This design comes from an exercise in tuning for small area and a short achievable clock period on the open sky130 flow, not from production work. At most, simulation tests tie the RTL to the original design; equivalence was not proved. Not every run is shown, and edits may drop behaviour that the tests do not exercise. The RTL of runs 2 to 4 and 8 was laid out without a check of its function.

### The metal 1 layer, run 1

Bar = 50 um.
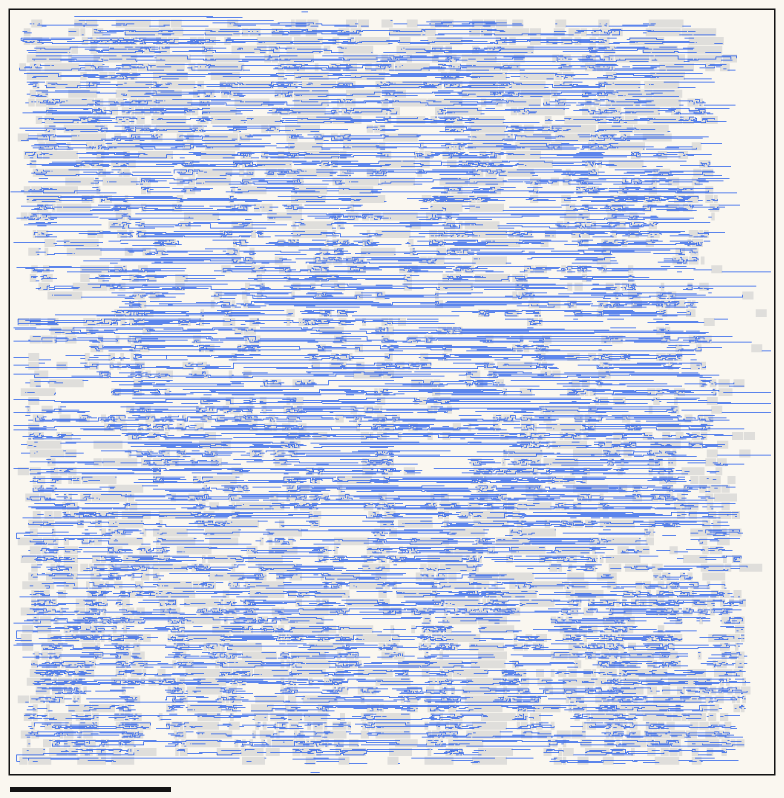
### Track usage over the die, run 1

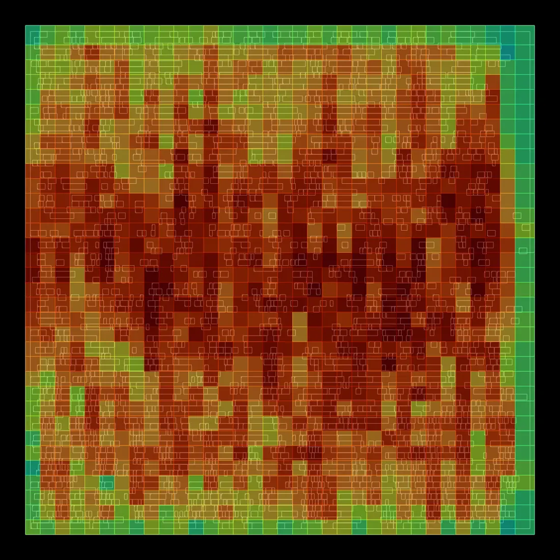
### Cells by drive strength, run 1

Bar = 50 um.
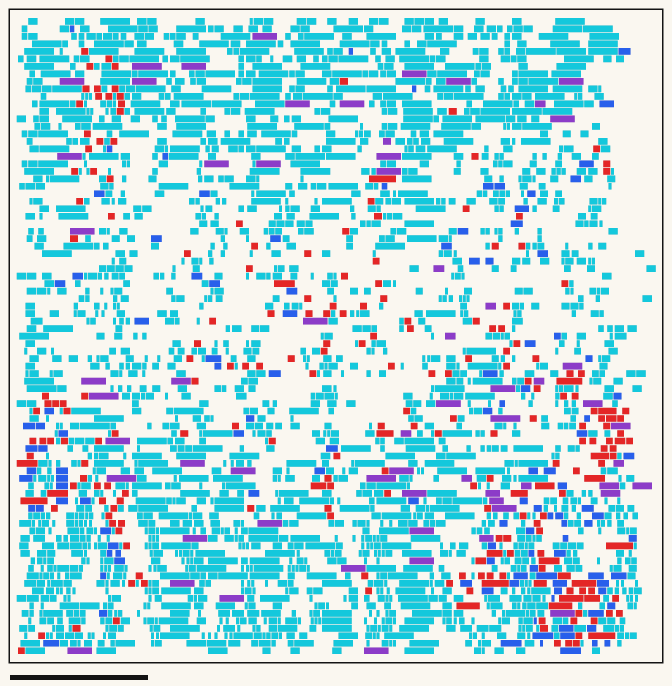
## run.sh

```bash
#!/bin/bash
# synth_recipe.tcl (not shown) runs the flow's synth.tcl, then flattens the netlist and writes it again
# the make line also repeats each setting of config.mk as NAME=value (left out here)
make -C /OpenROAD-flow-scripts/flow DESIGN_CONFIG=/design/flow/config.mk WORK_HOME=/design/flow/orfs CLKGATE_MAP_FILE= SYNTH_SCRIPT=/design/flow/synth_recipe.tcl finish
```

## config.mk

```make
export PLATFORM = sky130hd
export DESIGN_NAME = multi_push_multi_pop_fifo
export DESIGN_NICKNAME = multi_push_multi_pop_fifo
export VERILOG_FILES = /design/flow/design.v
export SDC_FILE = /design/flow/constraint.sdc
export NUM_CORES = 4
export LEC_CHECK = 0
export CAP_MARGIN = 20
export CORE_MARGIN = 2
export CORE_UTILIZATION = 40
export PLACE_DENSITY = 0.6
export SETUP_SLACK_MARGIN = 0.3
export SLEW_MARGIN = 20
```

## constraint.sdc

```tcl
create_clock -name core_clock -period 6.0 [get_ports {clk_i}]
set_input_delay 1.2000 -clock core_clock [delete_from_list [all_inputs] [get_ports {clk_i}]]
set_output_delay 1.2000 -clock core_clock [all_outputs]
set_load 0.01 [all_outputs]
```

## design.v

```verilog
module multi_push_multi_pop_fifo
    #(
        parameter DATA_WIDTH = 13,                 
        parameter FIFO_DEPTH = 19,                 
        parameter N          = 3,                  
        parameter NW         = $clog2 (N + 1),
        parameter DW         = DATA_WIDTH
    )
    (
        input  wire                  clk_i,        
        input  wire                  rst_i,        
        input  wire [NW-1:0]         push_i,       
        input  wire [N*DW-1:0]       push_data_i,  
        input  wire [NW-1:0]         pop_i,        
        output wire [N*DW-1:0]       pop_data_o,   
        output wire [NW-1:0]         can_push_o,   
        output wire [NW-1:0]         can_pop_o     
    );
    localparam PW    = $clog2(FIFO_DEPTH);  
    localparam PTHRS = FIFO_DEPTH - 1'b1;   
    wire           dont_push_w;
    wire           dont_pop_w;
    wire           do_push_w;
    wire           do_pop_w;
    logic [PW-1:0] counter_l;
    wire  [PW-1:0] counter_next_w;
    wire  [PW-1:0] counter_remainder_w;
    wire  [NW-1:0] wr_update_w;
    wire  [NW-1:0] rd_update_w;
    logic [PW-1:0] wr_ptr_l;
    wire  [PW-1:0] wr_ptr_remainder_w;
    wire  [PW-1:0] wr_ptr_next_w;
    wire           wr_ptr_edge_cross_w;
    logic [PW-1:0] rd_ptr_l;
    wire  [PW-1:0] rd_ptr_remainder_w;
    wire  [PW-1:0] rd_ptr_next_w;
    wire           rd_ptr_edge_cross_w;
    logic [NW-1:0] can_push_l;
    wire  [NW-1:0] can_push_next_w;
    wire           can_push_use_rem_w;
    logic [NW-1:0] can_pop_l;
    wire  [NW-1:0] can_pop_next_w;
    wire           can_pop_use_def_w;
    wire           push_en_w        [N];
    wire  [PW-1:0] push_base_w      [N];
    wire           push_cross_edge_w[N];
    wire  [PW-1:0] push_index_w     [N];
    wire  [PW-1:0] pop_base_w       [N];
    wire           pop_cross_edge_w [N];
    wire  [PW-1:0] pop_index_w      [N];
    logic [DW-1:0] fifo_l               [FIFO_DEPTH];
    wire  [DW-1:0] fifo_next_w          [FIFO_DEPTH];
    wire           fifo_en_w            [FIFO_DEPTH][N];
    wire  [DW-1:0] fifo_data_mask_w     [FIFO_DEPTH][N];
    wire  [DW-1:0] fifo_push_data_w     [FIFO_DEPTH][N];
    logic [DW-1:0] fifo_assembled_data_w[FIFO_DEPTH];
    logic          fifo_assembled_en_w  [FIFO_DEPTH];
    assign dont_push_w         = (can_push_l < push_i);
    assign dont_pop_w          = (can_pop_l  < pop_i );
    assign do_push_w           = ~dont_push_w;
    assign do_pop_w            = ~dont_pop_w;
    assign wr_update_w         = push_i & {NW{do_push_w}};
    assign rd_update_w         = pop_i  & {NW{do_pop_w}};
    assign counter_next_w      = counter_l + wr_update_w - rd_update_w;
    assign counter_remainder_w = FIFO_DEPTH - counter_next_w;
    assign wr_ptr_remainder_w  = PTHRS - wr_ptr_l;
    assign wr_ptr_edge_cross_w = wr_update_w > wr_ptr_remainder_w;
    assign wr_ptr_next_w       = (wr_ptr_edge_cross_w) ? (wr_update_w - wr_ptr_remainder_w - 1'b1) :
                                                         (wr_update_w + wr_ptr_l);
    assign rd_ptr_remainder_w  = PTHRS - rd_ptr_l;
    assign rd_ptr_edge_cross_w = rd_update_w > rd_ptr_remainder_w;
    assign rd_ptr_next_w       = (rd_ptr_edge_cross_w) ? (rd_update_w - rd_ptr_remainder_w - 1'b1) :
                                                         (rd_update_w + rd_ptr_l);
    assign can_push_use_rem_w  = (counter_remainder_w < N);
    assign can_push_next_w     = (can_push_use_rem_w) ? counter_remainder_w[NW-1:0] : N;
    assign can_pop_use_def_w   = (counter_next_w > N);
    assign can_pop_next_w      = (can_pop_use_def_w) ? N : counter_next_w[NW-1:0];
    always_ff @(posedge clk_i)
        if (rst_i) begin
            counter_l  <= {PW{1'b0}};
            wr_ptr_l   <= {PW{1'b0}};
            rd_ptr_l   <= {PW{1'b0}};
            can_push_l <= N;
            can_pop_l  <= {NW{1'b0}};
        end else begin
            counter_l  <= counter_next_w;
            wr_ptr_l   <= wr_ptr_next_w;
            rd_ptr_l   <= rd_ptr_next_w;
            can_push_l <= can_push_next_w;
            can_pop_l  <= can_pop_next_w;
        end
    generate
        for (genvar p = 0; p < N; p = p + 1) begin: port
            assign push_en_w        [p] = wr_update_w > p;
            assign push_base_w      [p] = wr_ptr_l + p;
            assign push_cross_edge_w[p] = (push_base_w[p] > PTHRS);
            assign push_index_w     [p] = (push_cross_edge_w[p]) ? (push_base_w[p] - FIFO_DEPTH) : push_base_w[p];
            assign pop_base_w       [p] = rd_ptr_l + p;
            assign pop_cross_edge_w [p] = (pop_base_w[p] > PTHRS);
            assign pop_index_w      [p] = (pop_cross_edge_w[p] ) ? (pop_base_w[p] - FIFO_DEPTH ) : pop_base_w[p];
            assign pop_data_o[p*DW +: DW] = fifo_l[pop_index_w[p]];
        end
        for (genvar f = 0; f < FIFO_DEPTH; f = f + 1) begin: fifo
            for (genvar p = 0; p < N; p = p + 1) begin
                assign fifo_en_w       [f][p] = (f == push_index_w[p]) && push_en_w[p];
                assign fifo_data_mask_w[f][p] = {DW{fifo_en_w[f][p]}};
                assign fifo_push_data_w[f][p] = push_data_i[p*DW +: DW] & fifo_data_mask_w[f][p];
            end
            always_comb begin
                fifo_assembled_data_w[f] = {DW{1'b0}};
                fifo_assembled_en_w  [f] = 1'b0;
                for (int n = 0; n < N; n = n + 1) begin
                    fifo_assembled_data_w[f] = fifo_assembled_data_w[f] | fifo_push_data_w[f][n];
                    fifo_assembled_en_w  [f] = fifo_assembled_en_w  [f] | fifo_en_w       [f][n];
                end
            end
            assign fifo_next_w[f] = (fifo_assembled_en_w[f]) ? fifo_assembled_data_w[f] : fifo_l[f];
            always_ff @(posedge clk_i)
                fifo_l[f] <= fifo_next_w[f];
        end
    endgenerate
    assign can_push_o = can_push_l;
    assign can_pop_o  = can_pop_l;
endmodule
```

==> impl_results.md, run 1 <==
* Met3 WL at between 15000 and 20000 um
* FF-to-FF End: fifo_l[4][3]
* Startpoint Class: flip-flop
* Top cell type's share of synthesized area at 0.342
* Reg2Reg Depth at 11
* Logic inverters at 98
* Share of cells above drive strength 1 at 0.163
* Wire per inst at approximately 41 um
* Final Hold Slack at a little under 700 ps
* Post-Route Setup TNS at 0 ps
* CTS tree: yes
* Grt peak-use layer: met2
* Initial drt markers at between 4k and 5k
* Worst Setup SP: rd_ptr_l[2]
* Worst Setup EP: pop_data_o[31]
* Headroom to the max-slew limit at 0.151
* DRT Pass-1 Iters at 10
* Top_reg_cell synth: edfxtp_1
* Max-cap violations at 0
* Hold Path End: counter_l[0]
* Non-clock buffer total of the final layout at between 200 and 300
* Clock buffer count at 38
* Yosys cell types at between 100 and 150
* Worst EP required at around 4800 ps
* Post-Syn Area at about 0.022 sq mm
* RSZ-0062 raised after global routing: true
* Fillcell total at just over 5k
* Cell Chain, Critical Path: buf_4, nand3_1, or3_1, a2111oi_4, o21ai_2, a21boi_4, buf_12, buf_4, a22oi_1, o21ai_1, o32a_1, clkdlybuf4s50_1
* Nets at between 2k and 3k
* Critical path type: reg -> out
* Place WS at 449 ps
* DRT met1 WL at approximately 46000 um
* Max-slew violation count at 0
* Die ar. at between 0.05 and 0.06 sq mm
* Setup violations, final at 0
* Boundary pin count at just under 90
* Critical Path Stages at 12
* Initial antenna violation count at 9
* Largest reg by FF count: fifo_l
* Crit-path max cell delay at 580 ps
* Worst Path Buf+Inv at 4
* Synth warnings at 4
* Worst-Margin Slew at roughly 1300 ps
* HP Start: counter_l[0]
* HP Class: reg -> reg
* # clock sinks at about 270
* Finished Layout Cells at 3161
* Clock buffer depth at 3
* Design area at between 0.02 and 0.03 sq mm
* Root buf cell: clkbuf_16
* Register area at about 0.0078 sq mm
* Final sequential cell count at 266
* #FFs+latches synth at 266
* CP delay by family, top: compound AO/OA/AOI/OAI gates
* Initial core utilization at 0.403
* Routability cong. at around 1.2
* GR Overflow Total at 0
* Status: no timing/DRC/antenna violations
* Setup Skew at about 21 ps
* Die Y at around 240 um
* CP Capture Type: primary output
* Largest net degree at the start of global routing at 36
* Syn_area_per_cell at between 9 and 10 sq um
* Cells after Synth at 2357
* Htree depth at 2
* Vias in the first global route at ~22k
Notes on 'The metal 1 layer' above:
main direction	horizontal
wire length on this layer	45.5 mm
share of all routed wire	35%
longest straight run	98.0 um

Notes on 'Track usage over the die' above:
Global Route met1 Usage: 0.544
GRT Total Usage: 0.453
post-layout util: 0.477

Notes on 'Cells by drive strength' above:
color	size	cells	most used
red	x3 and x4	221	buf_4
cyan	x1 and smaller	2060	edfxtp_1
blue	x2	118	mux2_2
purple	x6 and larger	61	clkbuf_16

[run 1: cells in the final DEF, fill, tap and decap left out, types with 22 or more instances in the layout]
cell             instances
mux2i_1                 50
ha_1                    29
nor3_1                  31
o211ai_1                50
a22o_1                  44
a21oi_1                 82
mux2_2                  26
buf_4                  184
edfxtp_1               247
nand2_1                242
clkbuf_16               36
clkdlybuf4s50_1         81
nor2_1                 114
and2_1                 164
nand3_1                 55
a221o_1                170
a222oi_1                94
o21ai_0                 49
or3_1                   22
inv_1                   93
o22ai_1                 25
a22oi_1                 75
[run 1: cells in the mapped netlist (16+ instances only)]
master and count:
nand4_1 18, a221o_1 170, a222oi_1 94, a221oi_1 24, o22ai_1 26, a22oi_1 75
buf_1 31, nor2_1 119, or3_1 22, inv_1 95, o211ai_1 50, nor2b_1 16
o21ai_0 54, a211oi_1 18, nor3_1 37, and2_1 167, buf_2 62, dfxtp_1 19
nand2_1 244, mux2i_1 50, nand3_1 58, mux2_2 26, xnor2_1 17, ha_1 34
edfxtp_1 247, a21oi_1 85, a31oi_1 18, a32oi_1 19, o2bb2ai_1 16, a22o_1 44
clkbuf_1 144
[run 1: kinds of logic (layout without fill, tap and decap cells)]
| logic type | after synthesis | after routing | share of synthesized area |
|---|---|---|---|
| AO/OA/AOI/OAI | 828 | 828 | 0.316 |
| AND/OR/NAND/NOR | 770 | 770 | 0.182 |
| buffers and inverters | 345 | 448 | 0.0660 |
| flip-flops | 266 | 266 | 0.360 |
| multiplexers | 77 | 77 | 0.0373 |
| adder cells (fa/ha/maj) | 40 | 40 | 0.0252 |
| XOR/XNOR | 31 | 31 | 0.0144 |
| other | 0 | 5 | 0 |
[run 1: what timing repair did]
action,CTS,global route
gates resized for setup,40,59
endpoints found under the setup margin,39,35
setup buffers,9,12
cloned,0,1
hold buffers,0,0
hold endpoints to repair,0,0
pin swaps,8,10
==> run 1 -> run 2 <==
==> design.v (replaced) <==
module multi_push_multi_pop_fifo
    #(
        parameter DATA_WIDTH = 13,
        parameter FIFO_DEPTH = 19,
        parameter N          = 3,
        parameter NW         = $clog2 (N + 1),
        parameter DW         = DATA_WIDTH
    )
    (
        input  wire                  clk_i,
        input  wire                  rst_i,
        input  wire [NW-1:0]         push_i,
        input  wire [N*DW-1:0]       push_data_i,
        input  wire [NW-1:0]         pop_i,
        output wire [N*DW-1:0]       pop_data_o,
        output wire [NW-1:0]         can_push_o,
        output wire [NW-1:0]         can_pop_o
    );
    localparam R  = (FIFO_DEPTH + N - 1) / N;  
    localparam RW = $clog2(R);
    localparam CW = $clog2(FIFO_DEPTH + 1);
    logic [CW-1:0] count_l;
    logic [NW-1:0] can_push_l;
    logic [NW-1:0] can_pop_l;
    logic [N-1:0]  wr_ph_l;               
    logic [N-1:0]  rd_ph_l;               
    logic [RW-1:0] wr_row_l [N];
    logic [RW-1:0] rd_row_l [N];
    logic [DW-1:0] mem_l    [N][R];
    wire  [NW-1:0] np_w = (push_i <= can_push_l) ? push_i : {NW{1'b0}};
    wire  [NW-1:0] nq_w = (pop_i  <= can_pop_l ) ? pop_i  : {NW{1'b0}};
    wire  [CW-1:0] count_next_w = count_l + np_w - nq_w;
    logic [N-1:0]  bank_we_w;
    logic [N-1:0]  bank_re_w;
    logic [DW-1:0] bank_wd_w [N];
    logic [DW-1:0] bank_rd_w [N];
    logic [N-1:0]  wr_ph_next_w;
    logic [N-1:0]  rd_ph_next_w;
    always_comb begin
        for (int b = 0; b < N; b++) begin
            bank_we_w[b] = 1'b0;
            bank_re_w[b] = 1'b0;
            bank_wd_w[b] = {DW{1'b0}};
            for (int k = 0; k < N; k++) begin
                if (wr_ph_l[(b - k + N) % N]) begin
                    bank_we_w[b] = bank_we_w[b] | (np_w > k);
                    bank_wd_w[b] = bank_wd_w[b] | push_data_i[k*DW +: DW];
                end
                if (rd_ph_l[(b - k + N) % N])
                    bank_re_w[b] = bank_re_w[b] | (nq_w > k);
            end
        end
        for (int b = 0; b < N; b++) begin
            wr_ph_next_w[b] = 1'b0;
            rd_ph_next_w[b] = 1'b0;
            for (int k = 0; k < N; k++) begin
                if (np_w == k) wr_ph_next_w[b] = wr_ph_next_w[b] | wr_ph_l[(b - k + N) % N];
                if (nq_w == k) rd_ph_next_w[b] = rd_ph_next_w[b] | rd_ph_l[(b - k + N) % N];
            end
            if (np_w == N) wr_ph_next_w[b] = wr_ph_l[b];
            if (nq_w == N) rd_ph_next_w[b] = rd_ph_l[b];
        end
    end
    always_ff @(posedge clk_i)
        if (rst_i) begin
            count_l    <= {CW{1'b0}};
            can_push_l <= N;
            can_pop_l  <= {NW{1'b0}};
            wr_ph_l    <= 1;
            rd_ph_l    <= 1;
        end else begin
            count_l    <= count_next_w;
            can_push_l <= (FIFO_DEPTH - count_next_w < N) ? FIFO_DEPTH - count_next_w : N;
            can_pop_l  <= (count_next_w > N) ? N : count_next_w;
            wr_ph_l    <= wr_ph_next_w;
            rd_ph_l    <= rd_ph_next_w;
        end
    generate
        for (genvar b = 0; b < N; b++) begin: bank
            always_ff @(posedge clk_i)
                if (rst_i) begin
                    wr_row_l[b] <= {RW{1'b0}};
                    rd_row_l[b] <= {RW{1'b0}};
                end else begin
                    if (bank_we_w[b]) wr_row_l[b] <= (wr_row_l[b] == R - 1) ? {RW{1'b0}} : wr_row_l[b] + 1'b1;
                    if (bank_re_w[b]) rd_row_l[b] <= (rd_row_l[b] == R - 1) ? {RW{1'b0}} : rd_row_l[b] + 1'b1;
                end
            for (genvar r = 0; r < R; r++) begin: row
                always_ff @(posedge clk_i)
                    if (bank_we_w[b] && wr_row_l[b] == r)
                        mem_l[b][r] <= bank_wd_w[b];
            end
            assign bank_rd_w[b] = mem_l[b][rd_row_l[b]];
        end
        for (genvar p = 0; p < N; p++) begin: port
            logic [DW-1:0] word;
            always_comb begin
                word = {DW{1'b0}};
                for (int b = 0; b < N; b++)
                    if (rd_ph_l[(b - p + N) % N]) word = word | bank_rd_w[b];
            end
            assign pop_data_o[p*DW +: DW] = word;
        end
    endgenerate
    assign can_push_o = can_push_l;
    assign can_pop_o  = can_pop_l;
endmodule
### Track usage over the die, run 2

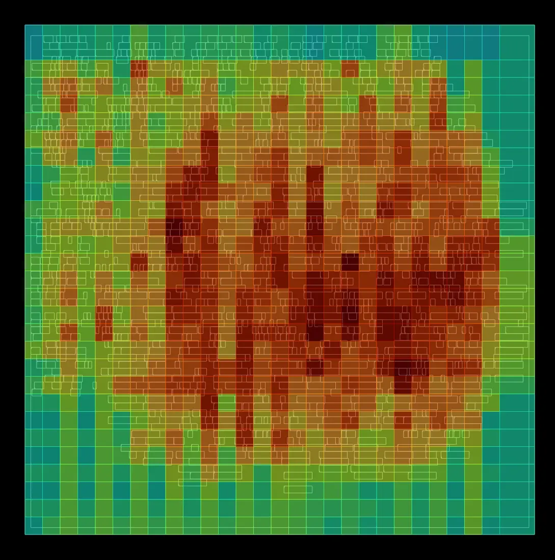
wire per inst: 31.2 um
GRT Total Usage: 0.295

==> run 2 against run 1 <==
Net effect: clock skew fell by 5.7 ps; critical endpoint is now pop_data_o[23]; still clean; sequential cell count grew 40; via count shrank 48%; sequential share of layout area grew 18 points; die area shrank 29%; largest cell class is now sequential cells; non-clock buffer count decreased by 147; maximum frequency increased by 4.6%; count of clock-buffer cells in the layout grew 3.
==> impl_results.md, run 2 <==
* Clock latency on the worst-skew pair at 540 ps (was 560 ps)
* Vias in the first global route at 11.9k (was 22.2k)
* Initial antenna violation count at 0 (was 9)
* Post-Route Setup TNS at 0 ps (unchanged)
* Die X at 200 um (was 237 um)
* DR vias/cell at 6.60 (was 7.51)
* Top_reg_cell synth: edfxtp_1 (unchanged)
* Largest register FFs at 273 (was 247)
* Max-slew violation count at 0 (unchanged)
* Startpoint Class: flip-flop (unchanged)
* Multi-input logic area at 0.00587 sq mm (was 0.0128 sq mm)
* Max FO, Critical Path at 29 (was 15)
* Post-synthesis sequential area ratio at 0.576 (was 0.360)
* CTS Hold Buffers Added at 0 (unchanged)
* Top Registers: mem_l (273), rd_row_l (9), wr_row_l (9)
* Post-DP HPWL at 41300 um (was 97200 um)
* Initial core utilization at 0.407 (was 0.403)
* Commonest cells in the netlist: edfxtp_1 (273), nor2_1 (78), nand2_1 (63) (was edfxtp_1 (247), nand2_1 (244), a221o_1 (170))
* Synth top area cells: edfxtp_1 (53%), dfxtp_1 (4.3%), a222oi_1 (3.3%) (was edfxtp_1 (34%), a221o_1 (7.9%), and2_1 (4.8%))
* DP Cell Count at 1821 (was 3073)
* Most frequent cells in the layout: edfxtp_1 (273), clkdlybuf4s50_1 (87), nor2_1 (77) (was edfxtp_1 (247), nand2_1 (242), buf_4 (184))
* Slowest CP cell: o41ai_1 (was clkdlybuf4s50_1)
* Nets at 1412 (was 2521)
* Crit-path max cell delay at 1030 ps (was 580 ps)
* Drt drc at 0 (unchanged)
* Setup ws final at 513 ps (was 261 ps)
* Status: no timing/DRC/antenna violations (unchanged)
* Initial drt markers at 2201 (was 4352)
* Worst-Margin Slew at 1200 ps (was 1270 ps)
* Antenna diodes at 0 (was 5)
* Worst path most repeated cell: inv_1 (was buf_4)
* Post-Syn Area at 0.0154 sq mm (was 0.0217 sq mm)
* Worst EP required at 4800 ps (about the same)
* Cell Chain, Critical Path: inv_1, ha_2, inv_1, o41ai_1, o22a_1, a221o_1, clkdlybuf4s50_1 (was buf_4, nand3_1, or3_1, a2111oi_4, o21ai_2, a21boi_4, buf_12, buf_4, a22oi_1, o21ai_1, o32a_1, clkdlybuf4s50_1)
* Root buf cell: clkbuf_16 (unchanged)
* Headroom to the max-slew limit at 0.199 (was 0.151)
* # clock sinks at 306 (was 266)
* Synthesized net count at 1335 (was 2442)
* CP delay by family, top: compound AO/OA/AOI/OAI gates (unchanged)
* Routability cong. at 1.01 (was 1.18)
* CTS Buf Count at 36 (was 34)
* HP Class: reg -> reg (unchanged)
* #FFs+latches synth at 306 (was 266)
* Share of cells above drive strength 1 at 0.139 (was 0.163)
* Yosys cell types at 74 (was 103)
* Final ANT Viol Nets at 0 (unchanged)
* Top cell type's share of synthesized area at 0.533 (was 0.342)
* Fillcell total at 3354 (was 5063)
* RSZ-0062 raised after global routing: false (was true)
* CTS tree: yes (unchanged)
* Worst Path Buf+Inv at 3 (was 4)
* Design area at 0.0181 sq mm (was 0.0256 sq mm)
* Fin crit share at 0.915 (was 0.957)
* Critical Path AT at 4290 ps (was 4540 ps)
* Setup violations, final at 0 (unchanged)
* Critical path type: reg -> out (unchanged)
* CP Capture Type: primary output (unchanged)
* Register area at 0.00886 sq mm (was 0.00781 sq mm)
* Most common cell after layout, fill and taps aside: edfxtp_1 (unchanged)
* Synth warnings at 6 (was 4)
* Peak Freq at 182 MHz (was 174 MHz)
* DRT Pass-1 Iters at 10 (unchanged)
* Die ar. at 0.0400 sq mm (was 0.0560 sq mm)
* Largest reg by FF count: mem_l (was fifo_l)
* Htree depth at 2 (unchanged)
* Synth area leader: edfxtp_1 (unchanged)
* WL final at 58800 um (was 130000 um)
* Place WS at 1080 ps (was 449 ps)
* Core region area at 0.0378 sq mm (was 0.0537 sq mm)
* Setup Skew at 15.0 ps (was 20.7 ps)
* Post-CTS Setup Bufs at 0 (was 9)
* Post-cts resize count at 0 (was 40)
* Max-cap violations at 0 (unchanged)
* Cells after Synth at 1272 (was 2357)
* Area growth syn-to-layout at 17.7% (was 18.2%)
* Largest net degree at the start of global routing at 50 (was 36)
* Finished Layout Cells at 1887 (was 3161)
* Top-count cell post-synth: edfxtp_1 (unchanged)
* Clock buffer depth at 3 (unchanged)
* Syn_area_per_cell at 12.1 sq um (was 9.19 sq um)
* Vias at 12.5k (was 23.7k)
* Die Y at 200 um (was 237 um)
* Period minus WS final at 5490 ps (was 5740 ps)
* Rows at 71 (was 85)
* GR Overflow Total at 0 (unchanged)
### Port wiring, run 2

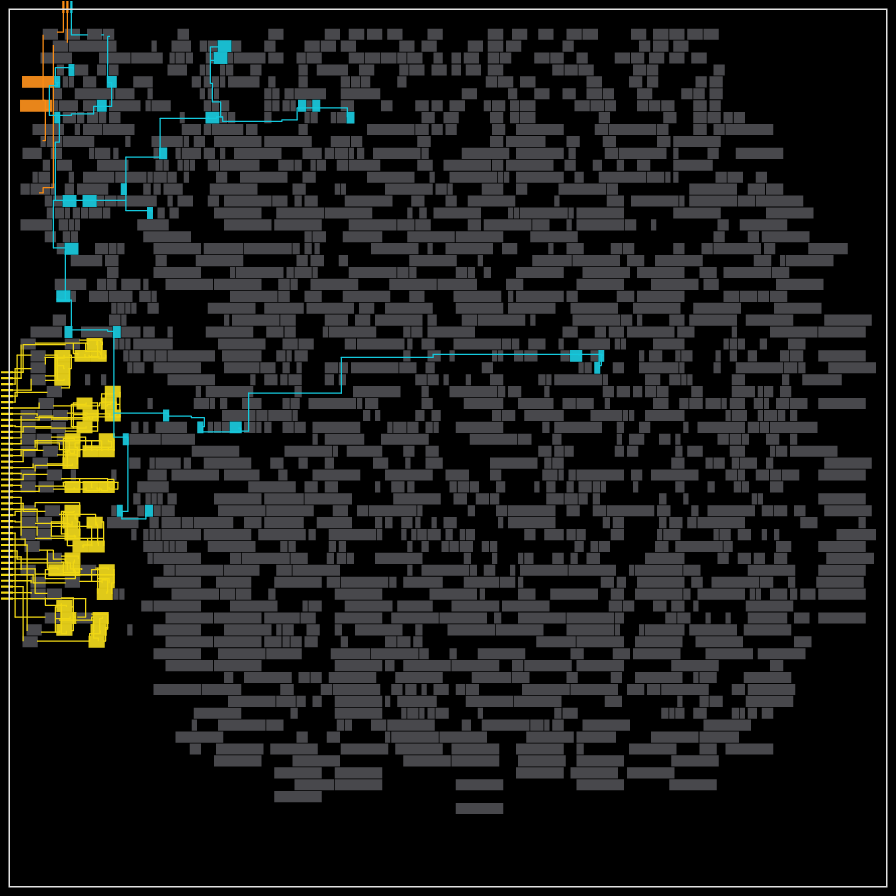
color	port	bits	direction	edge	end cells	wire
cyan	rst_i	1	input	top	29	444 um
orange	can_push_o	2	output	top	2	76.4 um
yellow	push_data_i	39	input	left	39	1060 um
# port buffers: 87
boundary pin count: 88

## run 2: cell count changes in the layout (fill, tap and decap cells not counted), moves of 22 or more
cell and change:
nand2_1 -179, a221o_1 -155, and2_1 -154, buf_4 -129, a222oi_1 -43, o211ai_1 -41
nand3_1 -39, nor2_1 -37, a22oi_1 -36, inv_1 -31, mux2i_1 -31, edfxtp_1 +26
a21oi_1 -22
## run 2: cell type report
| cell class | instances | share of cell area |
|---|---|---|
| Inverter | 65 | 0.0135 |
| Timing Repair Buffer | 143 | 0.0712 |
| Sequential cell | 306 | 0.490 |
| Clock buffer | 41 | 0.0526 |
| Multi-Input combinational cell | 797 | 0.324 |
| Clock inverter | 24 | 0.0131 |
| Tap cell | 511 | 0.0353 |
## run 2: worst register-to-register path: cells and delay by family (launching register included)
kind                     cells  cell delay [ps]
adder cells (fa/ha/maj)      4             1060
AO/OA/AOI/OAI                3              800
AND/OR/NAND/NOR              5              770
flip-flops                   1              360
buffers and inverters        3              200
XOR/XNOR                     1              140
## run 2: metrics by stage
step	hold slack, ps	utilization
6_report	569	0.479
5_1_grt	607	0.479
4_1_cts	572	0.479
3_5_place_dp	562	0.447
3_3_place_gp	554	0.447
2_1_floorplan	505	-
## run 2: cells by family after synthesis
group | share of synthesized area
mux | 0.0620
xor+xnor | 0.00285
compound gates | 0.210
flops | 0.576
buf+inv | 0.0462
fa+ha+maj | 0.0156
simple gates | 0.0865
## run 2: worst paths after layout
kind                       start  cells past startpoint             end  slack [ps]
setup / recovery  rd_row_l[2][1]                      7  pop_data_o[23]         510
hold reg to reg   wr_row_l[0][1]                      2  wr_row_l[0][1]         570
setup reg to reg    can_pop_l[1]                     16    can_pop_l[1]        2560
hold / removal    wr_row_l[0][1]                      2  wr_row_l[0][1]         570
## run 2: per-layer routing
layer  GRT usage  vias up  wire (um)
li1            -     5240          -
met1       0.372     6147      21600
met2       0.464      862      26800
met3      0.0724      201       6730
met4       0.168        0       3710
met5           0        -          0
==> run 3: a larger rewrite; changed files in full <==
==> design.v <==
module multi_push_multi_pop_fifo
    #(
        parameter DATA_WIDTH = 13,
        parameter FIFO_DEPTH = 19,
        parameter N          = 3,
        parameter NW         = $clog2 (N + 1),
        parameter DW         = DATA_WIDTH
    )
    (
        input  wire                  clk_i,
        input  wire                  rst_i,
        input  wire [NW-1:0]         push_i,
        input  wire [N*DW-1:0]       push_data_i,
        input  wire [NW-1:0]         pop_i,
        output wire [N*DW-1:0]       pop_data_o,
        output wire [NW-1:0]         can_push_o,
        output wire [NW-1:0]         can_pop_o
    );
    localparam RD = FIFO_DEPTH - N;           
    localparam R  = (RD + N - 1) / N;         
    localparam RW = $clog2(R);
    localparam CW = $clog2(FIFO_DEPTH + 1);
    logic [CW-1:0] count_l;
    logic [NW-1:0] can_push_l;
    logic [NW-1:0] can_pop_l;
    logic [DW-1:0] head_l   [N];
    logic [N-1:0]  wr_ph_l;                   
    logic [N-1:0]  rd_ph_l;                   
    logic [RW-1:0] wr_row_l [N];
    logic [RW-1:0] rd_row_l [N];
    logic [DW-1:0] mem_l    [N][R];
    wire  [NW-1:0] np_w = (push_i <= can_push_l) ? push_i : {NW{1'b0}};
    wire  [NW-1:0] nq_w = (pop_i  <= can_pop_l ) ? pop_i  : {NW{1'b0}};
    wire  [CW-1:0] count_next_w = count_l + np_w - nq_w;
    wire  [CW-1:0] rest_w       = count_l - nq_w;            
    wire  [CW-1:0] ring_cnt_w   = (count_l > N) ? count_l - N : {CW{1'b0}};
    wire  [NW-1:0] ring_pop_w   = (nq_w > ring_cnt_w) ? ring_cnt_w[NW-1:0] : nq_w;
    wire  [NW-1:0] first_w      = (rest_w >= N) ? {NW{1'b0}} : N - rest_w[NW-1:0];
    wire  [NW-1:0] ring_push_w  = (np_w > first_w) ? np_w - first_w : {NW{1'b0}};
    logic [DW-1:0] ring_rd_w [N];             
    logic [DW-1:0] bank_rd_w [N];
    logic [N-1:0]  bank_we_w;
    logic [N-1:0]  bank_re_w;
    logic [DW-1:0] bank_wd_w [N];
    logic [N-1:0]  wr_ph_next_w;
    logic [N-1:0]  rd_ph_next_w;
    logic [DW-1:0] head_next_w [N];
    always_comb begin
        for (int b = 0; b < N; b++) begin
            bank_we_w[b] = 1'b0;
            bank_re_w[b] = 1'b0;
            bank_wd_w[b] = {DW{1'b0}};
            for (int j = 0; j < N; j++) begin
                if (wr_ph_l[(b - j + N) % N]) begin
                    bank_we_w[b] = bank_we_w[b] | (ring_push_w > j);
                    for (int k = 0; k < N; k++)
                        if (first_w + j == k) bank_wd_w[b] = bank_wd_w[b] | push_data_i[k*DW +: DW];
                end
                if (rd_ph_l[(b - j + N) % N])
                    bank_re_w[b] = bank_re_w[b] | (ring_pop_w > j);
            end
        end
        for (int b = 0; b < N; b++) begin
            wr_ph_next_w[b] = 1'b0;
            rd_ph_next_w[b] = 1'b0;
            for (int k = 0; k < N; k++) begin
                if (ring_push_w == k) wr_ph_next_w[b] = wr_ph_next_w[b] | wr_ph_l[(b - k + N) % N];
                if (ring_pop_w  == k) rd_ph_next_w[b] = rd_ph_next_w[b] | rd_ph_l[(b - k + N) % N];
            end
            if (ring_push_w == N) wr_ph_next_w[b] = wr_ph_l[b];
            if (ring_pop_w  == N) rd_ph_next_w[b] = rd_ph_l[b];
        end
        for (int j = 0; j < N; j++) begin
            ring_rd_w[j] = {DW{1'b0}};
            for (int b = 0; b < N; b++)
                if (rd_ph_l[(b - j + N) % N]) ring_rd_w[j] = ring_rd_w[j] | bank_rd_w[b];
        end
        for (int p = 0; p < N; p++) begin
            head_next_w[p] = {DW{1'b0}};
            for (int i = 0; i <= N; i++) begin
                int e;
                e = p + i;
                if (nq_w == i) begin
                    if (e < count_l)
                        head_next_w[p] = (e < N) ? head_l[e % N] : ring_rd_w[(e - N) % N];
                    else
                        for (int k = 0; k < N; k++)
                            if (e - count_l == k) head_next_w[p] = push_data_i[k*DW +: DW];
                end
            end
        end
    end
    always_ff @(posedge clk_i)
        if (rst_i) begin
            count_l    <= {CW{1'b0}};
            can_push_l <= N;
            can_pop_l  <= {NW{1'b0}};
            wr_ph_l    <= 1;
            rd_ph_l    <= 1;
        end else begin
            count_l    <= count_next_w;
            can_push_l <= (FIFO_DEPTH - count_next_w < N) ? FIFO_DEPTH - count_next_w : N;
            can_pop_l  <= (count_next_w > N) ? N : count_next_w;
            wr_ph_l    <= wr_ph_next_w;
            rd_ph_l    <= rd_ph_next_w;
        end
    always_ff @(posedge clk_i)
        for (int p = 0; p < N; p++)
            head_l[p] <= head_next_w[p];
    generate
        for (genvar b = 0; b < N; b++) begin: bank
            always_ff @(posedge clk_i)
                if (rst_i) begin
                    wr_row_l[b] <= {RW{1'b0}};
                    rd_row_l[b] <= {RW{1'b0}};
                end else begin
                    if (bank_we_w[b]) wr_row_l[b] <= (wr_row_l[b] == R - 1) ? {RW{1'b0}} : wr_row_l[b] + 1'b1;
                    if (bank_re_w[b]) rd_row_l[b] <= (rd_row_l[b] == R - 1) ? {RW{1'b0}} : rd_row_l[b] + 1'b1;
                end
            for (genvar r = 0; r < R; r++) begin: row
                always_ff @(posedge clk_i)
                    if (bank_we_w[b] && wr_row_l[b] == r)
                        mem_l[b][r] <= bank_wd_w[b];
            end
            assign bank_rd_w[b] = mem_l[b][rd_row_l[b]];
        end
        for (genvar p = 0; p < N; p++) begin: port
            assign pop_data_o[p*DW +: DW] = head_l[p];
        end
    endgenerate
    assign can_push_o = can_push_l;
    assign can_pop_o  = can_pop_l;
endmodule
==> config.mk <==
export PLATFORM = sky130hd
export DESIGN_NAME = multi_push_multi_pop_fifo
export DESIGN_NICKNAME = multi_push_multi_pop_fifo
export VERILOG_FILES = /design/flow/design.v
export SDC_FILE = /design/flow/constraint.sdc
export NUM_CORES = 4
export LEC_CHECK = 0
export CAP_MARGIN = 20
export CORE_MARGIN = 2
export CORE_UTILIZATION = 40
export PLACE_DENSITY = 0.6
export SETUP_SLACK_MARGIN = 3.6
export SLEW_MARGIN = 20
### Port wiring, run 3

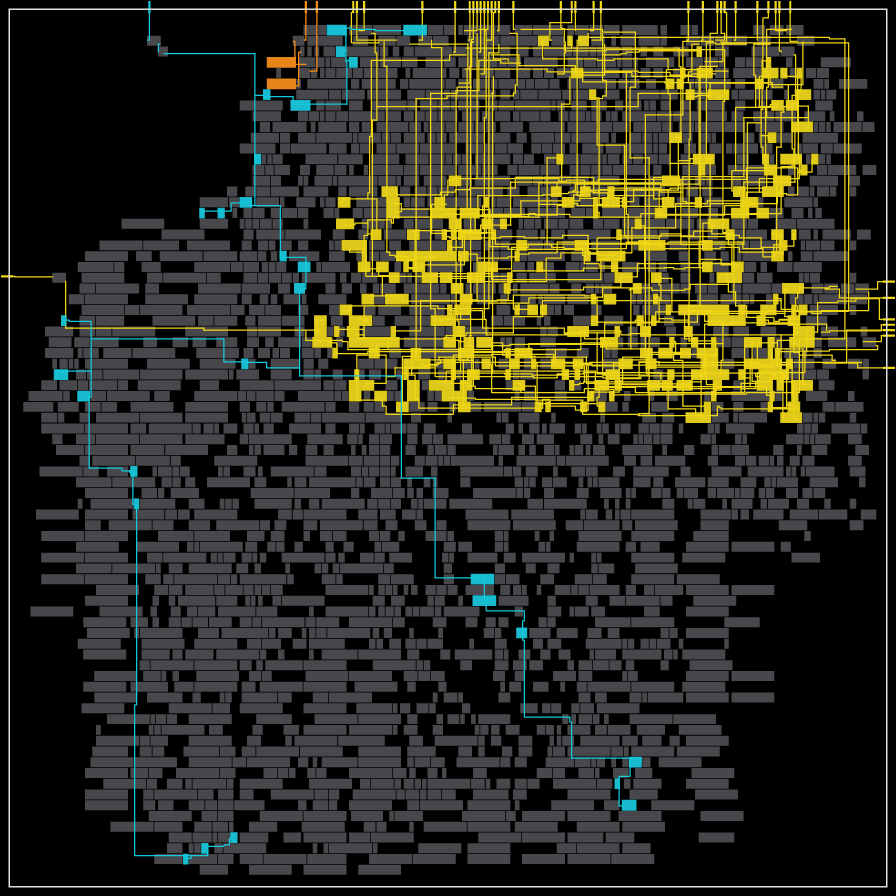
color	port	bits	direction	edge	end cells	wire
yellow	push_data_i	39	input	31 top, 7 right, 1 left	274	8230 um
cyan	rst_i	1	input	top	28	672 um
orange	can_push_o	2	output	top	2	42.5 um

==> run 3 against run 2 <==
Net effect: highest routed layer is now met5; final area is 54% higher; critical path type is now in -> reg; setup slack better by 640 ps; first-iteration DRC count is 100% higher; non-clock buffer count is 317 higher; global-route usage is 6.8 points higher; cell count is 56% higher; sequential cell count stayed put; wire length is 67% higher.
==> impl_results.md, run 3 <==
* Commonest cells in the netlist: edfxtp_1 (234), nand2_1 (188), a21oi_1 (174) (was edfxtp_1 (273), nor2_1 (78), nand2_1 (63))
* CP delay by family, top: simple AND/OR/NAND/NOR gates (was compound AO/OA/AOI/OAI gates)
* Most common cell after layout, fill and taps aside: edfxtp_1 (unchanged)
* DR vias/cell at 7.22 (was 6.60)
* Critical path type: in -> reg (was reg -> out)
* Cells after Synth at 1994 (was 1272)
* Initial antenna violation count at 3 (was 0)
* CP Capture Type: flip-flop (was primary output)
* Core region area at 0.0466 sq mm (was 0.0378 sq mm)
* Drt drc at 0 (unchanged)
* Die ar. at 0.0490 sq mm (was 0.0400 sq mm)
* Post-synthesis sequential area ratio at 0.448 (was 0.576)
* Place WS at 66.5 ps (was 1080 ps)
* Worst EP required at 6300 ps (was 4800 ps)
* Fillcell total at 3662 (was 3354)
* Clock latency on the worst-skew pair at 590 ps (was 540 ps)
* # port buffers at 87 (unchanged)
* Synth warnings at 9 (was 6)
* # clock sinks at 306 (unchanged)
* CTS tree: yes (unchanged)
* Boundary pin count at 88 (unchanged)
* CTS Buf Count at 36 (unchanged)
* Max FO, Critical Path at 7 (was 29)
* HP Class: reg -> reg (unchanged)
* GR Overflow Total at 0 (unchanged)
* Status: no timing/DRC/antenna violations (unchanged)
* Max-cap violations at 0 (unchanged)
* Die Y at 221 um (was 200 um)
* Crit-path max cell delay at 550 ps (was 1030 ps)
* Rows at 79 (was 71)
* Largest net degree at the start of global routing at 62 (was 50)
* Max-slew violation count at 0 (unchanged)
* Post-Route Setup TNS at 0 ps (unchanged)
* Post-Syn Area at 0.0189 sq mm (was 0.0154 sq mm)
* Startpoint Class: primary input (was flip-flop)
* Synth area leader: edfxtp_1 (unchanged)
* Initial drt markers at 4512 (was 2201)
* Htree depth at 2 (unchanged)
* Clock buffer depth at 3 (unchanged)
* Setup violations, final at 0 (unchanged)
* #FFs+latches synth at 306 (unchanged)
* Vias in the first global route at 18.5k (was 11.9k)
* Finished Layout Cells at 2943 (was 1887)
* Routability cong. at 1.02 (was 1.01)
* Yosys cell types at 94 (was 74)
* Share of cells above drive strength 1 at 0.401 (was 0.139)
* Multi-input logic area at 0.0121 sq mm (was 0.00587 sq mm)
* Most frequent cells in the layout: edfxtp_1 (234), buf_4 (215), nand2_1 (162) (was edfxtp_1 (273), clkdlybuf4s50_1 (87), nor2_1 (77))
* Setup ws final at 1150 ps (was 513 ps)
* Final ANT Viol Nets at 0 (unchanged)
### The metal 1 layer, run 3

Bar = 50 um.
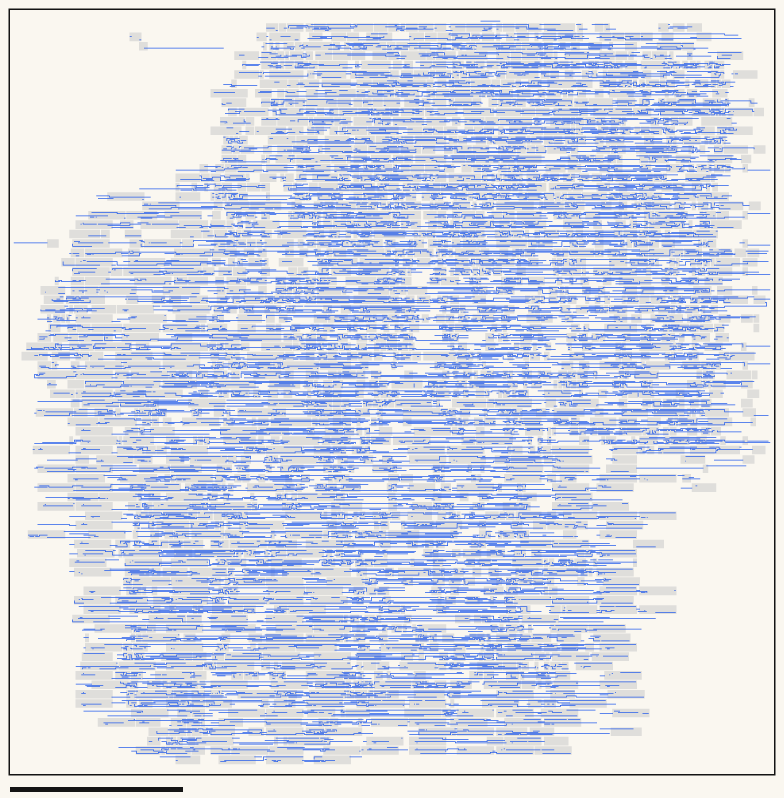
WL final: 98200 um
vias: 21.3k
Global Route met1 Usage: 0.493

## run 3: cells by family after synthesis
group / Yosys count / share of synthesized area
compound gates: 782 / 0.289
simple gates: 551 / 0.144
flops: 306 / 0.448
buf+inv: 253 / 0.0562
mux: 49 / 0.0286
fa+ha+maj: 43 / 0.0301
xor+xnor: 10 / 0.00464
## run 3: layout make-up
class,count,area share
Timing Repair inverter,2,0.000585
Multi-Input combinational cell,1437,0.437
Sequential cell,306,0.307
Timing Repair Buffer,460,0.172
Antenna cell,3,0.000270
Inverter,64,0.0116
Clock inverter,17,0.00828
Clock buffer,47,0.0365
Tap cell,607,0.0273
## run 3: worst paths after layout
path / start / end / slack, ps / cells after the start
max: pop_i[1] / mem_l[5][0] / 1150 / 22
min: head_l[0][9] / head_l[0][9] / 510 / 2
max reg2reg: can_pop_l[1] / mem_l[5][0] / 1350 / 22
min reg2reg: head_l[0][9] / head_l[0][9] / 510 / 2
## run 3: worst reg2reg max path: cells and delay by family (launching register included)
family                     cells  cell delay, ps
and+or+nand+nor                8            1390
adders and majority gates      4            1290
buffers and inverters          7             790
AOI/OAI and AO/OA              3             530
DFF                            1             380
## run 3: per-stage QoR
stage          cell area, sq um   util  hold WS (ps)
2_1_floorplan             19200      -           465
3_3_place_gp              20700  0.445           489
3_5_place_dp              20700  0.445           491
4_1_cts                   25000  0.538           527
5_1_grt                   27800  0.597           531
6_report                  27800  0.597           505
## run 3: routing by layer
| layer | wire, um | vias to the layer above | GRT usage |
|---|---|---|---|
| met5 | 13 | - | 0 |
| met4 | 8240 | 2 | 0.210 |
| met3 | 15500 | 562 | 0.0983 |
| met2 | 39600 | 2215 | 0.517 |
| met1 | 34800 | 10100 | 0.493 |
| li1 | - | 8429 | - |
## run 3: repair_timing
action / in CTS / in global routing
pin swaps: 93 / 180
resized for setup: 521 / 421
gates cloned: 18 / 13
setup endpoints to repair: 583 / 574
setup buffers: 134 / 120
hold buffers: 0 / 0
==> run 3 -> run 4 <==
--- a/design.v
+++ b/design.v
@@ -29,8 +29,22 @@
     logic [RW-1:0] wr_row_l [N];
     logic [RW-1:0] rd_row_l [N];
     logic [DW-1:0] mem_l    [N][R];
-    wire  [NW-1:0] np_w = (push_i <= can_push_l) ? push_i : {NW{1'b0}};
-    wire  [NW-1:0] nq_w = (pop_i  <= can_pop_l ) ? pop_i  : {NW{1'b0}};
+    wire  [DW-1:0] pd_w [N];
+    for (genvar k = 0; k < N; k++) begin: pd
+        assign pd_w[k] = push_data_i[k*DW +: DW];
+    end
+    wire           do_push_w = (push_i <= can_push_l);
+    wire           do_pop_w  = (pop_i  <= can_pop_l );
+    wire  [NW-1:0] np_w = do_push_w ? push_i : {NW{1'b0}};
+    wire  [NW-1:0] nq_w = do_pop_w  ? pop_i  : {NW{1'b0}};
+    logic [N:0]    nq_oh_w;
+    logic [2*N-1:0] cnt_oh_w;                 
+    logic [2*N:0]  cgt_w;                     
+    always_comb begin
+        for (int i = 0; i <= N; i++) nq_oh_w[i] = (nq_w == i);
+        for (int v = 0; v < 2*N; v++) cnt_oh_w[v] = (count_l == v);
+        for (int e = 0; e <= 2*N; e++) cgt_w[e] = (count_l > e);
+    end
     wire  [CW-1:0] count_next_w = count_l + np_w - nq_w;
     wire  [CW-1:0] rest_w       = count_l - nq_w;            
     wire  [CW-1:0] ring_cnt_w   = (count_l > N) ? count_l - N : {CW{1'b0}};
@@ -54,7 +68,7 @@
                 if (wr_ph_l[(b - j + N) % N]) begin
                     bank_we_w[b] = bank_we_w[b] | (ring_push_w > j);
                     for (int k = 0; k < N; k++)
-                        if (first_w + j == k) bank_wd_w[b] = bank_wd_w[b] | push_data_i[k*DW +: DW];
+                        if (first_w + j == k) bank_wd_w[b] = bank_wd_w[b] | pd_w[k];
                 end
                 if (rd_ph_l[(b - j + N) % N])
                     bank_re_w[b] = bank_re_w[b] | (ring_pop_w > j);
@@ -75,19 +89,23 @@
             for (int b = 0; b < N; b++)
                 if (rd_ph_l[(b - j + N) % N]) ring_rd_w[j] = ring_rd_w[j] | bank_rd_w[b];
         end
-        for (int p = 0; p < N; p++) begin
+    end
+    for (genvar p = 0; p < N; p++) begin: hd
+        logic [N:0]   sel_old;                
+        logic [N-1:0] sel_new;                
+        always_comb begin
+            sel_new = {N{1'b0}};
+            for (int i = 0; i <= N; i++) begin
+                sel_old[i] = nq_oh_w[i] & cgt_w[p + i];
+                for (int k = 0; k < N; k++)
+                    if (p + i - k >= 0)
+                        sel_new[k] = sel_new[k] | (nq_oh_w[i] & cnt_oh_w[p + i - k]);
+            end
             head_next_w[p] = {DW{1'b0}};
-            for (int i = 0; i <= N; i++) begin
-                int e;
-                e = p + i;
-                if (nq_w == i) begin
-                    if (e < count_l)
-                        head_next_w[p] = (e < N) ? head_l[e % N] : ring_rd_w[(e - N) % N];
-                    else
-                        for (int k = 0; k < N; k++)
-                            if (e - count_l == k) head_next_w[p] = push_data_i[k*DW +: DW];
-                end
-            end
+            for (int i = 0; i <= N; i++)
+                head_next_w[p] = head_next_w[p] | ({DW{sel_old[i]}} & ((p + i < N) ? head_l[(p + i) % N] : ring_rd_w[(p + i + N) % N]));
+            for (int k = 0; k < N; k++)
+                head_next_w[p] = head_next_w[p] | ({DW{sel_new[k]}} & pd_w[k]);
         end
     end
     always_ff @(posedge clk_i)
### Cells by drive strength, run 4

Bar = 50 um.
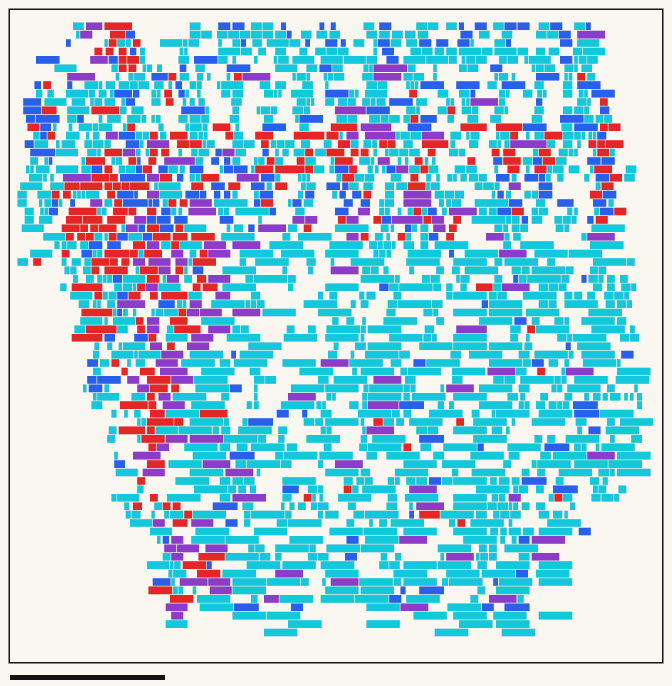
color	size	cells	most used
purple	x6 and larger	124	buf_6
cyan	x1 and smaller	1241	edfxtp_1
red	x3 and x4	219	buf_4
blue	x2	215	a22oi_2
non-clock buffer total of the final layout: 272
Area growth syn-to-layout: 33.3%
setup ws final: 1010 ps

==> run 4 against run 3 <==
Net effect: clock skew shrank 13 ps; area after synthesis shrank 9.6%; setup slack lost 140 ps; sequential share of layout area grew 6.7 points; maximum frequency shrank 2.9%; critical path depth grew 2; hold slack gained 31 ps; global-route usage shrank 8.0 points; utilization shrank 5.6 points; final area shrank 18%; largest cell class unchanged; still clean.
==> impl_results.md, run 4 <==
* Status: no timing/DRC/antenna violations (unchanged)
* GR Overflow Total at 0 (unchanged)
* Placed cell area at 0.0192 sq mm (was 0.0207 sq mm)
* DR vias/cell at 6.72 (was 7.22)
* # clock sinks at 306 (unchanged)
* Synth top area cells: edfxtp_1 (41%), dfxtp_1 (8.4%), a222oi_1 (5.5%) (was edfxtp_1 (37%), dfxtp_1 (7.6%), a21oi_1 (4.6%))
* First-pass GRT wire length at 95400 um (was 132000 um)
* Synthesized net count at 1679 (was 2082)
* Most frequent cells in the layout: edfxtp_1 (234), nand2_1 (136), buf_4 (109) (was edfxtp_1 (234), buf_4 (215), nand2_1 (162))
* Cell Chain, Critical Path: buf_8, ha_4, nor2b_4, o21a_1, nor2_4, ha_2, inv_2, fa_2, nor2b_1, a32oi_1, a2111o_2, nor2_2, ha_2, inv_2, fa_2, nand3_4, buf_6, nor2_4, a21oi_4, buf_6, nor4b_4, buf_6, buf_12, buf_16 (was buf_8, ha_4, nor2b_4, o21ai_4, nand2_4, inv_4, ha_4, inv_4, fa_2, o31ai_4, buf_4, nand3_4, or2_4, fa_2, nand3_4, buf_4, nor2_4, a21oi_4, or3_4, nor2_4, buf_12, buf_16)
* Syn_area_per_cell at 10.7 sq um (was 9.47 sq um)
* Peak Freq at 200 MHz (was 206 MHz)
* Critical path type: in -> reg (unchanged)
* Hold Crit Depth at 2 (unchanged)
* Post-DP HPWL at 44700 um (was 62200 um)
* Reg2Reg Depth at 24 (was 22)
* Top Registers: mem_l (234), head_l (39) (unchanged)
* Drt drc at 0 (unchanged)
* Worst-Margin Slew at 1100 ps (was 804 ps)
* Die X at 211 um (was 221 um)
* Synth area leader: edfxtp_1 (unchanged)
* Crit-path max cell delay at 550 ps (about the same)
* #FFs+latches synth at 306 (unchanged)
* Design area at 0.0228 sq mm (was 0.0278 sq mm)
* Max-cap violations at 0 (unchanged)
* Boundary pin count at 88 (unchanged)
* Place WS at -243 ps (was 66.5 ps)
* Die ar. at 0.0444 sq mm (was 0.0490 sq mm)
* Vias in the first global route at 15.1k (was 18.5k)
* Share of cells above drive strength 1 at 0.310 (was 0.401)
* Top-count cell post-synth: edfxtp_1 (unchanged)
* Post-layout util at 0.542 (was 0.597)
* Max-slew violation count at 0 (unchanged)
* Largest reg by FF count: mem_l (unchanged)
* Max FO, Critical Path at 7 (unchanged)
* Die Y at 211 um (was 221 um)
* CTS Buf Count at 37 (was 36)
* Top_reg_cell synth: edfxtp_1 (unchanged)
* HP Class: reg -> reg (unchanged)
* Slowest CP cell: fa_2 (unchanged)
* Fin crit share at 0.832 (was 0.808)
* Rows at 75 (was 79)
* Core region area at 0.0420 sq mm (was 0.0466 sq mm)
* Final ANT Viol Nets at 0 (unchanged)
* Root buf cell: clkbuf_16 (unchanged)
* Cells after Synth at 1600 (was 1994)
* GRT Total Usage at 0.283 (was 0.363)
* # port buffers at 87 (unchanged)
* Post-synthesis sequential area ratio at 0.496 (was 0.448)
* Post-Route Setup TNS at 0 ps (unchanged)
* Top cell type's share of synthesized area at 0.412 (was 0.372)
* Routability cong. at 0.931 (was 1.02)
* Htree depth at 2 (unchanged)
* Worst path most repeated cell: buf_6
* Period minus WS final at 4990 ps (was 4850 ps)
* Worst EP required at 6290 ps (was 6300 ps)
* RSZ-0062 raised after global routing: true (unchanged)
* Critical Path AT at 5280 ps (was 5150 ps)
* CP Capture Type: flip-flop (unchanged)
* Wire per inst at 27.7 um (was 33.4 um)
* Yosys cell types at 78 (was 94)
* CTS tree: yes (unchanged)
* WL final at 64700 um (was 98200 um)
* Post-Syn Area at 0.0171 sq mm (was 0.0189 sq mm)
* Largest net degree at the start of global routing at 54 (was 62)
* DRT Pass-1 Iters at 12 (was 10)
* Startpoint Class: primary input (unchanged)
* Nets at 1849 (was 2395)
* Most common cell after layout, fill and taps aside: edfxtp_1 (unchanged)
* Initial drt markers at 2269 (was 4512)
* Largest register FFs at 234 (unchanged)
* Headroom to the max-slew limit at 0.262 (was 0.462)
### Clock wires, drivers and flops, run 4

Bar = 50 um.
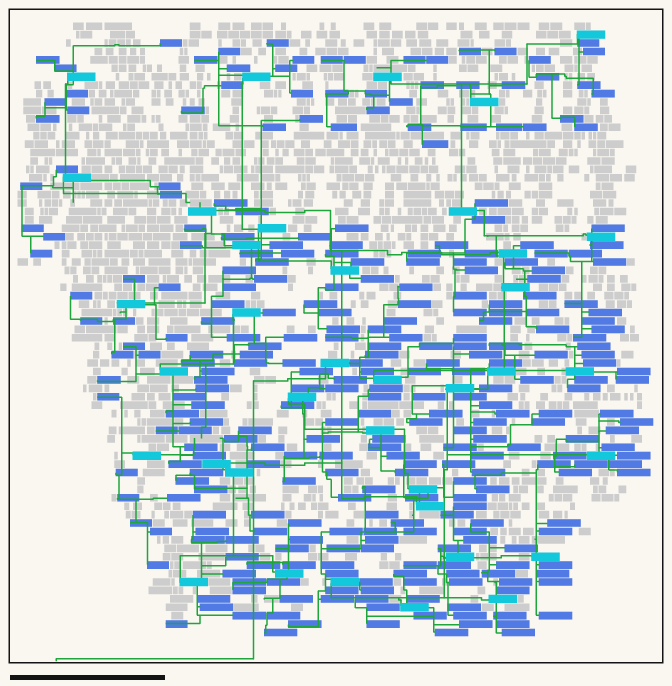
[green] clock wires | length: 4340 um
[cyan] clock-net drivers | count: 37
[blue] flip-flops | count: 306
flops lie	all over the die
routed clock nets	38
Setup Skew: 25.8 ps
clock latency on the worst-skew pair: 570 ps

## run 4: cell count changes after synthesis, sizes merged, moves of 17 or more
cell     previous run  this run
mux2i              39        18
o21ai             161        94
buf                72        40
nor2              128        44
nand3              41        62
a222oi             21        94
inv                60        40
a21oi             175        52
a22oi              60        92
a32oi              47        19
o2111ai             4        21
a211oi             38         9
a221oi             68        15
## run 4: final timing paths
kind         slack (ps)            to    startpoint
max                1010   mem_l[5][5]      pop_i[1]
min                 540  head_l[0][7]  head_l[2][7]
max reg2reg        1300   mem_l[5][5]  can_pop_l[1]
min reg2reg         540  head_l[0][7]  head_l[2][7]
## run 4: cells by family after synthesis
kind of cell,after synthesis,synth area share
AO/OA/AOI/OAI,564,0.253
AND/OR/NAND/NOR,460,0.137
flip-flops,306,0.496
buffers and inverters,183,0.0454
multiplexers,47,0.0383
adder cells (fa/ha/maj),34,0.0267
XOR/XNOR,6,0.00308
## run 4: repair_timing
| item | 4_1_cts | 5_1_grt |
|---|---|---|
| pin swaps | 97 | 73 |
| hold buffers | 0 | 0 |
| setup endpoints to repair | 583 | 561 |
| cloned | 8 | 4 |
| gates resized for setup | 390 | 110 |
| buffers inserted | 64 | 25 |
## run 4: critical path: cells and delay by family
| family | cells | cell delay (ps) |
|---|---|---|
| fa+ha+maj | 5 | 1440 |
| simple gates | 7 | 950 |
| buf+inv | 8 | 840 |
| compound gates | 4 | 830 |
## run 4: routing by layer
metal | vias to the layer above | wire (um) | track usage
met1 | 7828 | 24700 | 0.361
met5 | - | 0 | 0
met2 | 915 | 31800 | 0.482
met4 | 0 | 2800 | 0.117
li1 | 6843 | - | -
met3 | 137 | 5440 | 0.0401
## run 4: final cells by class
class                           count  area (sq um)
Clock inverter                     24           250
Inverter                           41           180
Multi-Input combinational cell   1112          9270
Clock buffer                       44           972
Antenna cell                        1          2.50
Tap cell                          539           674
Timing Repair Buffer              272          2910
Fill cell                        3517         19300
Sequential cell                   306          8510
## run 4: stage by stage
step | std cells | hold slack, ps
3_3_place_gp | 2169 | 480
3_5_place_dp | 2169 | 506
2_1_floorplan | 1600 | 468
5_1_grt | 2338 | 545
4_1_cts | 2309 | 532
6_report | 2339 | 536
## Run 5: files that changed since run 4, shown whole
removed: run.sh
==> design.v <==
module multi_push_multi_pop_fifo
    #(
        parameter DATA_WIDTH = 13,
        parameter FIFO_DEPTH = 19,
        parameter N          = 3,
        parameter NW         = $clog2 (N + 1),
        parameter DW         = DATA_WIDTH
    )
    (
        input  wire                  clk_i,
        input  wire                  rst_i,
        input  wire [NW-1:0]         push_i,
        input  wire [N*DW-1:0]       push_data_i,
        input  wire [NW-1:0]         pop_i,
        output wire [N*DW-1:0]       pop_data_o,
        output wire [NW-1:0]         can_push_o,
        output wire [NW-1:0]         can_pop_o
    );
    localparam R  = (FIFO_DEPTH - 1 + N - 1) / N;   
    localparam RW = $clog2(R);
    localparam CW = $clog2(FIFO_DEPTH + 1);
    logic [CW-1:0] count_l;
    logic [NW-1:0] can_push_l;
    logic [NW-1:0] can_pop_l;
    logic [DW-1:0] head_l   [N];
    logic [N-1:0]  wr_ph_l;                   
    logic [N-1:0]  rd_ph_l;                   
    logic [RW-1:0] wr_row_l [N];
    logic [RW-1:0] rd_row_l [N];
    logic [DW-1:0] mem_l    [N][R];
    wire  [DW-1:0] pd_w [N];
    for (genvar k = 0; k < N; k++) begin: pd
        assign pd_w[k] = push_data_i[k*DW +: DW];
    end
    logic [2*N:0]  ceq_w;                     
    logic [2*N:0]  cgt_w;                     
    logic [N:0]    cpush_ge_w;                
    logic [N:0]    cpop_ge_w;                 
    logic [CW-1:0] cnt_d_w   [2*N+1];         
    logic [NW-1:0] cpush_d_w [2*N+1];
    logic [NW-1:0] cpop_d_w  [2*N+1];
    always_comb begin
        for (int v = 0; v <= 2*N; v++) begin
            ceq_w[v] = (count_l == v);
            cgt_w[v] = (count_l >  v);
        end
        for (int n = 0; n <= N; n++) begin
            cpush_ge_w[n] = (can_push_l >= n);
            cpop_ge_w[n]  = (can_pop_l  >= n);
        end
        for (int d = 0; d <= 2*N; d++) begin
            logic [CW:0] c;
            c = {1'b0, count_l} + d - N;
            cnt_d_w[d]   = c[CW-1:0];
            cpush_d_w[d] = (FIFO_DEPTH - c < N) ? FIFO_DEPTH - c : N;
            cpop_d_w[d]  = (c > N) ? N : c;
        end
    end
    logic [N:0]    np_oh_w, nq_oh_w;          
    logic [N+1:0]  np_ge_w, nq_ge_w;          
    always_comb begin
        for (int n = 1; n <= N; n++) begin
            np_oh_w[n] = (push_i == n) & cpush_ge_w[n];
            nq_oh_w[n] = (pop_i  == n) & cpop_ge_w[n];
        end
        np_oh_w[0] = ~|np_oh_w[N:1];
        nq_oh_w[0] = ~|nq_oh_w[N:1];
        np_ge_w[N+1] = 1'b0;
        nq_ge_w[N+1] = 1'b0;
        for (int n = N; n >= 0; n--) begin
            np_ge_w[n] = np_ge_w[n+1] | np_oh_w[n];
            nq_ge_w[n] = nq_ge_w[n+1] | nq_oh_w[n];
        end
    end
    logic [2*N:0]  d_oh_w;
    always_comb begin
        d_oh_w = {(2*N+1){1'b0}};
        for (int n = 0; n <= N; n++)
            for (int i = 0; i <= N; i++)
                d_oh_w[n - i + N] = d_oh_w[n - i + N] | (np_oh_w[n] & nq_oh_w[i]);
    end
    logic [CW-1:0] count_next_w;
    logic [NW-1:0] can_push_next_w, can_pop_next_w;
    always_comb begin
        count_next_w    = {CW{1'b0}};
        can_push_next_w = {NW{1'b0}};
        can_pop_next_w  = {NW{1'b0}};
        for (int d = 0; d <= 2*N; d++) begin
            count_next_w    = count_next_w    | ({CW{d_oh_w[d]}} & cnt_d_w[d]);
            can_push_next_w = can_push_next_w | ({NW{d_oh_w[d]}} & cpush_d_w[d]);
            can_pop_next_w  = can_pop_next_w  | ({NW{d_oh_w[d]}} & cpop_d_w[d]);
        end
    end
    logic [DW-1:0] bank_rd_w [N];
    logic [N-1:0]  bank_we_w;
    logic [N-1:0]  bank_re_w;
    logic [DW-1:0] bank_wd_w [N];
    logic [N-1:0]  wr_ph_next_w;
    logic [N-1:0]  rd_ph_next_w;
    always_comb begin
        for (int b = 0; b < N; b++) begin
            bank_we_w[b] = 1'b0;
            bank_re_w[b] = 1'b0;
            bank_wd_w[b] = {DW{1'b0}};
            wr_ph_next_w[b] = 1'b0;
            rd_ph_next_w[b] = 1'b0;
            for (int j = 0; j < N; j++) begin
                if (wr_ph_l[(b - j + N) % N]) begin
                    bank_we_w[b] = bank_we_w[b] | np_ge_w[j + 1];
                    bank_wd_w[b] = bank_wd_w[b] | pd_w[j];
                end
                if (rd_ph_l[(b - j + N) % N])
                    bank_re_w[b] = bank_re_w[b] | nq_ge_w[j + 1];
            end
            for (int m = 0; m <= N; m++) begin
                wr_ph_next_w[b] = wr_ph_next_w[b] | (np_oh_w[m] & wr_ph_l[(b - m % N + N) % N]);
                rd_ph_next_w[b] = rd_ph_next_w[b] | (nq_oh_w[m] & rd_ph_l[(b - m % N + N) % N]);
            end
        end
    end
    logic [DW-1:0] head_next_w [N];
    for (genvar p = 0; p < N; p++) begin: hd
        logic [N-1:0] sel_head;               
        logic [N-1:0] sel_bank;               
        logic [N-1:0] sel_new;                
        always_comb begin
            sel_head = {N{1'b0}};
            sel_bank = {N{1'b0}};
            sel_new  = {N{1'b0}};
            for (int i = 0; i <= N; i++) begin
                if (p + i < N)
                    sel_head[p + i] = nq_oh_w[i] & cgt_w[p + i];
                else
                    for (int b = 0; b < N; b++)
                        sel_bank[b] = sel_bank[b] | (nq_oh_w[i] & cgt_w[p + i] & rd_ph_l[(b - (p + i - N) + N) % N]);
                for (int k = 0; k < N; k++)
                    if (p + i - k >= 0)
                        sel_new[k] = sel_new[k] | (nq_oh_w[i] & ceq_w[p + i - k]);
            end
            head_next_w[p] = {DW{1'b0}};
            for (int e = 0; e < N; e++)
                head_next_w[p] = head_next_w[p] | ({DW{sel_head[e]}} & head_l[e]);
            for (int b = 0; b < N; b++)
                head_next_w[p] = head_next_w[p] | ({DW{sel_bank[b]}} & bank_rd_w[b]);
            for (int k = 0; k < N; k++)
                head_next_w[p] = head_next_w[p] | ({DW{sel_new[k]}} & pd_w[k]);
        end
    end
    always_ff @(posedge clk_i)
        if (rst_i) begin
            count_l    <= {CW{1'b0}};
            can_push_l <= N;
            can_pop_l  <= {NW{1'b0}};
            wr_ph_l    <= 1;
            rd_ph_l    <= 1;                  
        end else begin
            count_l    <= count_next_w;
            can_push_l <= can_push_next_w;
            can_pop_l  <= can_pop_next_w;
            wr_ph_l    <= wr_ph_next_w;
            rd_ph_l    <= rd_ph_next_w;
        end
    always_ff @(posedge clk_i)
        for (int p = 0; p < N; p++)
            head_l[p] <= head_next_w[p];
    generate
        for (genvar b = 0; b < N; b++) begin: bank
            always_ff @(posedge clk_i)
                if (rst_i) begin
                    wr_row_l[b] <= {RW{1'b0}};
                    rd_row_l[b] <= 1;         
                end else begin
                    if (bank_we_w[b]) wr_row_l[b] <= (wr_row_l[b] == R - 1) ? {RW{1'b0}} : wr_row_l[b] + 1'b1;
                    if (bank_re_w[b]) rd_row_l[b] <= (rd_row_l[b] == R - 1) ? {RW{1'b0}} : rd_row_l[b] + 1'b1;
                end
            for (genvar r = 0; r < R; r++) begin: row
                always_ff @(posedge clk_i)
                    if (bank_we_w[b] && wr_row_l[b] == r)
                        mem_l[b][r] <= bank_wd_w[b];
            end
            assign bank_rd_w[b] = mem_l[b][rd_row_l[b]];
        end
        for (genvar p = 0; p < N; p++) begin: port
            assign pop_data_o[p*DW +: DW] = head_l[p];
        end
    endgenerate
    assign can_push_o = can_push_l;
    assign can_pop_o  = can_pop_l;
endmodule
==> flow/run.sh <==
#!/bin/bash
# Standard ORFS layout, except that ABC maps the logic with flow/abc_speed.script
# (area-leaner than ORFS's speed script; the registers are mapped as in the
# standard synthesis, before ABC runs). Each step's output goes to its own log.
set -euo pipefail
W=$PWD
rm -rf "$W/scripts_mod"
cp -r "$FLOW_HOME/scripts" "$W/scripts_mod"
cp "$W/flow/abc_speed.script" "$W/scripts_mod/abc_speed.script"
bash standard.sh SCRIPTS_DIR="$W/scripts_mod" synth > "$W/synth.log" 2>&1
bash standard.sh SCRIPTS_DIR="$W/scripts_mod" finish > "$W/layout.log" 2>&1
==> flow/abc_speed.script <==
strash
&get -n
&st
&dch
&nf -R 1000
&put
buffer -c
upsize -c
dnsize -c
==> standard.sh <==
#!/bin/bash
# synth_recipe.tcl (not shown) runs the flow's synth.tcl, then flattens the netlist and writes it again
# the make line also repeats each setting of config.mk as NAME=value (left out here)
make -C /OpenROAD-flow-scripts/flow DESIGN_CONFIG=/design/flow/config.mk WORK_HOME=/design/flow/orfs CLKGATE_MAP_FILE= SYNTH_SCRIPT=/design/flow/synth_recipe.tcl "${@:-finish}"
==> config.mk <==
export PLATFORM = sky130hd
export DESIGN_NAME = multi_push_multi_pop_fifo
export DESIGN_NICKNAME = multi_push_multi_pop_fifo
export VERILOG_FILES = /design/flow/design.v
export SDC_FILE = /design/flow/constraint.sdc
export NUM_CORES = 4
export LEC_CHECK = 0
export CAP_MARGIN = 20
export CORE_MARGIN = 2
export CORE_UTILIZATION = 40
export PLACE_DENSITY = 0.6
export SETUP_SLACK_MARGIN = 3.5
export SLEW_MARGIN = 20
### Port wiring, run 5

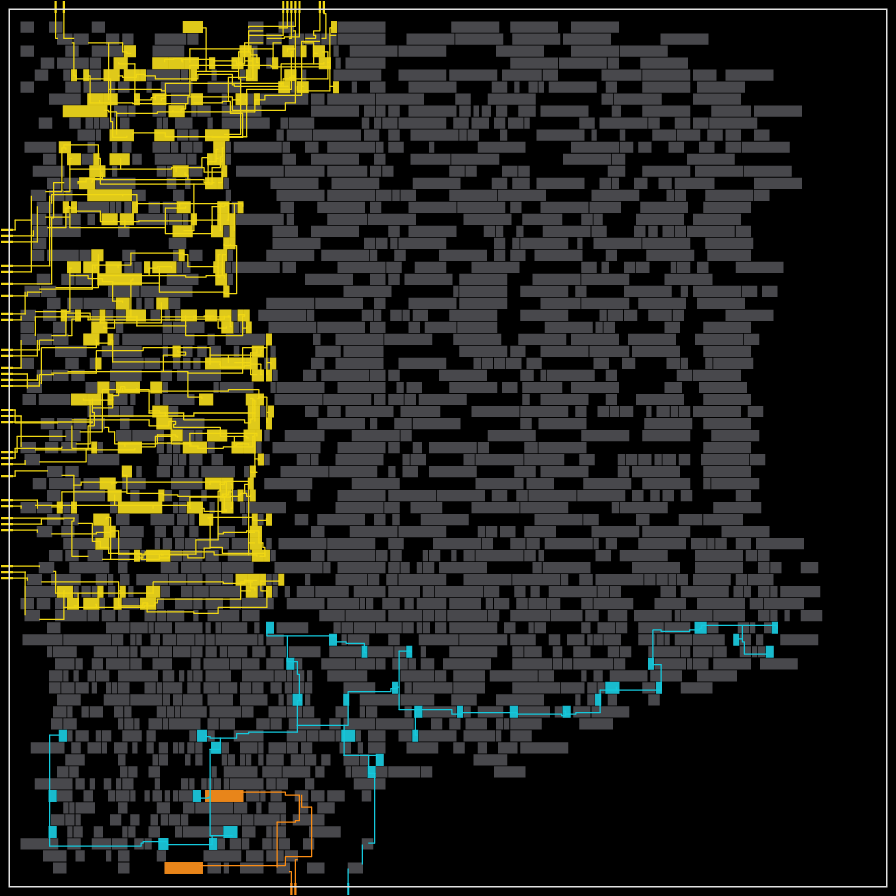
color	port	bits	direction	edge	end cells	wire
cyan	rst_i	1	input	bottom	33	404 um
yellow	push_data_i	39	input	30 left, 9 top	176	3080 um
orange	can_push_o	2	output	bottom	2	88.4 um

==> run 5 against run 4 <==
Net effect: utilization barely moved; global-route usage fell by 2.2 points; critical path type unchanged; sequential share of layout area rose by 4.7 points; area after synthesis fell by 11%; largest cell class is now sequential cells; critical endpoint is now head_l[2][0]; clock skew rose by 3.5 ps.
==> impl_results.md, run 5 <==
* Status: no timing/DRC/antenna violations (unchanged)
* Boundary pin count at 88 (unchanged)
* Area growth syn-to-layout at 34.0% (was 33.3%)
* Synthesized net count at 1450 (was 1679)
* GR Overflow Total at 0 (unchanged)
* RSZ-0062 raised after global routing: true (unchanged)
* Cells after Synth at 1384 (was 1600)
* Wire per inst at 25.3 um (was 27.7 um)
* Most common cell after layout, fill and taps aside: edfxtp_1 (unchanged)
* Post-synthesis sequential area ratio at 0.560 (was 0.496)
* HP Class: reg -> reg (unchanged)
* Antenna diodes at 0 (was 1)
* Fin crit share at 0.429 (was 0.832)
* Crit-path max cell delay at 330 ps (was 550 ps)
* # clock sinks at 306 (unchanged)
* Finished Layout Cells at 2105 (was 2339)
* Yosys cell types at 65 (was 78)
* GRT Total Usage at 0.261 (was 0.283)
* Htree depth at 2 (unchanged)
* Top_reg_cell synth: edfxtp_1 (unchanged)
* #FFs+latches synth at 306 (unchanged)
* Setup violations, final at 0 (unchanged)
* Die ar. at 0.0393 sq mm (was 0.0444 sq mm)
* Synth warnings at 11 (was 9)
* CTS Buf Count at 34 (was 37)
* Commonest cells in the netlist: edfxtp_1 (234), nand2_1 (177), a22oi_1 (128) (was edfxtp_1 (234), nand2_1 (178), clkbuf_1 (99))
* # port buffers at 87 (unchanged)
* CP Capture Type: flip-flop (unchanged)
* Synth area leader: edfxtp_1 (unchanged)
* Routability cong. at 0.907 (was 0.931)
* Worst Path Buf+Inv at 4 (was 8)
* Top Registers: mem_l (234), head_l (39) (unchanged)
* Vias in the first global route at 12.7k (was 15.1k)
* Die Y at 198 um (was 211 um)
* Vias at 13.7k (was 15.7k)
* Rows at 71 (was 75)
* DR vias/cell at 6.50 (was 6.72)
* Largest net degree at the start of global routing at 46 (was 54)
* WL final at 53200 um (was 64700 um)
* Worst EP required at 6400 ps (was 6290 ps)
* Syn_area_per_cell at 10.9 sq um (was 10.7 sq um)
* Top-count cell post-synth: edfxtp_1 (unchanged)
* Critical path type: in -> reg (unchanged)
* Core region area at 0.0374 sq mm (was 0.0420 sq mm)
### Track usage over the die, run 5

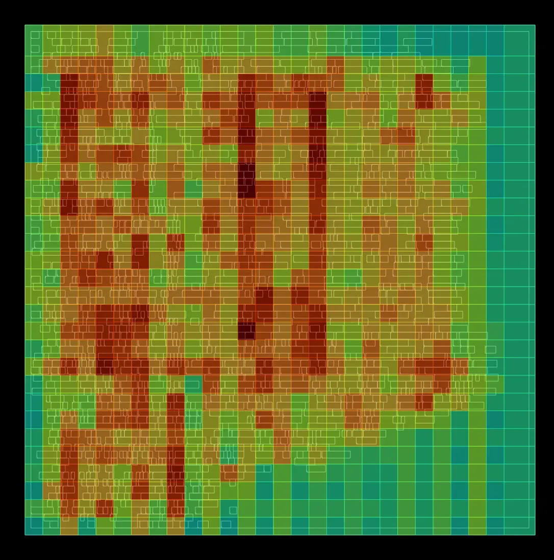
grt peak-use layer: met2
post-layout util: 0.541
Global Route met1 Usage: 0.378

run 5: cell count changes after synthesis, sizes merged, moves of 15 or more:
| cell | previous run | this run |
|---|---|---|
| clkbuf | 102 | 71 |
| o21ai | 94 | 50 |
| and3b | 18 | 0 |
| mux2 | 16 | 1 |
| inv | 40 | 20 |
| o22ai | 10 | 31 |
| nand3b | 23 | 0 |
| nor2 | 44 | 99 |
| a22oi | 92 | 130 |
| a32oi | 19 | 0 |
| mux2i | 18 | 2 |
| o2111ai | 21 | 1 |
run 5: metrics by stage:
| step | instance area [sq um] | setup slack [ps] | utilization | hold slack (ps) |
|---|---|---|---|---|
| floorplan | 15600 | 3110 | - | 480 |
| global placement | 16900 | 1790 | 0.451 | 511 |
| detailed placement | 16900 | 1760 | 0.451 | 514 |
| CTS | 19200 | 3450 | 0.514 | 474 |
| global route | 20200 | 3320 | 0.541 | 514 |
| finish | 20200 | 3420 | 0.541 | 494 |
run 5: worst max-delay path by stage:
stage                              start            end  slack [ps]  cells after the start
after detailed placement        pop_i[1]   head_l[2][0]        1760                     10
after global routing          count_l[1]  head_l[0][11]        3320                     14
after CTS                 rd_row_l[2][1]   head_l[0][1]        3450                     11
final                           pop_i[1]   head_l[2][0]        3420                     12
after floorplan                 pop_i[0]     count_l[3]        3110                      9
after global placement          pop_i[0]   head_l[2][0]        1790                     10
run 5: layout make-up:
| cell class | instances | area, sq um | area share |
|---|---|---|---|
| tap | 511 | 639 | 0.0316 |
| multi-input combinational | 960 | 7410 | 0.366 |
| timing repair buffer | 246 | 2460 | 0.121 |
| clock inverter | 19 | 213 | 0.0105 |
| sequential | 306 | 8520 | 0.421 |
| inverter | 20 | 83.8 | 0.00414 |
| clock buffer | 43 | 916 | 0.0452 |
run 5: metal layers:
layer	GRT usage	routed length (um)
met1	0.378	22400
met2	0.398	23900
met3	0.0482	5420
met4	0.0760	1530
met5	0	0
run 5: repair_timing:
item,in CTS,in global routing
pin swaps,46,74
setup buffers,67,57
resized for setup,209,131
setup endpoints to repair,345,99
hold buffers,0,0
cloned,5,2
run 5: logic make-up after synthesis:
kind of cell,share of synthesized area
AOI/OAI and AO/OA,0.242
xor gates and xnor gates,0.00927
adders and majority gates,0.0174
buffers and inverters,0.0336
DFF,0.560
muxes,0.00207
and+or+nand+nor,0.135
==> run 5 -> run 6 <==
==> flow/run.sh (replaced) <==
#!/bin/bash
# Standard ORFS layout, except that ABC maps the logic with flow/abc_speed.script
# (area-leaner than ORFS's speed script; the registers are mapped as in the
# standard synthesis, before ABC runs). Each step's output goes to its own log.
# Ports are buffered with buf_4 instead of the default pick (clkdlybuf4s50_1).
set -euo pipefail
W=$PWD
rm -rf "$W/scripts_mod"
cp -r "$FLOW_HOME/scripts" "$W/scripts_mod"
cp "$W/flow/abc_speed.script" "$W/scripts_mod/abc_speed.script"
bash standard.sh SCRIPTS_DIR="$W/scripts_mod" synth > "$W/synth.log" 2>&1
bash standard.sh SCRIPTS_DIR="$W/scripts_mod" "BUFFER_PORTS_ARGS=-buffer_cell sky130_fd_sc_hd__buf_4" finish > "$W/layout.log" 2>&1
### Port wiring, run 6

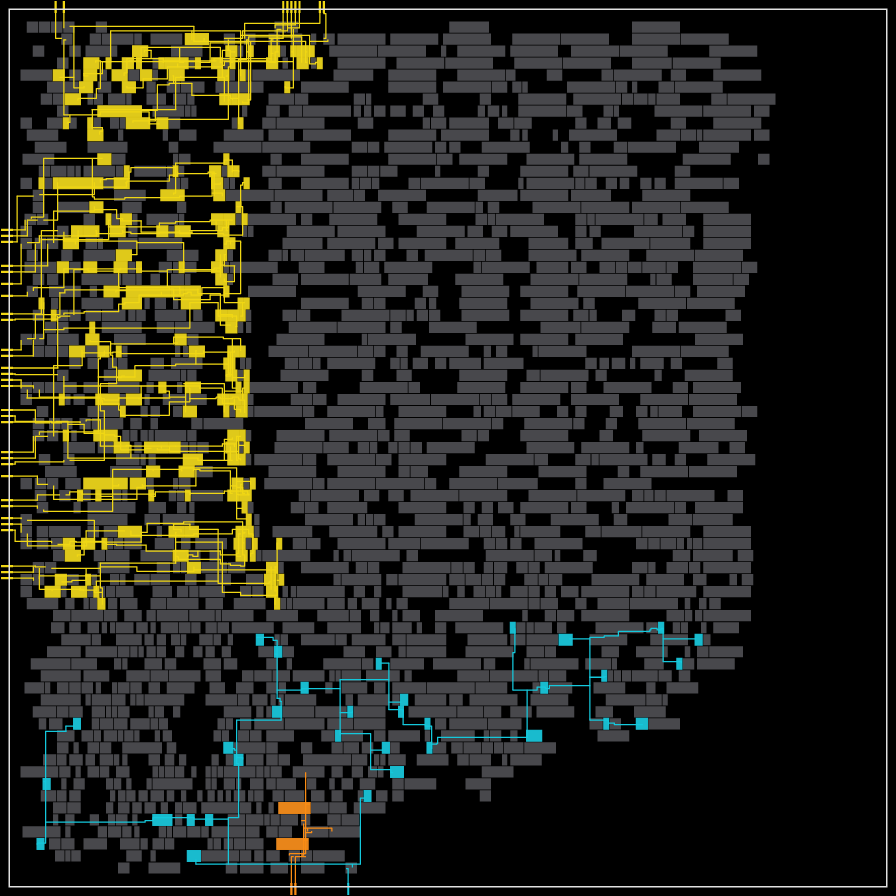

==> run 6 against run 5 <==
Net effect: cell count up 0.52%; global-route usage down 0.061 points; critical endpoint is now head_l[2][12]; still clean; largest cell class unchanged; utilization about the same.
==> impl_results.md, run 6 <==
* Nets at 1646 (was 1634)
* GR Overflow Total at 0 (unchanged)
* DRT Pass-1 Iters at 7 (was 9)
* Synthesized net count at 1450 (unchanged)
* Top_reg_cell synth: edfxtp_1 (unchanged)
* Post-DP HPWL at 34800 um (was 34900 um)
* Post-Syn Area at 0.0151 sq mm (unchanged)
* Largest reg by FF count: mem_l (unchanged)
* Vias in the first global route at 12.6k (was 12.7k)
* First-pass GRT wire length at 78100 um (about the same)
* Post-synthesis sequential area ratio at 0.560 (unchanged)
* Hold Crit Depth at 1 (unchanged)
* Peak Freq at 388 MHz (about the same)
* Max FO, Critical Path at 4 (was 7)
* Critical path type: in -> reg (unchanged)
* Clock latency on the worst-skew pair at 540 ps (about the same)
* RSZ-0062 raised after global routing: true (unchanged)
* GRT Total Usage at 0.260 (was 0.261)
* Initial antenna violation count at 0 (unchanged)
* Routability cong. at 0.882 (was 0.907)
* WL final at 53900 um (was 53200 um)
* Boundary pin count at 88 (unchanged)
* Setup Skew at 21.4 ps (was 29.2 ps)
* Yosys cell types at 65 (unchanged)
* Final Hold Slack at 513 ps (was 494 ps)
* DR vias/cell at 6.51 (was 6.50)
* Core region area at 0.0374 sq mm (unchanged)
* Flop2flop setup slack at 3480 ps (was 3430 ps)
* Initial core utilization at 0.404 (unchanged)
* Top cell type's share of synthesized area at 0.465 (unchanged)
* Period minus WS final at 2580 ps (about the same)
* Max-slew violation count at 0 (unchanged)
* Startpoint Class: primary input (unchanged)
* Antenna diodes at 0 (unchanged)
* Synth area leader: edfxtp_1 (unchanged)
* Die Y at 198 um (unchanged)
* Slowest CP cell: a222oi_1 (was or3_1)
* Vias at 13.8k (was 13.7k)
* Drt drc at 0 (unchanged)
* Top Registers: mem_l (234), head_l (39) (unchanged)
* Worst Path Buf+Inv at 5 (was 4)
* Cells after Synth at 1384 (unchanged)
* Reg2Reg Depth at 11 (was 14)
* Max-cap violations at 0 (unchanged)
* Critical Path Stages at 12 (unchanged)
* Status: no timing/DRC/antenna violations (unchanged)
* Largest net degree at the start of global routing at 46 (unchanged)
* #FFs+latches synth at 306 (unchanged)
* Post-Route Setup TNS at 0 ps (unchanged)
* Die X at 198 um (unchanged)
* Synth top area cells: edfxtp_1 (47%), dfxtp_1 (9.5%), a222oi_1 (6.5%) (unchanged)
* Initial drt markers at 2187 (was 2218)
* Worst path most repeated cell: buf_6 (unchanged)
* Largest register FFs at 234 (unchanged)
* Syn_area_per_cell at 10.9 sq um (unchanged)
* Cell Chain, Critical Path: buf_8, nand4_1, buf_6, buf_6, buf_6, o22ai_4, a21oi_2, o21ai_4, buf_12, a222oi_1, o21ai_1, a211o_1 (was buf_8, nand4_1, buf_6, buf_6, nand2_4, nor2_4, a21oi_2, o21ai_4, buf_12, a222oi_1, o21ai_1, or3_1)
* CTS tree: yes (unchanged)
* Htree depth at 2 (unchanged)
* Top-count cell post-synth: edfxtp_1 (unchanged)
* Synth warnings at 11 (unchanged)
* Fillcell total at 3168 (was 3182)
* Share of cells above drive strength 1 at 0.341 (was 0.278)
* CTS Buf Count at 34 (unchanged)
* Crit-path max cell delay at 340 ps (was 330 ps)
* CP Capture Type: flip-flop (unchanged)
* Die ar. at 0.0393 sq mm (unchanged)
* Wire per inst at 25.5 um (was 25.3 um)
* Setup violations, final at 0 (unchanged)
* Worst EP required at 6420 ps (was 6400 ps)
* # clock sinks at 306 (unchanged)
* Final ANT Viol Nets at 0 (unchanged)
### Clock wires, drivers and flops, run 6

Bar = 50 um.
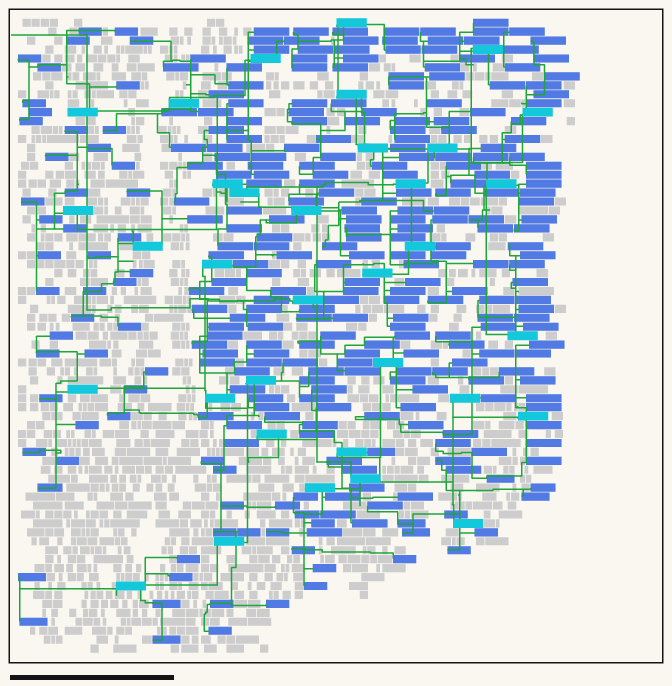
[blue] flip-flops | count: 306
[green] clock wires | length: 4020 um
[cyan] clock-net drivers | count: 34
routed clock nets	35

run 6: per-layer routing:
layer | vias up | track usage | share of wire
met3 | 87 | 0.0492 | 0.11
li1 | 6007 | - | -
met4 | 0 | 0.0635 | 0.025
met2 | 890 | 0.405 | 0.46
met1 | 6796 | 0.374 | 0.41
met5 | - | 0 | 0
run 6: per-stage QoR:
stage,utilization,instances,setup slack [ps],instance area [sq um]
floorplan,-,1384,3110,15600
global placement,0.443,1904,2230,16600
detailed placement,0.444,1906,2190,16600
CTS,0.506,2045,3430,18900
global route,0.541,2116,3390,20200
finish,0.541,2116,3420,20200
run 6: timing repair:
| action | CTS | global route |
|---|---|---|
| resized for setup | 124 | 171 |
| setup endpoints to repair | 222 | 128 |
| pin swaps | 47 | 96 |
| setup buffers | 74 | 65 |
| cloned | 4 | 6 |
| hold buffers | 0 | 0 |
run 6: cell families (layout without fill, tap and decap cells):
logic type,Yosys count,in the layout,share of synthesized area
buf+inv,119,337,0.0336
mux,3,3,0.00207
fa+ha+maj,21,21,0.0174
flops,306,306,0.560
simple gates,441,444,0.135
compound gates,478,478,0.242
xor+xnor,16,16,0.00927
run 6: final timing paths:
kind | endpoint | start
hold / removal | rd_row_l[0][0] | rd_row_l[0][0]
hold reg to reg | rd_row_l[0][0] | rd_row_l[0][0]
setup reg to reg | head_l[2][12] | count_l[1]
setup / recovery | head_l[2][12] | pop_i[1]
run 6: layout make-up:
class	instances	area (sq um)	area share
clock buffers	42	891	0.0440
inverters	20	83.8	0.00414
repair buffers	256	2380	0.118
flip-flops and latches	306	8510	0.420
clock inverters	19	205	0.0101
multi-input cells	962	7530	0.372
well taps	511	639	0.0316
==> run 6 -> run 7 <==
==> run.sh (new file) <==
#!/bin/bash
# synth_recipe.tcl (not shown) runs the flow's synth.tcl, then flattens the netlist and writes it again
# the make line also repeats each setting of config.mk as NAME=value (left out here)
make -C /OpenROAD-flow-scripts/flow DESIGN_CONFIG=/design/flow/config.mk WORK_HOME=/design/flow/orfs CLKGATE_MAP_FILE= SYNTH_SCRIPT=/design/flow/synth_recipe.tcl finish
removed: flow/run.sh
removed: flow/abc_speed.script
removed: standard.sh
### The metal 1 layer, run 7

Bar = 50 um.
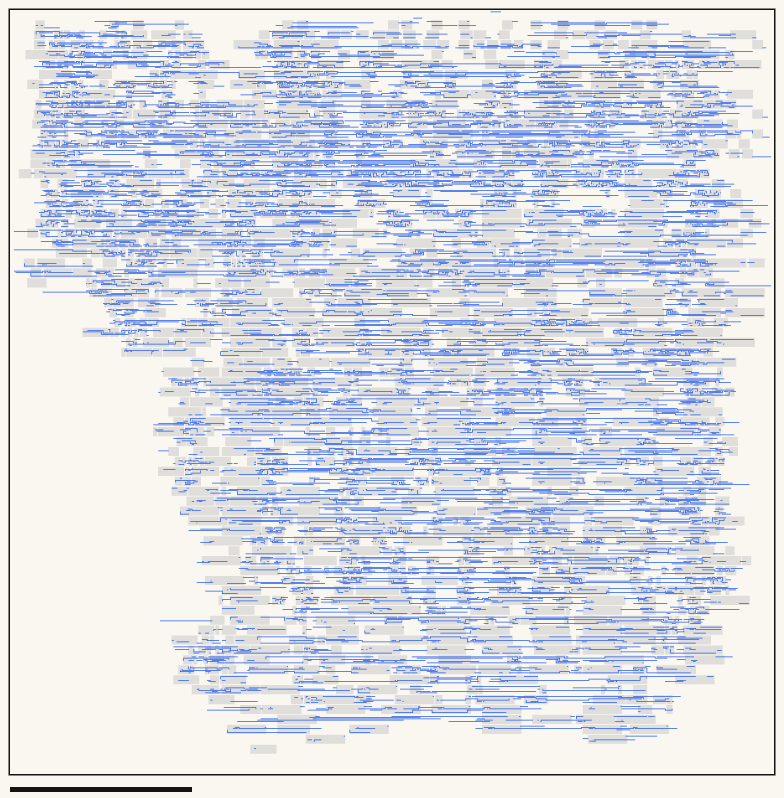
vias: 15.8k
WL final: 68100 um
Global Route met1 Usage: 0.370

==> run 7 against run 6 <==
Net effect: synthesized cell count increased by 14%; first-iteration DRC count increased by 15%; cell count increased by 9.6%; sequential cell count unchanged; non-clock buffer count increased by 2; final area increased by 9.8%; die area increased by 11%; wire length increased by 26%; utilization decreased by 0.91 points; global-route usage increased by 3.7 points; critical path type unchanged.
==> impl_results.md, run 7 <==
* Worst R2R Start: rd_row_l[1][1] (was count_l[1])
* Largest register FFs at 234 (unchanged)
* Routability cong. at 0.957 (was 0.882)
* Rows at 75 (was 71)
* Initial core utilization at 0.404 (about the same)
* CP Capture Type: flip-flop (unchanged)
* Core region area at 0.0418 sq mm (was 0.0374 sq mm)
* Vias in the first global route at 14.7k (was 12.6k)
* Top_reg_cell synth: edfxtp_1 (unchanged)
* Largest reg by FF count: mem_l (unchanged)
* Die X at 209 um (was 198 um)
* Met2 usage at 0.497 (was 0.405)
* Max-cap violations at 0 (unchanged)
* # port buffers at 87 (unchanged)
* Fin crit share at 0.427 (was 0.430)
* Flop2flop setup slack at 3510 ps (was 3480 ps)
* Worst EP required at 6220 ps (was 6420 ps)
* Crit-path max cell delay at 760 ps (was 340 ps)
* Clock buffer depth at 3 (unchanged)
* Synth warnings at 11 (unchanged)
* Cells after Synth at 1576 (was 1384)
* HP Class: reg -> reg (unchanged)
* Top cell type's share of synthesized area at 0.416 (was 0.465)
* Top Registers: mem_l (234), head_l (39) (unchanged)
* Hold Fails Final Rpt at 0 (unchanged)
* Headroom to the max-slew limit at 0.320 (was 0.402)
* Critical Path AT at 2780 ps (was 3000 ps)
* Drt drc at 0 (unchanged)
* Post-Route Setup TNS at 0 ps (unchanged)
* Post-synthesis sequential area ratio at 0.502 (was 0.560)
* FF-to-FF End: head_l[0][7] (was head_l[2][12])
* CP delay by family, top: buffers and inverters (was compound AO/OA/AOI/OAI gates)
* Max FO, Critical Path at 6 (was 4)
* Area growth syn-to-layout at 31.6% (was 33.9%)
* Critical Path Stages at 3 (was 12)
* Post-DP HPWL at 44200 um (was 34800 um)
* Clock transition at path regs at 60 ps (about the same)
* First-pass GRT wire length at 97400 um (was 78100 um)
* Design area at 0.0222 sq mm (was 0.0202 sq mm)
* Boundary pin count at 88 (unchanged)
* # clock sinks at 306 (unchanged)
* Nets at 1816 (was 1646)
* Initial drt markers at 2510 (was 2187)
* Die Y at 209 um (was 198 um)
* Synth top area cells: edfxtp_1 (42%), dfxtp_1 (8.5%), a222oi_1 (5.7%) (was edfxtp_1 (47%), dfxtp_1 (9.5%), a222oi_1 (6.5%))
* Synthesized net count at 1642 (was 1450)
* EDFF count, synth at 234 (unchanged)
* Yosys cell types at 96 (was 65)
* Peak Freq at 391 MHz (was 388 MHz)
* DRT Pass-1 Iters at 12 (was 7)
* Setup Skew at 29.6 ps (was 21.4 ps)
* Setup violations, final at 0 (unchanged)
* Most common cell after layout, fill and taps aside: edfxtp_1 (unchanged)
* Reg2Reg Depth at 9 (was 11)
* Startpoint Class: primary input (unchanged)
* Final ANT Viol Nets at 0 (unchanged)
* Wire per inst at 29.4 um (was 25.5 um)
* Cell Chain, Critical Path: clkdlybuf4s50_1, a222oi_1, inv_1 (was buf_8, nand4_1, buf_6, buf_6, buf_6, o22ai_4, a21oi_2, o21ai_4, buf_12, a222oi_1, o21ai_1, a211o_1)
* GRT Total Usage at 0.298 (was 0.260)
* Status: no timing/DRC/antenna violations (unchanged)
* Syn_area_per_cell at 10.7 sq um (was 10.9 sq um)
* Placed cell area at 0.0184 sq mm (was 0.0166 sq mm)
* Post-layout util at 0.532 (was 0.541)
* GRT met3 Usage at 0.0410 (was 0.0492)
* Async S/R FF share, synth at 0 (unchanged)
* Critical path type: in -> reg (unchanged)
* Post-Syn Area at 0.0169 sq mm (was 0.0151 sq mm)
* Max-slew violation count at 0 (unchanged)
* RSZ-0062 raised after global routing: true (unchanged)
* DR vias/cell at 6.80 (was 6.51)
* CTS tree: yes (unchanged)
* Share of cells above drive strength 1 at 0.259 (was 0.341)
* Die ar. at 0.0439 sq mm (was 0.0393 sq mm)
* Largest net degree at the start of global routing at 63 (was 46)
* Synth area leader: edfxtp_1 (unchanged)
* #FFs+latches synth at 306 (unchanged)
* Commonest cells in the netlist: edfxtp_1 (234), nand2_1 (108), a222oi_1 (96) (was edfxtp_1 (234), nand2_1 (177), a22oi_1 (128))
* Worst Setup EP: mem_l[14][4] (was head_l[2][12])
* Most frequent cells in the layout: edfxtp_1 (234), buf_4 (120), nand2_1 (100) (was edfxtp_1 (234), buf_4 (203), nand2_1 (165))
* GR Overflow Total at 0 (unchanged)
* Clock latency on the worst-skew pair at 560 ps (was 540 ps)
* Worst Setup SP: push_data_i[4] (was pop_i[1])
* Final Hold Slack at 510 ps (was 513 ps)
* Initial antenna violation count at 1 (was 0)
* Period minus WS final at 2560 ps (was 2580 ps)
* Worst-Margin Slew at 1020 ps (was 894 ps)
* Top-count cell post-synth: edfxtp_1 (unchanged)
* Root buf cell: clkbuf_16 (unchanged)
* Worst Path Buf+Inv at 2 (was 5)
* CTS Buf Count at 36 (was 34)
* Slowest CP cell: a222oi_1 (unchanged)
* Htree depth at 2 (unchanged)
* Grt peak-use layer: met2 (unchanged)
### Cells by drive strength, run 7

Bar = 50 um.
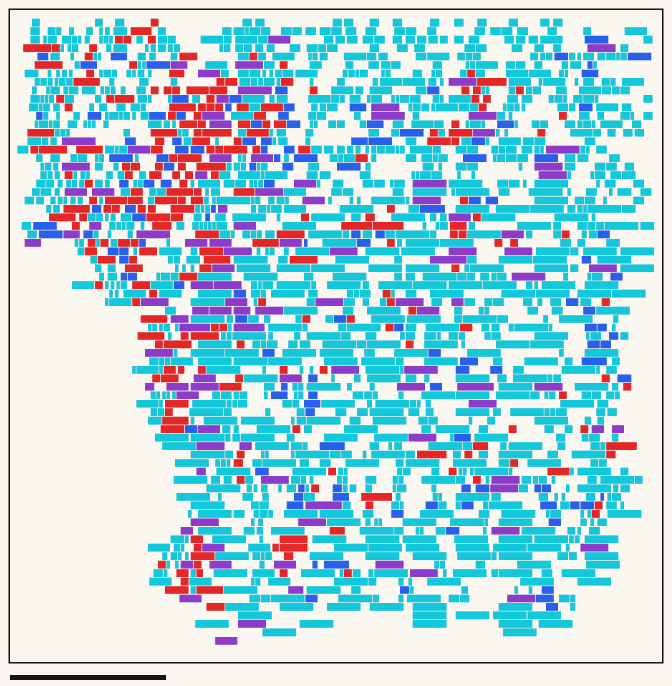
setup ws final: 3440 ps
non-clock buffer total of the final layout: 258

## run 7: kinds of logic after synthesis
family                     after synthesis  share of synthesized area
and+or+nand+nor                        427                      0.131
muxes                                   57                     0.0385
xor gates and xnor gates                 8                    0.00415
buffers and inverters                  202                     0.0536
adders and majority gates               21                     0.0156
AOI/OAI and AO/OA                      555                      0.255
DFF                                    306                      0.502
## run 7: worst min-delay path: cells and delay by family, from the launching register on
family / cells / cell delay, ps
DFF: 1 / 330
AOI/OAI and AO/OA: 1 / 80
and+or+nand+nor: 1 / 70
## run 7: worst min path at each step
stage                           to           start  cells past startpoint
floorplan           rd_row_l[1][2]  rd_row_l[1][2]                      2
global placement    rd_row_l[1][1]  rd_row_l[1][1]                      2
finish                head_l[0][4]    head_l[0][4]                      2
global route          head_l[0][4]    head_l[0][4]                      2
CTS                   head_l[0][4]    head_l[0][4]                      2
detailed placement  rd_row_l[1][1]  rd_row_l[1][1]                      2
## run 7: area by class of cell
class,count,area (sq um)
Fill cell,3561,19500
Multi-Input combinational cell,1073,8700
Sequential cell,306,8520
Timing Repair Buffer,258,2730
Clock buffer,48,967
Tap cell,539,674
Inverter,73,305
Clock inverter,18,300
Timing Repair inverter,2,15.0
Antenna cell,2,5.00
## run 7: per-stage QoR
stage	setup WS, ps	std cells
after floorplan	3050	1576
after global placement	2150	2097
after detailed placement	2030	2097
after CTS	3490	2241
after global routing	3420	2318
final	3440	2319
## run 7: timing repair
| item | 4_1_cts | 5_1_grt |
|---|---|---|
| buffers inserted | 70 | 72 |
| resized for setup | 216 | 91 |
| gates cloned | 8 | 4 |
| hold buffers | 0 | 0 |
| pin swaps | 44 | 44 |
| setup endpoints to repair | 390 | 179 |
## run 7: per-layer routing
metal / vias to the layer above / wire length [um] / part of all wire
met5: - / 0 / 0
met4: 0 / 4550 / 0.067
met3: 213 / 6020 / 0.088
met2: 1015 / 32400 / 0.48
met1: 7767 / 25100 / 0.37
li1: 6764 / - / -
==> run 7 -> run 8 <==
--- a/design.v
+++ b/design.v
@@ -20,6 +20,7 @@
     localparam RW = $clog2(R);
     localparam CW = $clog2(FIFO_DEPTH + 1);
     logic [CW-1:0] count_l;
+    logic [2*N-1:0] cgt_l;                    
     logic [NW-1:0] can_push_l;
     logic [NW-1:0] can_pop_l;
     logic [DW-1:0] head_l   [N];
@@ -34,16 +35,23 @@
     end
     logic [2*N:0]  ceq_w;                     
     logic [2*N:0]  cgt_w;                     
+    logic [4*N-1:0] cgt_u_w;                  
     logic [N:0]    cpush_ge_w;                
     logic [N:0]    cpop_ge_w;                 
     logic [CW-1:0] cnt_d_w   [2*N+1];         
     logic [NW-1:0] cpush_d_w [2*N+1];
     logic [NW-1:0] cpop_d_w  [2*N+1];
     always_comb begin
-        for (int v = 0; v <= 2*N; v++) begin
-            ceq_w[v] = (count_l == v);
-            cgt_w[v] = (count_l >  v);
-        end
+        for (int v = 0; v < 2*N; v++)
+            cgt_w[v] = cgt_l[v];
+        cgt_w[2*N] = (count_l > 2*N);
+        ceq_w[0] = ~cgt_w[0];
+        for (int v = 1; v <= 2*N; v++)
+            ceq_w[v] = cgt_w[v-1] & ~cgt_w[v];
+        for (int u = 0; u < 4*N; u++)
+            if (u < N)            cgt_u_w[u] = 1'b1;
+            else if (u - N < 2*N) cgt_u_w[u] = cgt_l[u - N];
+            else                  cgt_u_w[u] = (count_l > u - N);
         for (int n = 0; n <= N; n++) begin
             cpush_ge_w[n] = (can_push_l >= n);
             cpop_ge_w[n]  = (can_pop_l  >= n);
@@ -80,8 +88,14 @@
                 d_oh_w[n - i + N] = d_oh_w[n - i + N] | (np_oh_w[n] & nq_oh_w[i]);
     end
     logic [CW-1:0] count_next_w;
+    logic [2*N-1:0] cgt_next_w;
     logic [NW-1:0] can_push_next_w, can_pop_next_w;
     always_comb begin
+        for (int v = 0; v < 2*N; v++) begin
+            cgt_next_w[v] = 1'b0;
+            for (int d = 0; d <= 2*N; d++)
+                cgt_next_w[v] = cgt_next_w[v] | (d_oh_w[d] & cgt_u_w[v + 2*N - d]);
+        end
         count_next_w    = {CW{1'b0}};
         can_push_next_w = {NW{1'b0}};
         can_pop_next_w  = {NW{1'b0}};
@@ -149,12 +163,14 @@
     always_ff @(posedge clk_i)
         if (rst_i) begin
             count_l    <= {CW{1'b0}};
+            cgt_l      <= {(2*N){1'b0}};
             can_push_l <= N;
             can_pop_l  <= {NW{1'b0}};
             wr_ph_l    <= 1;
             rd_ph_l    <= 1;                  
         end else begin
             count_l    <= count_next_w;
+            cgt_l      <= cgt_next_w;
             can_push_l <= can_push_next_w;
             can_pop_l  <= can_pop_next_w;
             wr_ph_l    <= wr_ph_next_w;
==> flow/run.sh (new file) <==
#!/bin/bash
# Standard ORFS layout, except that ABC maps the logic with flow/abc_speed.script
# (area-leaner than ORFS's speed script; the registers are mapped as in the
# standard synthesis, before ABC runs). Each step's output goes to its own log.
# Ports are buffered with buf_4 instead of the default pick (clkdlybuf4s50_1).
set -euo pipefail
W=$PWD
rm -rf "$W/scripts_mod"
cp -r "$FLOW_HOME/scripts" "$W/scripts_mod"
cp "$W/flow/abc_speed.script" "$W/scripts_mod/abc_speed.script"
bash standard.sh SCRIPTS_DIR="$W/scripts_mod" synth > "$W/synth.log" 2>&1
bash standard.sh SCRIPTS_DIR="$W/scripts_mod" "BUFFER_PORTS_ARGS=-buffer_cell sky130_fd_sc_hd__buf_4" finish > "$W/layout.log" 2>&1
==> flow/abc_speed.script (new file) <==
strash
&get -n
&st
&dch
&nf -R 1000
&put
buffer -c
upsize -c
dnsize -c
==> standard.sh (new file) <==
#!/bin/bash
# synth_recipe.tcl (not shown) runs the flow's synth.tcl, then flattens the netlist and writes it again
# the make line also repeats each setting of config.mk as NAME=value (left out here)
make -C /OpenROAD-flow-scripts/flow DESIGN_CONFIG=/design/flow/config.mk WORK_HOME=/design/flow/orfs CLKGATE_MAP_FILE= SYNTH_SCRIPT=/design/flow/synth_recipe.tcl "${@:-finish}"
removed: run.sh
### Cells by drive strength, run 8

Bar = 50 um.
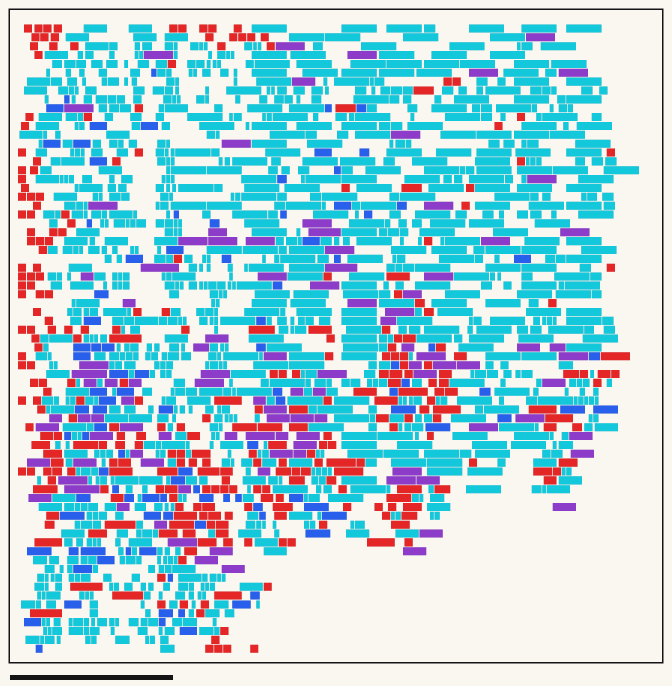
design area: 0.0204 sq mm
non-clock buffer total of the final layout: 255
Area growth syn-to-layout: 32.7%
setup ws final: 3340 ps

==> run 8 against run 7 <==
Net effect: still clean; area after synthesis down 8.8%; final area decreased by 8.0%; first-iteration DRC count grew 4.7%; count of clock-buffer cells in the layout is 2 lower; largest cell class is now sequential cells; highest routed layer unchanged.
==> impl_results.md, run 8 <==
* Share of cells above drive strength 1 at 0.306 (was 0.259)
* Met3 WL at 7490 um (was 6020 um)
* Max layer used: met4 (unchanged)
* Adder-Cell Fraction of Synth Area at 0.0171 (was 0.0156)
* Setup violations, final at 0 (unchanged)
* Synth area leader: edfxtp_1 (unchanged)
* First-pass GRT wire length at 85800 um (was 97400 um)
* #FFs+latches synth at 312 (was 306)
* Register area at 0.00861 sq mm (was 0.00852 sq mm)
* DRT Pass-1 Iters at 11 (was 12)
* Cells after Synth at 1411 (was 1576)
* Initial drt markers at 2628 (was 2510)
* Post-DP HPWL at 37200 um (was 44200 um)
* DR vias/cell at 6.85 (was 6.80)
* Core region area at 0.0378 sq mm (was 0.0418 sq mm)
* RSZ-0062 raised after global routing: true (unchanged)
* Final ANT Viol Nets at 0 (unchanged)
* Slowest CP cell: dfxtp_4 (was a222oi_1)
* WL final at 58600 um (was 68100 um)
* Worst path most repeated cell: a221o_1
* Async S/R FF share, synth at 0 (unchanged)
* Critical path type: reg -> reg (was in -> reg)
* Fillcell total at 3166 (was 3561)
* Multi-input logic area at 0.00757 sq mm (was 0.00870 sq mm)
* Synth warnings at 11 (unchanged)
* CP Capture Type: flip-flop (unchanged)
* Drt drc at 0 (unchanged)
* Period minus WS final at 2660 ps (was 2560 ps)
* Die ar. at 0.0401 sq mm (was 0.0439 sq mm)
* Largest net degree at the start of global routing at 46 (was 63)
* Post-synthesis sequential area ratio at 0.558 (was 0.502)
* Vias at 14.6k (was 15.8k)
* Most common cell after layout, fill and taps aside: edfxtp_1 (unchanged)
* CTS Buf Count at 35 (was 36)
* Cell Chain, Critical Path: inv_4, ha_4, buf_6, and2_4, a222oi_1, nand3_1, a211oi_4, buf_4, o221ai_2, a221o_1, a221o_1 (was clkdlybuf4s50_1, a222oi_1, inv_1)
* Xor/xnor share of the synthesized area at 0.00911 (was 0.00415)
* Headroom to the max-slew limit at 0.506 (was 0.320)
* Post-Route Setup TNS at 0 ps (unchanged)
* # port buffers at 87 (unchanged)
* Commonest cells in the netlist: edfxtp_1 (234), nand2_1 (197), a22oi_1 (125) (was edfxtp_1 (234), nand2_1 (108), a222oi_1 (96))
* Boundary pin count at 88 (unchanged)
* Wire per inst at 27.4 um (was 29.4 um)
* Clock buffer depth at 3 (unchanged)
* Initial core utilization at 0.408 (was 0.404)
* Max-cap violations at 0 (unchanged)
* Die Y at 200 um (was 209 um)
* Top Registers: mem_l (234), head_l (39) (unchanged)
* Clock transition at path regs at 60 ps (about the same)
* Post-Syn Area at 0.0154 sq mm (was 0.0169 sq mm)
* Hold Fails Final Rpt at 0 (unchanged)
* Rows at 71 (was 75)
* Nets at 1670 (was 1816)
* Setup Skew at 20.9 ps (was 29.6 ps)
* Root buf cell: clkbuf_16 (unchanged)
* Top_reg_cell synth: edfxtp_1 (unchanged)
* GRT Total Usage at 0.277 (was 0.298)
* Most frequent cells in the layout: edfxtp_1 (234), buf_4 (198), nand2_1 (182) (was edfxtp_1 (234), buf_4 (120), nand2_1 (100))
* Peak Freq at 376 MHz (was 391 MHz)
* Top-count cell post-synth: edfxtp_1 (unchanged)
* Synthesized net count at 1477 (was 1642)
* Critical Path AT at 3080 ps (was 2780 ps)
* Fin crit share at 0.443 (was 0.427)
* Antenna diodes at 0 (was 2)
* Clock latency on the worst-skew pair at 540 ps (was 560 ps)
* Crit-path max cell delay at 380 ps (was 760 ps)
* # clock sinks at 312 (was 306)
* HP Class: reg -> reg (unchanged)
* Post-Synth Simple-Gate Area at 0.138 (was 0.131)
* Yosys cell types at 61 (was 96)
* Compound-gate portion of the synthesized area at 0.245 (was 0.255)
* Worst-Margin Slew at 741 ps (was 1020 ps)
* Synth top area cells: edfxtp_1 (46%), dfxtp_1 (10%), a222oi_1 (7.1%) (was edfxtp_1 (42%), dfxtp_1 (8.5%), a222oi_1 (5.7%))
* Top cell type's share of synthesized area at 0.457 (was 0.416)
* Startpoint Class: flip-flop (was primary input)
* Largest family of logic cells by synthesized area: compound AO/OA/AOI/OAI gates (unchanged)
* Met2 routed WL at 25600 um (was 32400 um)
* Initial antenna violation count at 1 (unchanged)
* GR Overflow Total at 0 (unchanged)
* Multiplexer area fraction after synthesis at 0.00195 (was 0.0385)
* CTS tree: yes (unchanged)
* Largest reg by FF count: mem_l (unchanged)
* Htree depth at 2 (unchanged)
* DRT met1 WL at 24000 um (was 25100 um)
* Routability cong. at 0.918 (was 0.957)
* Max-slew violation count at 0 (unchanged)
* Status: no timing/DRC/antenna violations (unchanged)
* Max FO, Critical Path at 6 (unchanged)
* Vias in the first global route at 13.4k (was 14.7k)
* Largest register FFs at 234 (unchanged)
* EDFF count, synth at 234 (unchanged)
* Syn_area_per_cell at 10.9 sq um (was 10.7 sq um)
* Final Hold Slack at 507 ps (was 510 ps)
### Track usage over the die, run 8

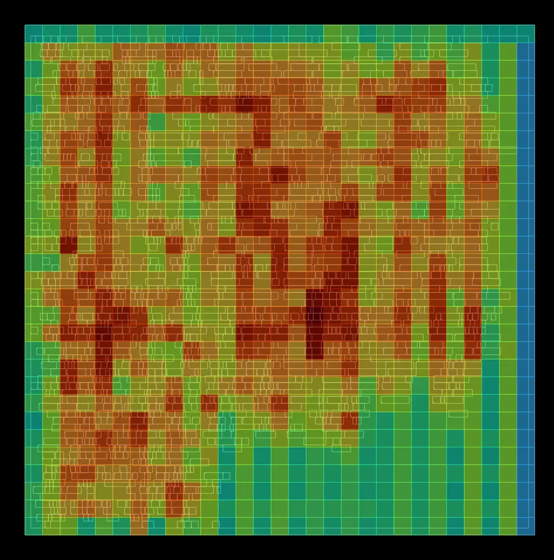
GRT met3 Usage: 0.0648
post-layout util: 0.541

[run 8: path summary, 6_finish.rpt]
check                                     from      endpoint  depth (start not counted)  slack (ps)
worst max-delay path            rd_row_l[1][1]  head_l[2][4]                         11        3340
worst min-delay path              head_l[0][9]  head_l[0][9]                          2         510
worst max register to register  rd_row_l[1][1]  head_l[2][4]                         11        3340
worst min register to register    head_l[0][9]  head_l[0][9]                          2         510
[run 8: critical path, delay by kind of cell, from the launching register on]
family	cells	cell delay [ps]
AO/OA/AOI/OAI	5	1180
adder cells (fa/ha/maj)	1	260
buffers and inverters	3	360
flip-flops	1	380
AND/OR/NAND/NOR	2	370
[run 8: cells by family (layout without fill, tap and decap cells)]
family | Yosys count | after routing
buffers and inverters | 118 | 331
AO/OA/AOI/OAI | 484 | 484
AND/OR/NAND/NOR | 457 | 459
multiplexers | 3 | 3
adder cells (fa/ha/maj) | 21 | 21
flip-flops | 312 | 312
XOR/XNOR | 16 | 16
[run 8: routing by layer]
metal / GRT usage / vias to the layer above
met5: 0 / -
met3: 0.0648 / 141
met4: 0.0776 / 0
met1: 0.408 / 7196
met2: 0.405 / 1117
li1: - / 6178
[run 8: through the flow]
| stage | std cells | cell area, sq um | worst slack (ps) |
|---|---|---|---|
| after CTS | 2084 | 19400 | 3330 |
| after detailed placement | 1932 | 16800 | 2280 |
| after floorplan | 1411 | 15800 | 2930 |
| final | 2137 | 20400 | 3340 |
| after global placement | 1932 | 16800 | 2390 |
| after global routing | 2137 | 20400 | 3260 |
[run 8: cell type report]
cell class | count | area share
flip-flops and latches | 312 | 0.422
multi-input cells | 983 | 0.371
repair buffers | 255 | 0.119
clock buffers | 46 | 0.0464
well taps | 511 | 0.0313
clock inverters | 13 | 0.00729
inverters | 17 | 0.00343
[run 8: repair_timing]
action                     CTS  global route
hold buffers                 0             0
gates resized for setup    137           130
pin swaps                   64            91
setup buffers               88            50
setup endpoints to repair  238           123
gates cloned                 5             3
## Run 9: large edit since run 8, in outline
design.v: 205 -> 191 lines; modules unchanged: 0
  multi_push_multi_pop_fifo: edited, 205 -> 191 lines
### Port wiring, run 9

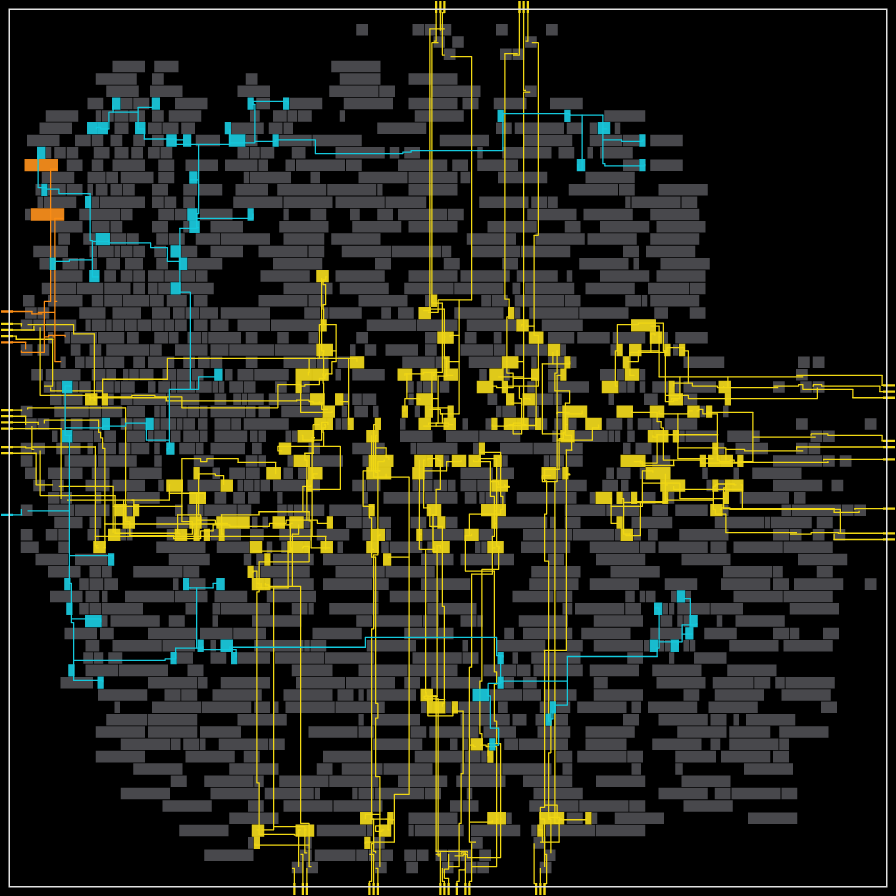
color	port	bits	direction	edge	end cells	wire
orange	can_push_o	2	output	left	2	105 um
yellow	push_data_i	39	input	15 bottom, 9 left, 9 right, 6 top	171	4410 um
cyan	rst_i	1	input	left	61	765 um

==> run 9 against run 8 <==
Net effect: die area shrank 6.7%; largest cell class unchanged; critical endpoint is now head_l[0][2]; critical path type is now in -> reg; utilization fell by 4.2 points; still clean; highest routed layer unchanged; synthesized cell count is 17% lower; final area down 13%.
==> impl_results.md, run 9 <==
* Status: no timing/DRC/antenna violations (unchanged)
* WL final at 48500 um (was 58600 um)
* Worst EP required at 6390 ps (was 6420 ps)
* Top-count cell post-synth: edfxtp_1 (unchanged)
* Most frequent cells in the layout: edfxtp_1 (234), nand2_1 (193), buf_4 (155) (was edfxtp_1 (234), buf_4 (198), nand2_1 (182))
* Post-Syn Area at 0.0143 sq mm (was 0.0154 sq mm)
* Core region area at 0.0355 sq mm (was 0.0378 sq mm)
* Headroom to the max-slew limit at 0.492 (was 0.506)
* Synth warnings at 8 (was 11)
* Synthesized net count at 1221 (was 1477)
* Largest reg by FF count: mem_l (unchanged)
* DR vias/cell at 6.57 (was 6.85)
* Syn_area_per_cell at 12.2 sq um (was 10.9 sq um)
* RSZ-0062 raised after global routing: true (unchanged)
* Final ANT Viol Nets at 0 (unchanged)
* Synth top area cells: edfxtp_1 (49%), dfxtp_1 (15%), a222oi_1 (9.6%) (was edfxtp_1 (46%), dfxtp_1 (10%), a222oi_1 (7.1%))
* Cell Chain, Critical Path: buf_12, nand2_8, or2_4, nand2_4, nor2_4, and2_4, buf_6, a222oi_1, o221ai_1, a211oi_1, nand3_1 (was inv_4, ha_4, buf_6, and2_4, a222oi_1, nand3_1, a211oi_4, buf_4, o221ai_2, a221o_1, a221o_1)
* Drt drc at 0 (unchanged)
* Max-slew violation count at 0 (unchanged)
* Fin crit share at 0.428 (was 0.443)
* Period minus WS final at 2570 ps (was 2660 ps)
* Initial drt markers at 2099 (was 2628)
* Setup Skew at 23.7 ps (was 20.9 ps)
* Die ar. at 0.0374 sq mm (was 0.0401 sq mm)
* Critical Path AT at 2950 ps (was 3080 ps)
* Antenna diodes at 0 (unchanged)
* CTS Buf Count at 37 (was 35)
* # port buffers at 87 (unchanged)
* Post-synthesis sequential area ratio at 0.635 (was 0.558)
* Clock buffer depth at 3 (unchanged)
* CTS tree: yes (unchanged)
* CP Capture Type: flip-flop (unchanged)
* Post-Route Setup TNS at 0 ps (unchanged)
* Hold Fails Final Rpt at 0 (unchanged)
* Die Y at 193 um (was 200 um)
* Rows at 69 (was 71)
* Peak Freq at 390 MHz (was 376 MHz)
* Post-DP HPWL at 29400 um (was 37200 um)
* Cells after Synth at 1176 (was 1411)
* Top cell type's share of synthesized area at 0.490 (was 0.457)
* CTS Hold Buffers Added at 0 (unchanged)
* Worst-Margin Slew at 761 ps (was 741 ps)
* Vias at 11.8k (was 14.6k)
* Share of cells above drive strength 1 at 0.247 (was 0.306)
* DRT Pass-1 Iters at 10 (was 11)
* Root buf cell: clkbuf_16 (unchanged)
* Slowest CP cell: a222oi_1 (was dfxtp_4)
* First-pass GRT wire length at 69200 um (was 85800 um)
* Max-cap violations at 0 (unchanged)
### Clock wires, drivers and flops, run 9

Bar = 50 um.
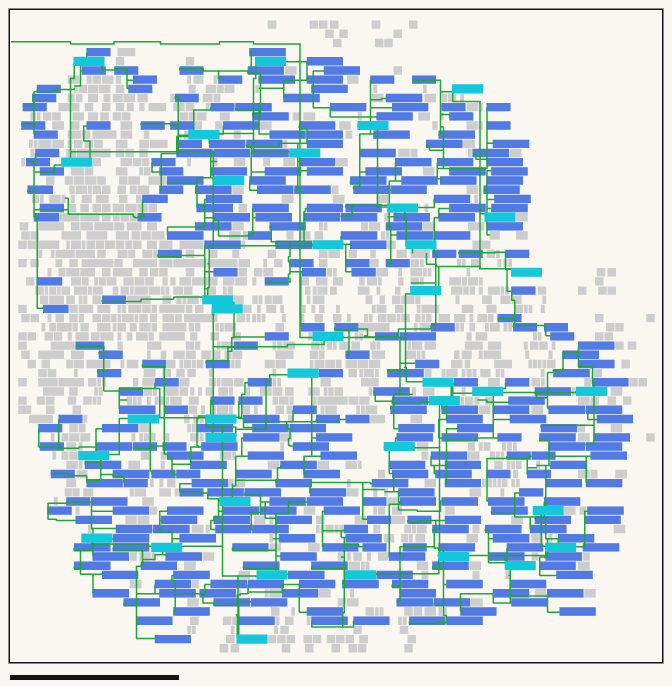
[green] clock wires | length: 3960 um
[cyan] clock-net drivers | count: 37
[blue] flip-flops | count: 338
flops lie	all over the die

-- run 9: cell types whose count changed after synthesis, sizes merged, moves of 26 or more --
cell / delta
a22oi: -53
and2: +26
a222oi: +28
a21oi: -35
dfxtp: +26
nand3: -62
-- run 9: logic make-up after synthesis --
kind of cell           synth area share
AOI/OAI and AO/OA                 0.225
muxes                           0.00558
and+or+nand+nor                   0.107
DFF                               0.635
buffers and inverters            0.0272
-- run 9: path summary, 6_finish.rpt --
check                 start        endpoint  slack, ps
min          wr_row_l[0][0]  wr_row_l[0][0]        500
min reg2reg  wr_row_l[0][0]  wr_row_l[0][0]        500
max                pop_i[1]    head_l[0][2]       3430
max reg2reg    can_pop_l[1]    head_l[0][2]       3700
-- run 9: repair_timing --
action	in CTS	in global routing
cloned	0	7
resized for setup	40	63
setup endpoints to repair	316	246
buffers inserted	21	54
pin swaps	9	55
-- run 9: layer usage --
metal  GRT usage  up-vias  wire length (um)
li1            -     5116                 -
met1       0.331     5776             19000
met2       0.388      796             22400
met3      0.0438      143              5530
met4      0.0696        0              1640
met5           0        -                 0
-- run 9: area by class of cell --
class / instances / area [sq um]
timing repair buffer: 181 / 1540
inverter: 10 / 55.1
fill: 3095 / 17800
multi-input combinational: 745 / 5310
clock buffer: 51 / 1000
tap: 461 / 577
sequential: 338 / 9120
clock inverter: 16 / 97.6
-- run 9: through the flow --
stage	instances	cell area [sq um]	hold WS [ps]	utilization
CTS	1741	16900	490	0.476
detailed placement	1653	15500	477	0.435
global placement	1653	15500	469	0.435
finish	1802	17700	496	0.499
global route	1802	17700	532	0.499
floorplan	1176	14500	459	-
-- run 9: worst max-delay path, delay by kind of cell --
kind | cells | cell delay [ps]
simple gates | 6 | 760
compound gates | 3 | 740
buf+inv | 2 | 250

==> notes/layouts.md <==
Pictures saved along the way, in no particular order.

The metal 1 layer.
Bar = 50 um.
(a)
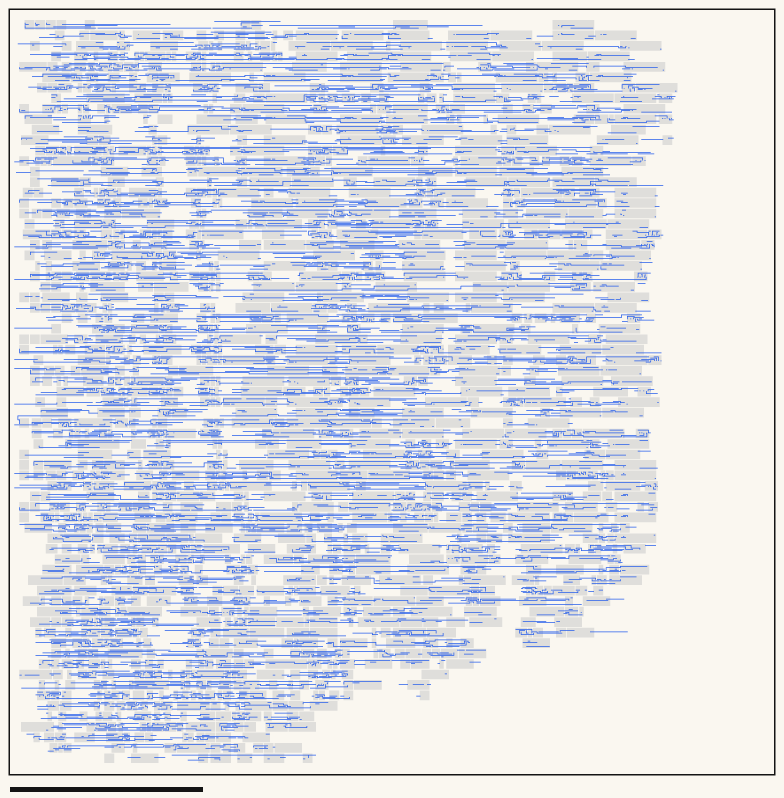
(b)
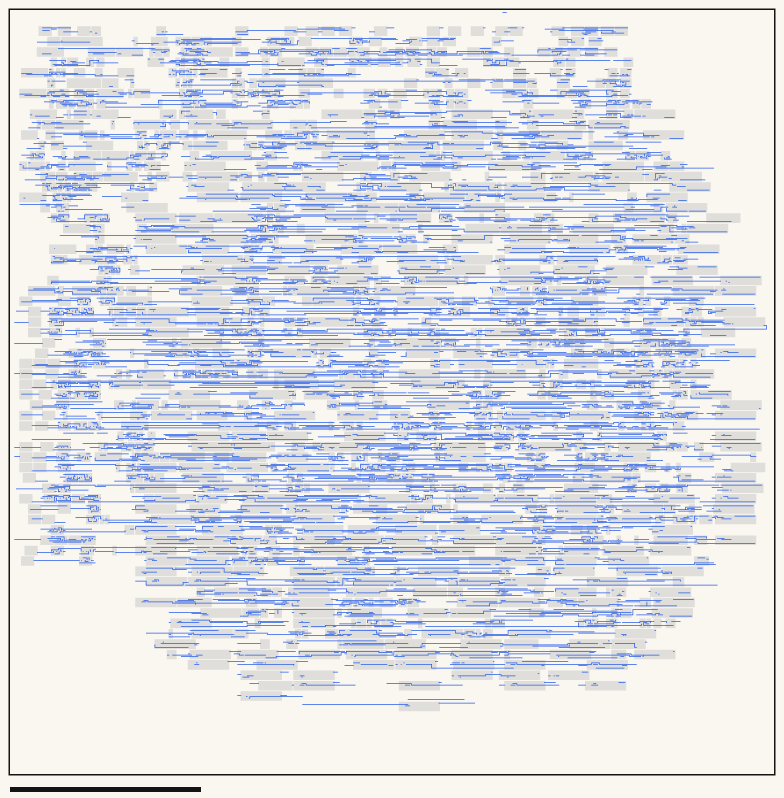
(c)
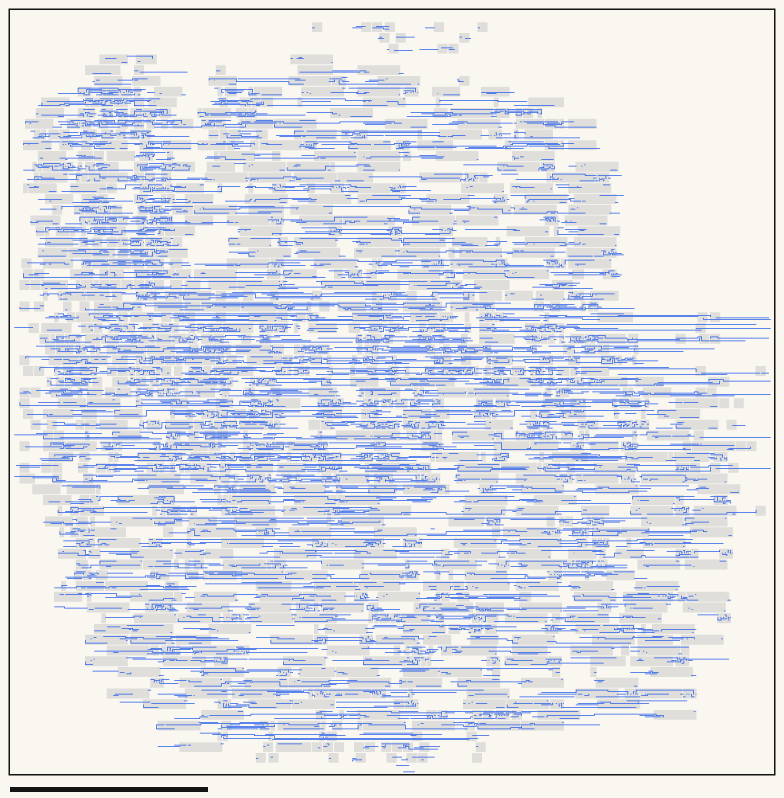
- run 2 = (b)
- run 6 = (a)
- run 9 = (c)


## Gallery

Track usage over the die.
Plate I
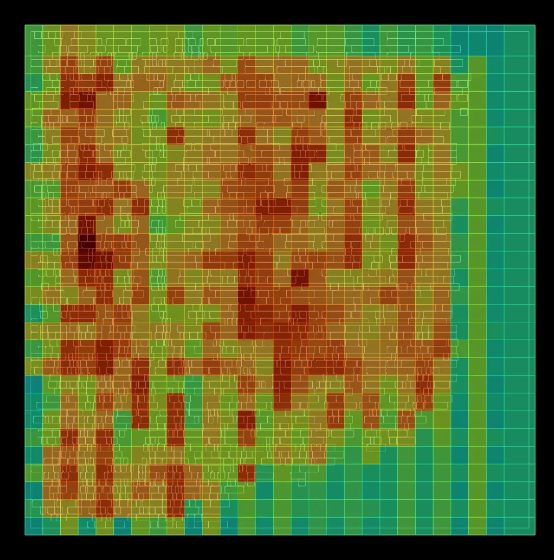
Plate II
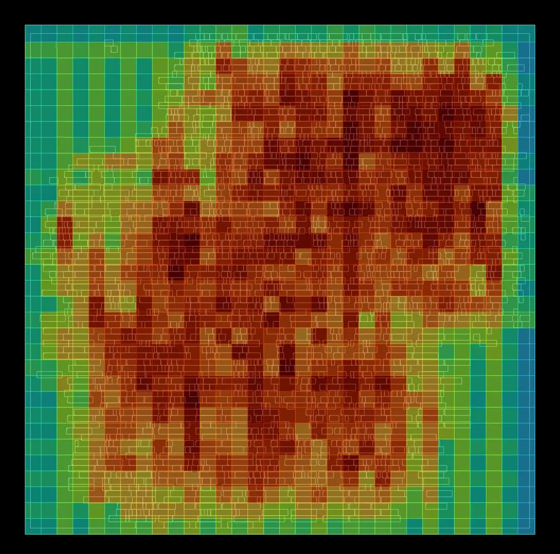
Plate III
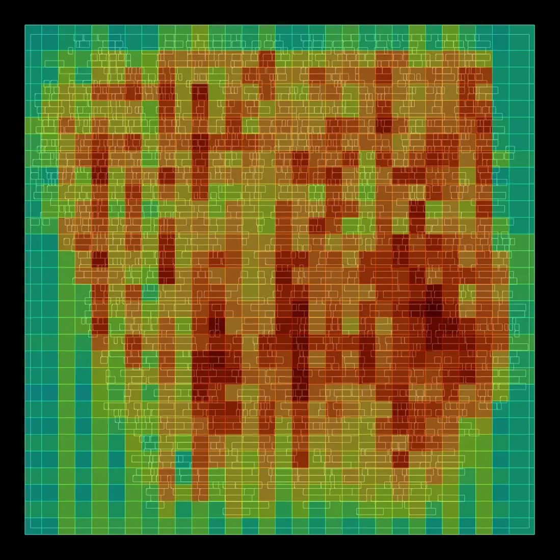
Plate IV
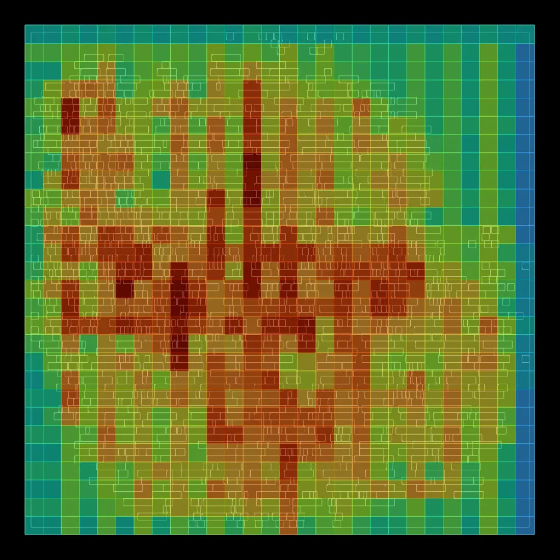
- Plate II = run 3
- Plate IV = run 9
- Plate III = run 4
- Plate I = run 6
The one with the highest track usage is Plate II.
The one with the most wire per cell is Plate II.

[separate check: timing with driven ports]
No port has a modelled driver above. Below, the same layouts with a new extraction and two added sets of constraints. Step 1 (the two cells are an assumption about what drives the block):
set clk [get_ports {clk_i}]
set_driving_cell -lib_cell sky130_fd_sc_hd__clkbuf_16 $clk
set_driving_cell -lib_cell sky130_fd_sc_hd__buf_2 [delete_from_list [all_inputs] $clk]
Step 2 moves the port delays by t, midway between the first and last clock arrival at a register: inputs arrive t later, outputs are due t later. That takes back most of the time a late clock gives input paths. Three values: ideal ports, drivers, drivers and shift; two values: the first two.
run	t (ns)	setup WS [ns]	hold WS [ns]	slew at the worst register clock pin (ns)
run 1	0.609	0.261 / 0.199 / 0.367	0.687 / 0.687 / 0.687	0.07 / 0.07
run 2	0.587	0.513 / 0.460 / 1.006	0.569 / 0.569 / 0.569	0.07 / 0.07
run 3	0.633	1.151 / 1.169 / 0.536	0.505 / 0.505 / 0.505	0.06 / 0.06
run 4	0.609	1.006 / 1.017 / 0.408	0.536 / 0.536 / 0.536	0.06 / 0.06
run 5	0.574	3.423 / 3.427 / 2.853	0.494 / 0.494 / 0.494	0.07 / 0.07
run 6	0.589	3.422 / 3.435 / 2.846	0.513 / 0.513 / 0.513	0.06 / 0.06
run 7	0.605	3.440 / 3.460 / 2.855	0.510 / 0.510 / 0.510	0.07 / 0.07
run 8	0.585	3.343 / 3.336 / 2.751	0.507 / 0.507 / 0.507	0.06 / 0.06
run 9	0.562	3.434 / 3.423 / 2.861	0.496 / 0.496 / 0.496	0.06 / 0.06
After both steps setup and hold are still met in every run listed. The setup slack of run 3, which loses most, moves by +0.018 ns with the drivers and by -0.615 ns with both steps.
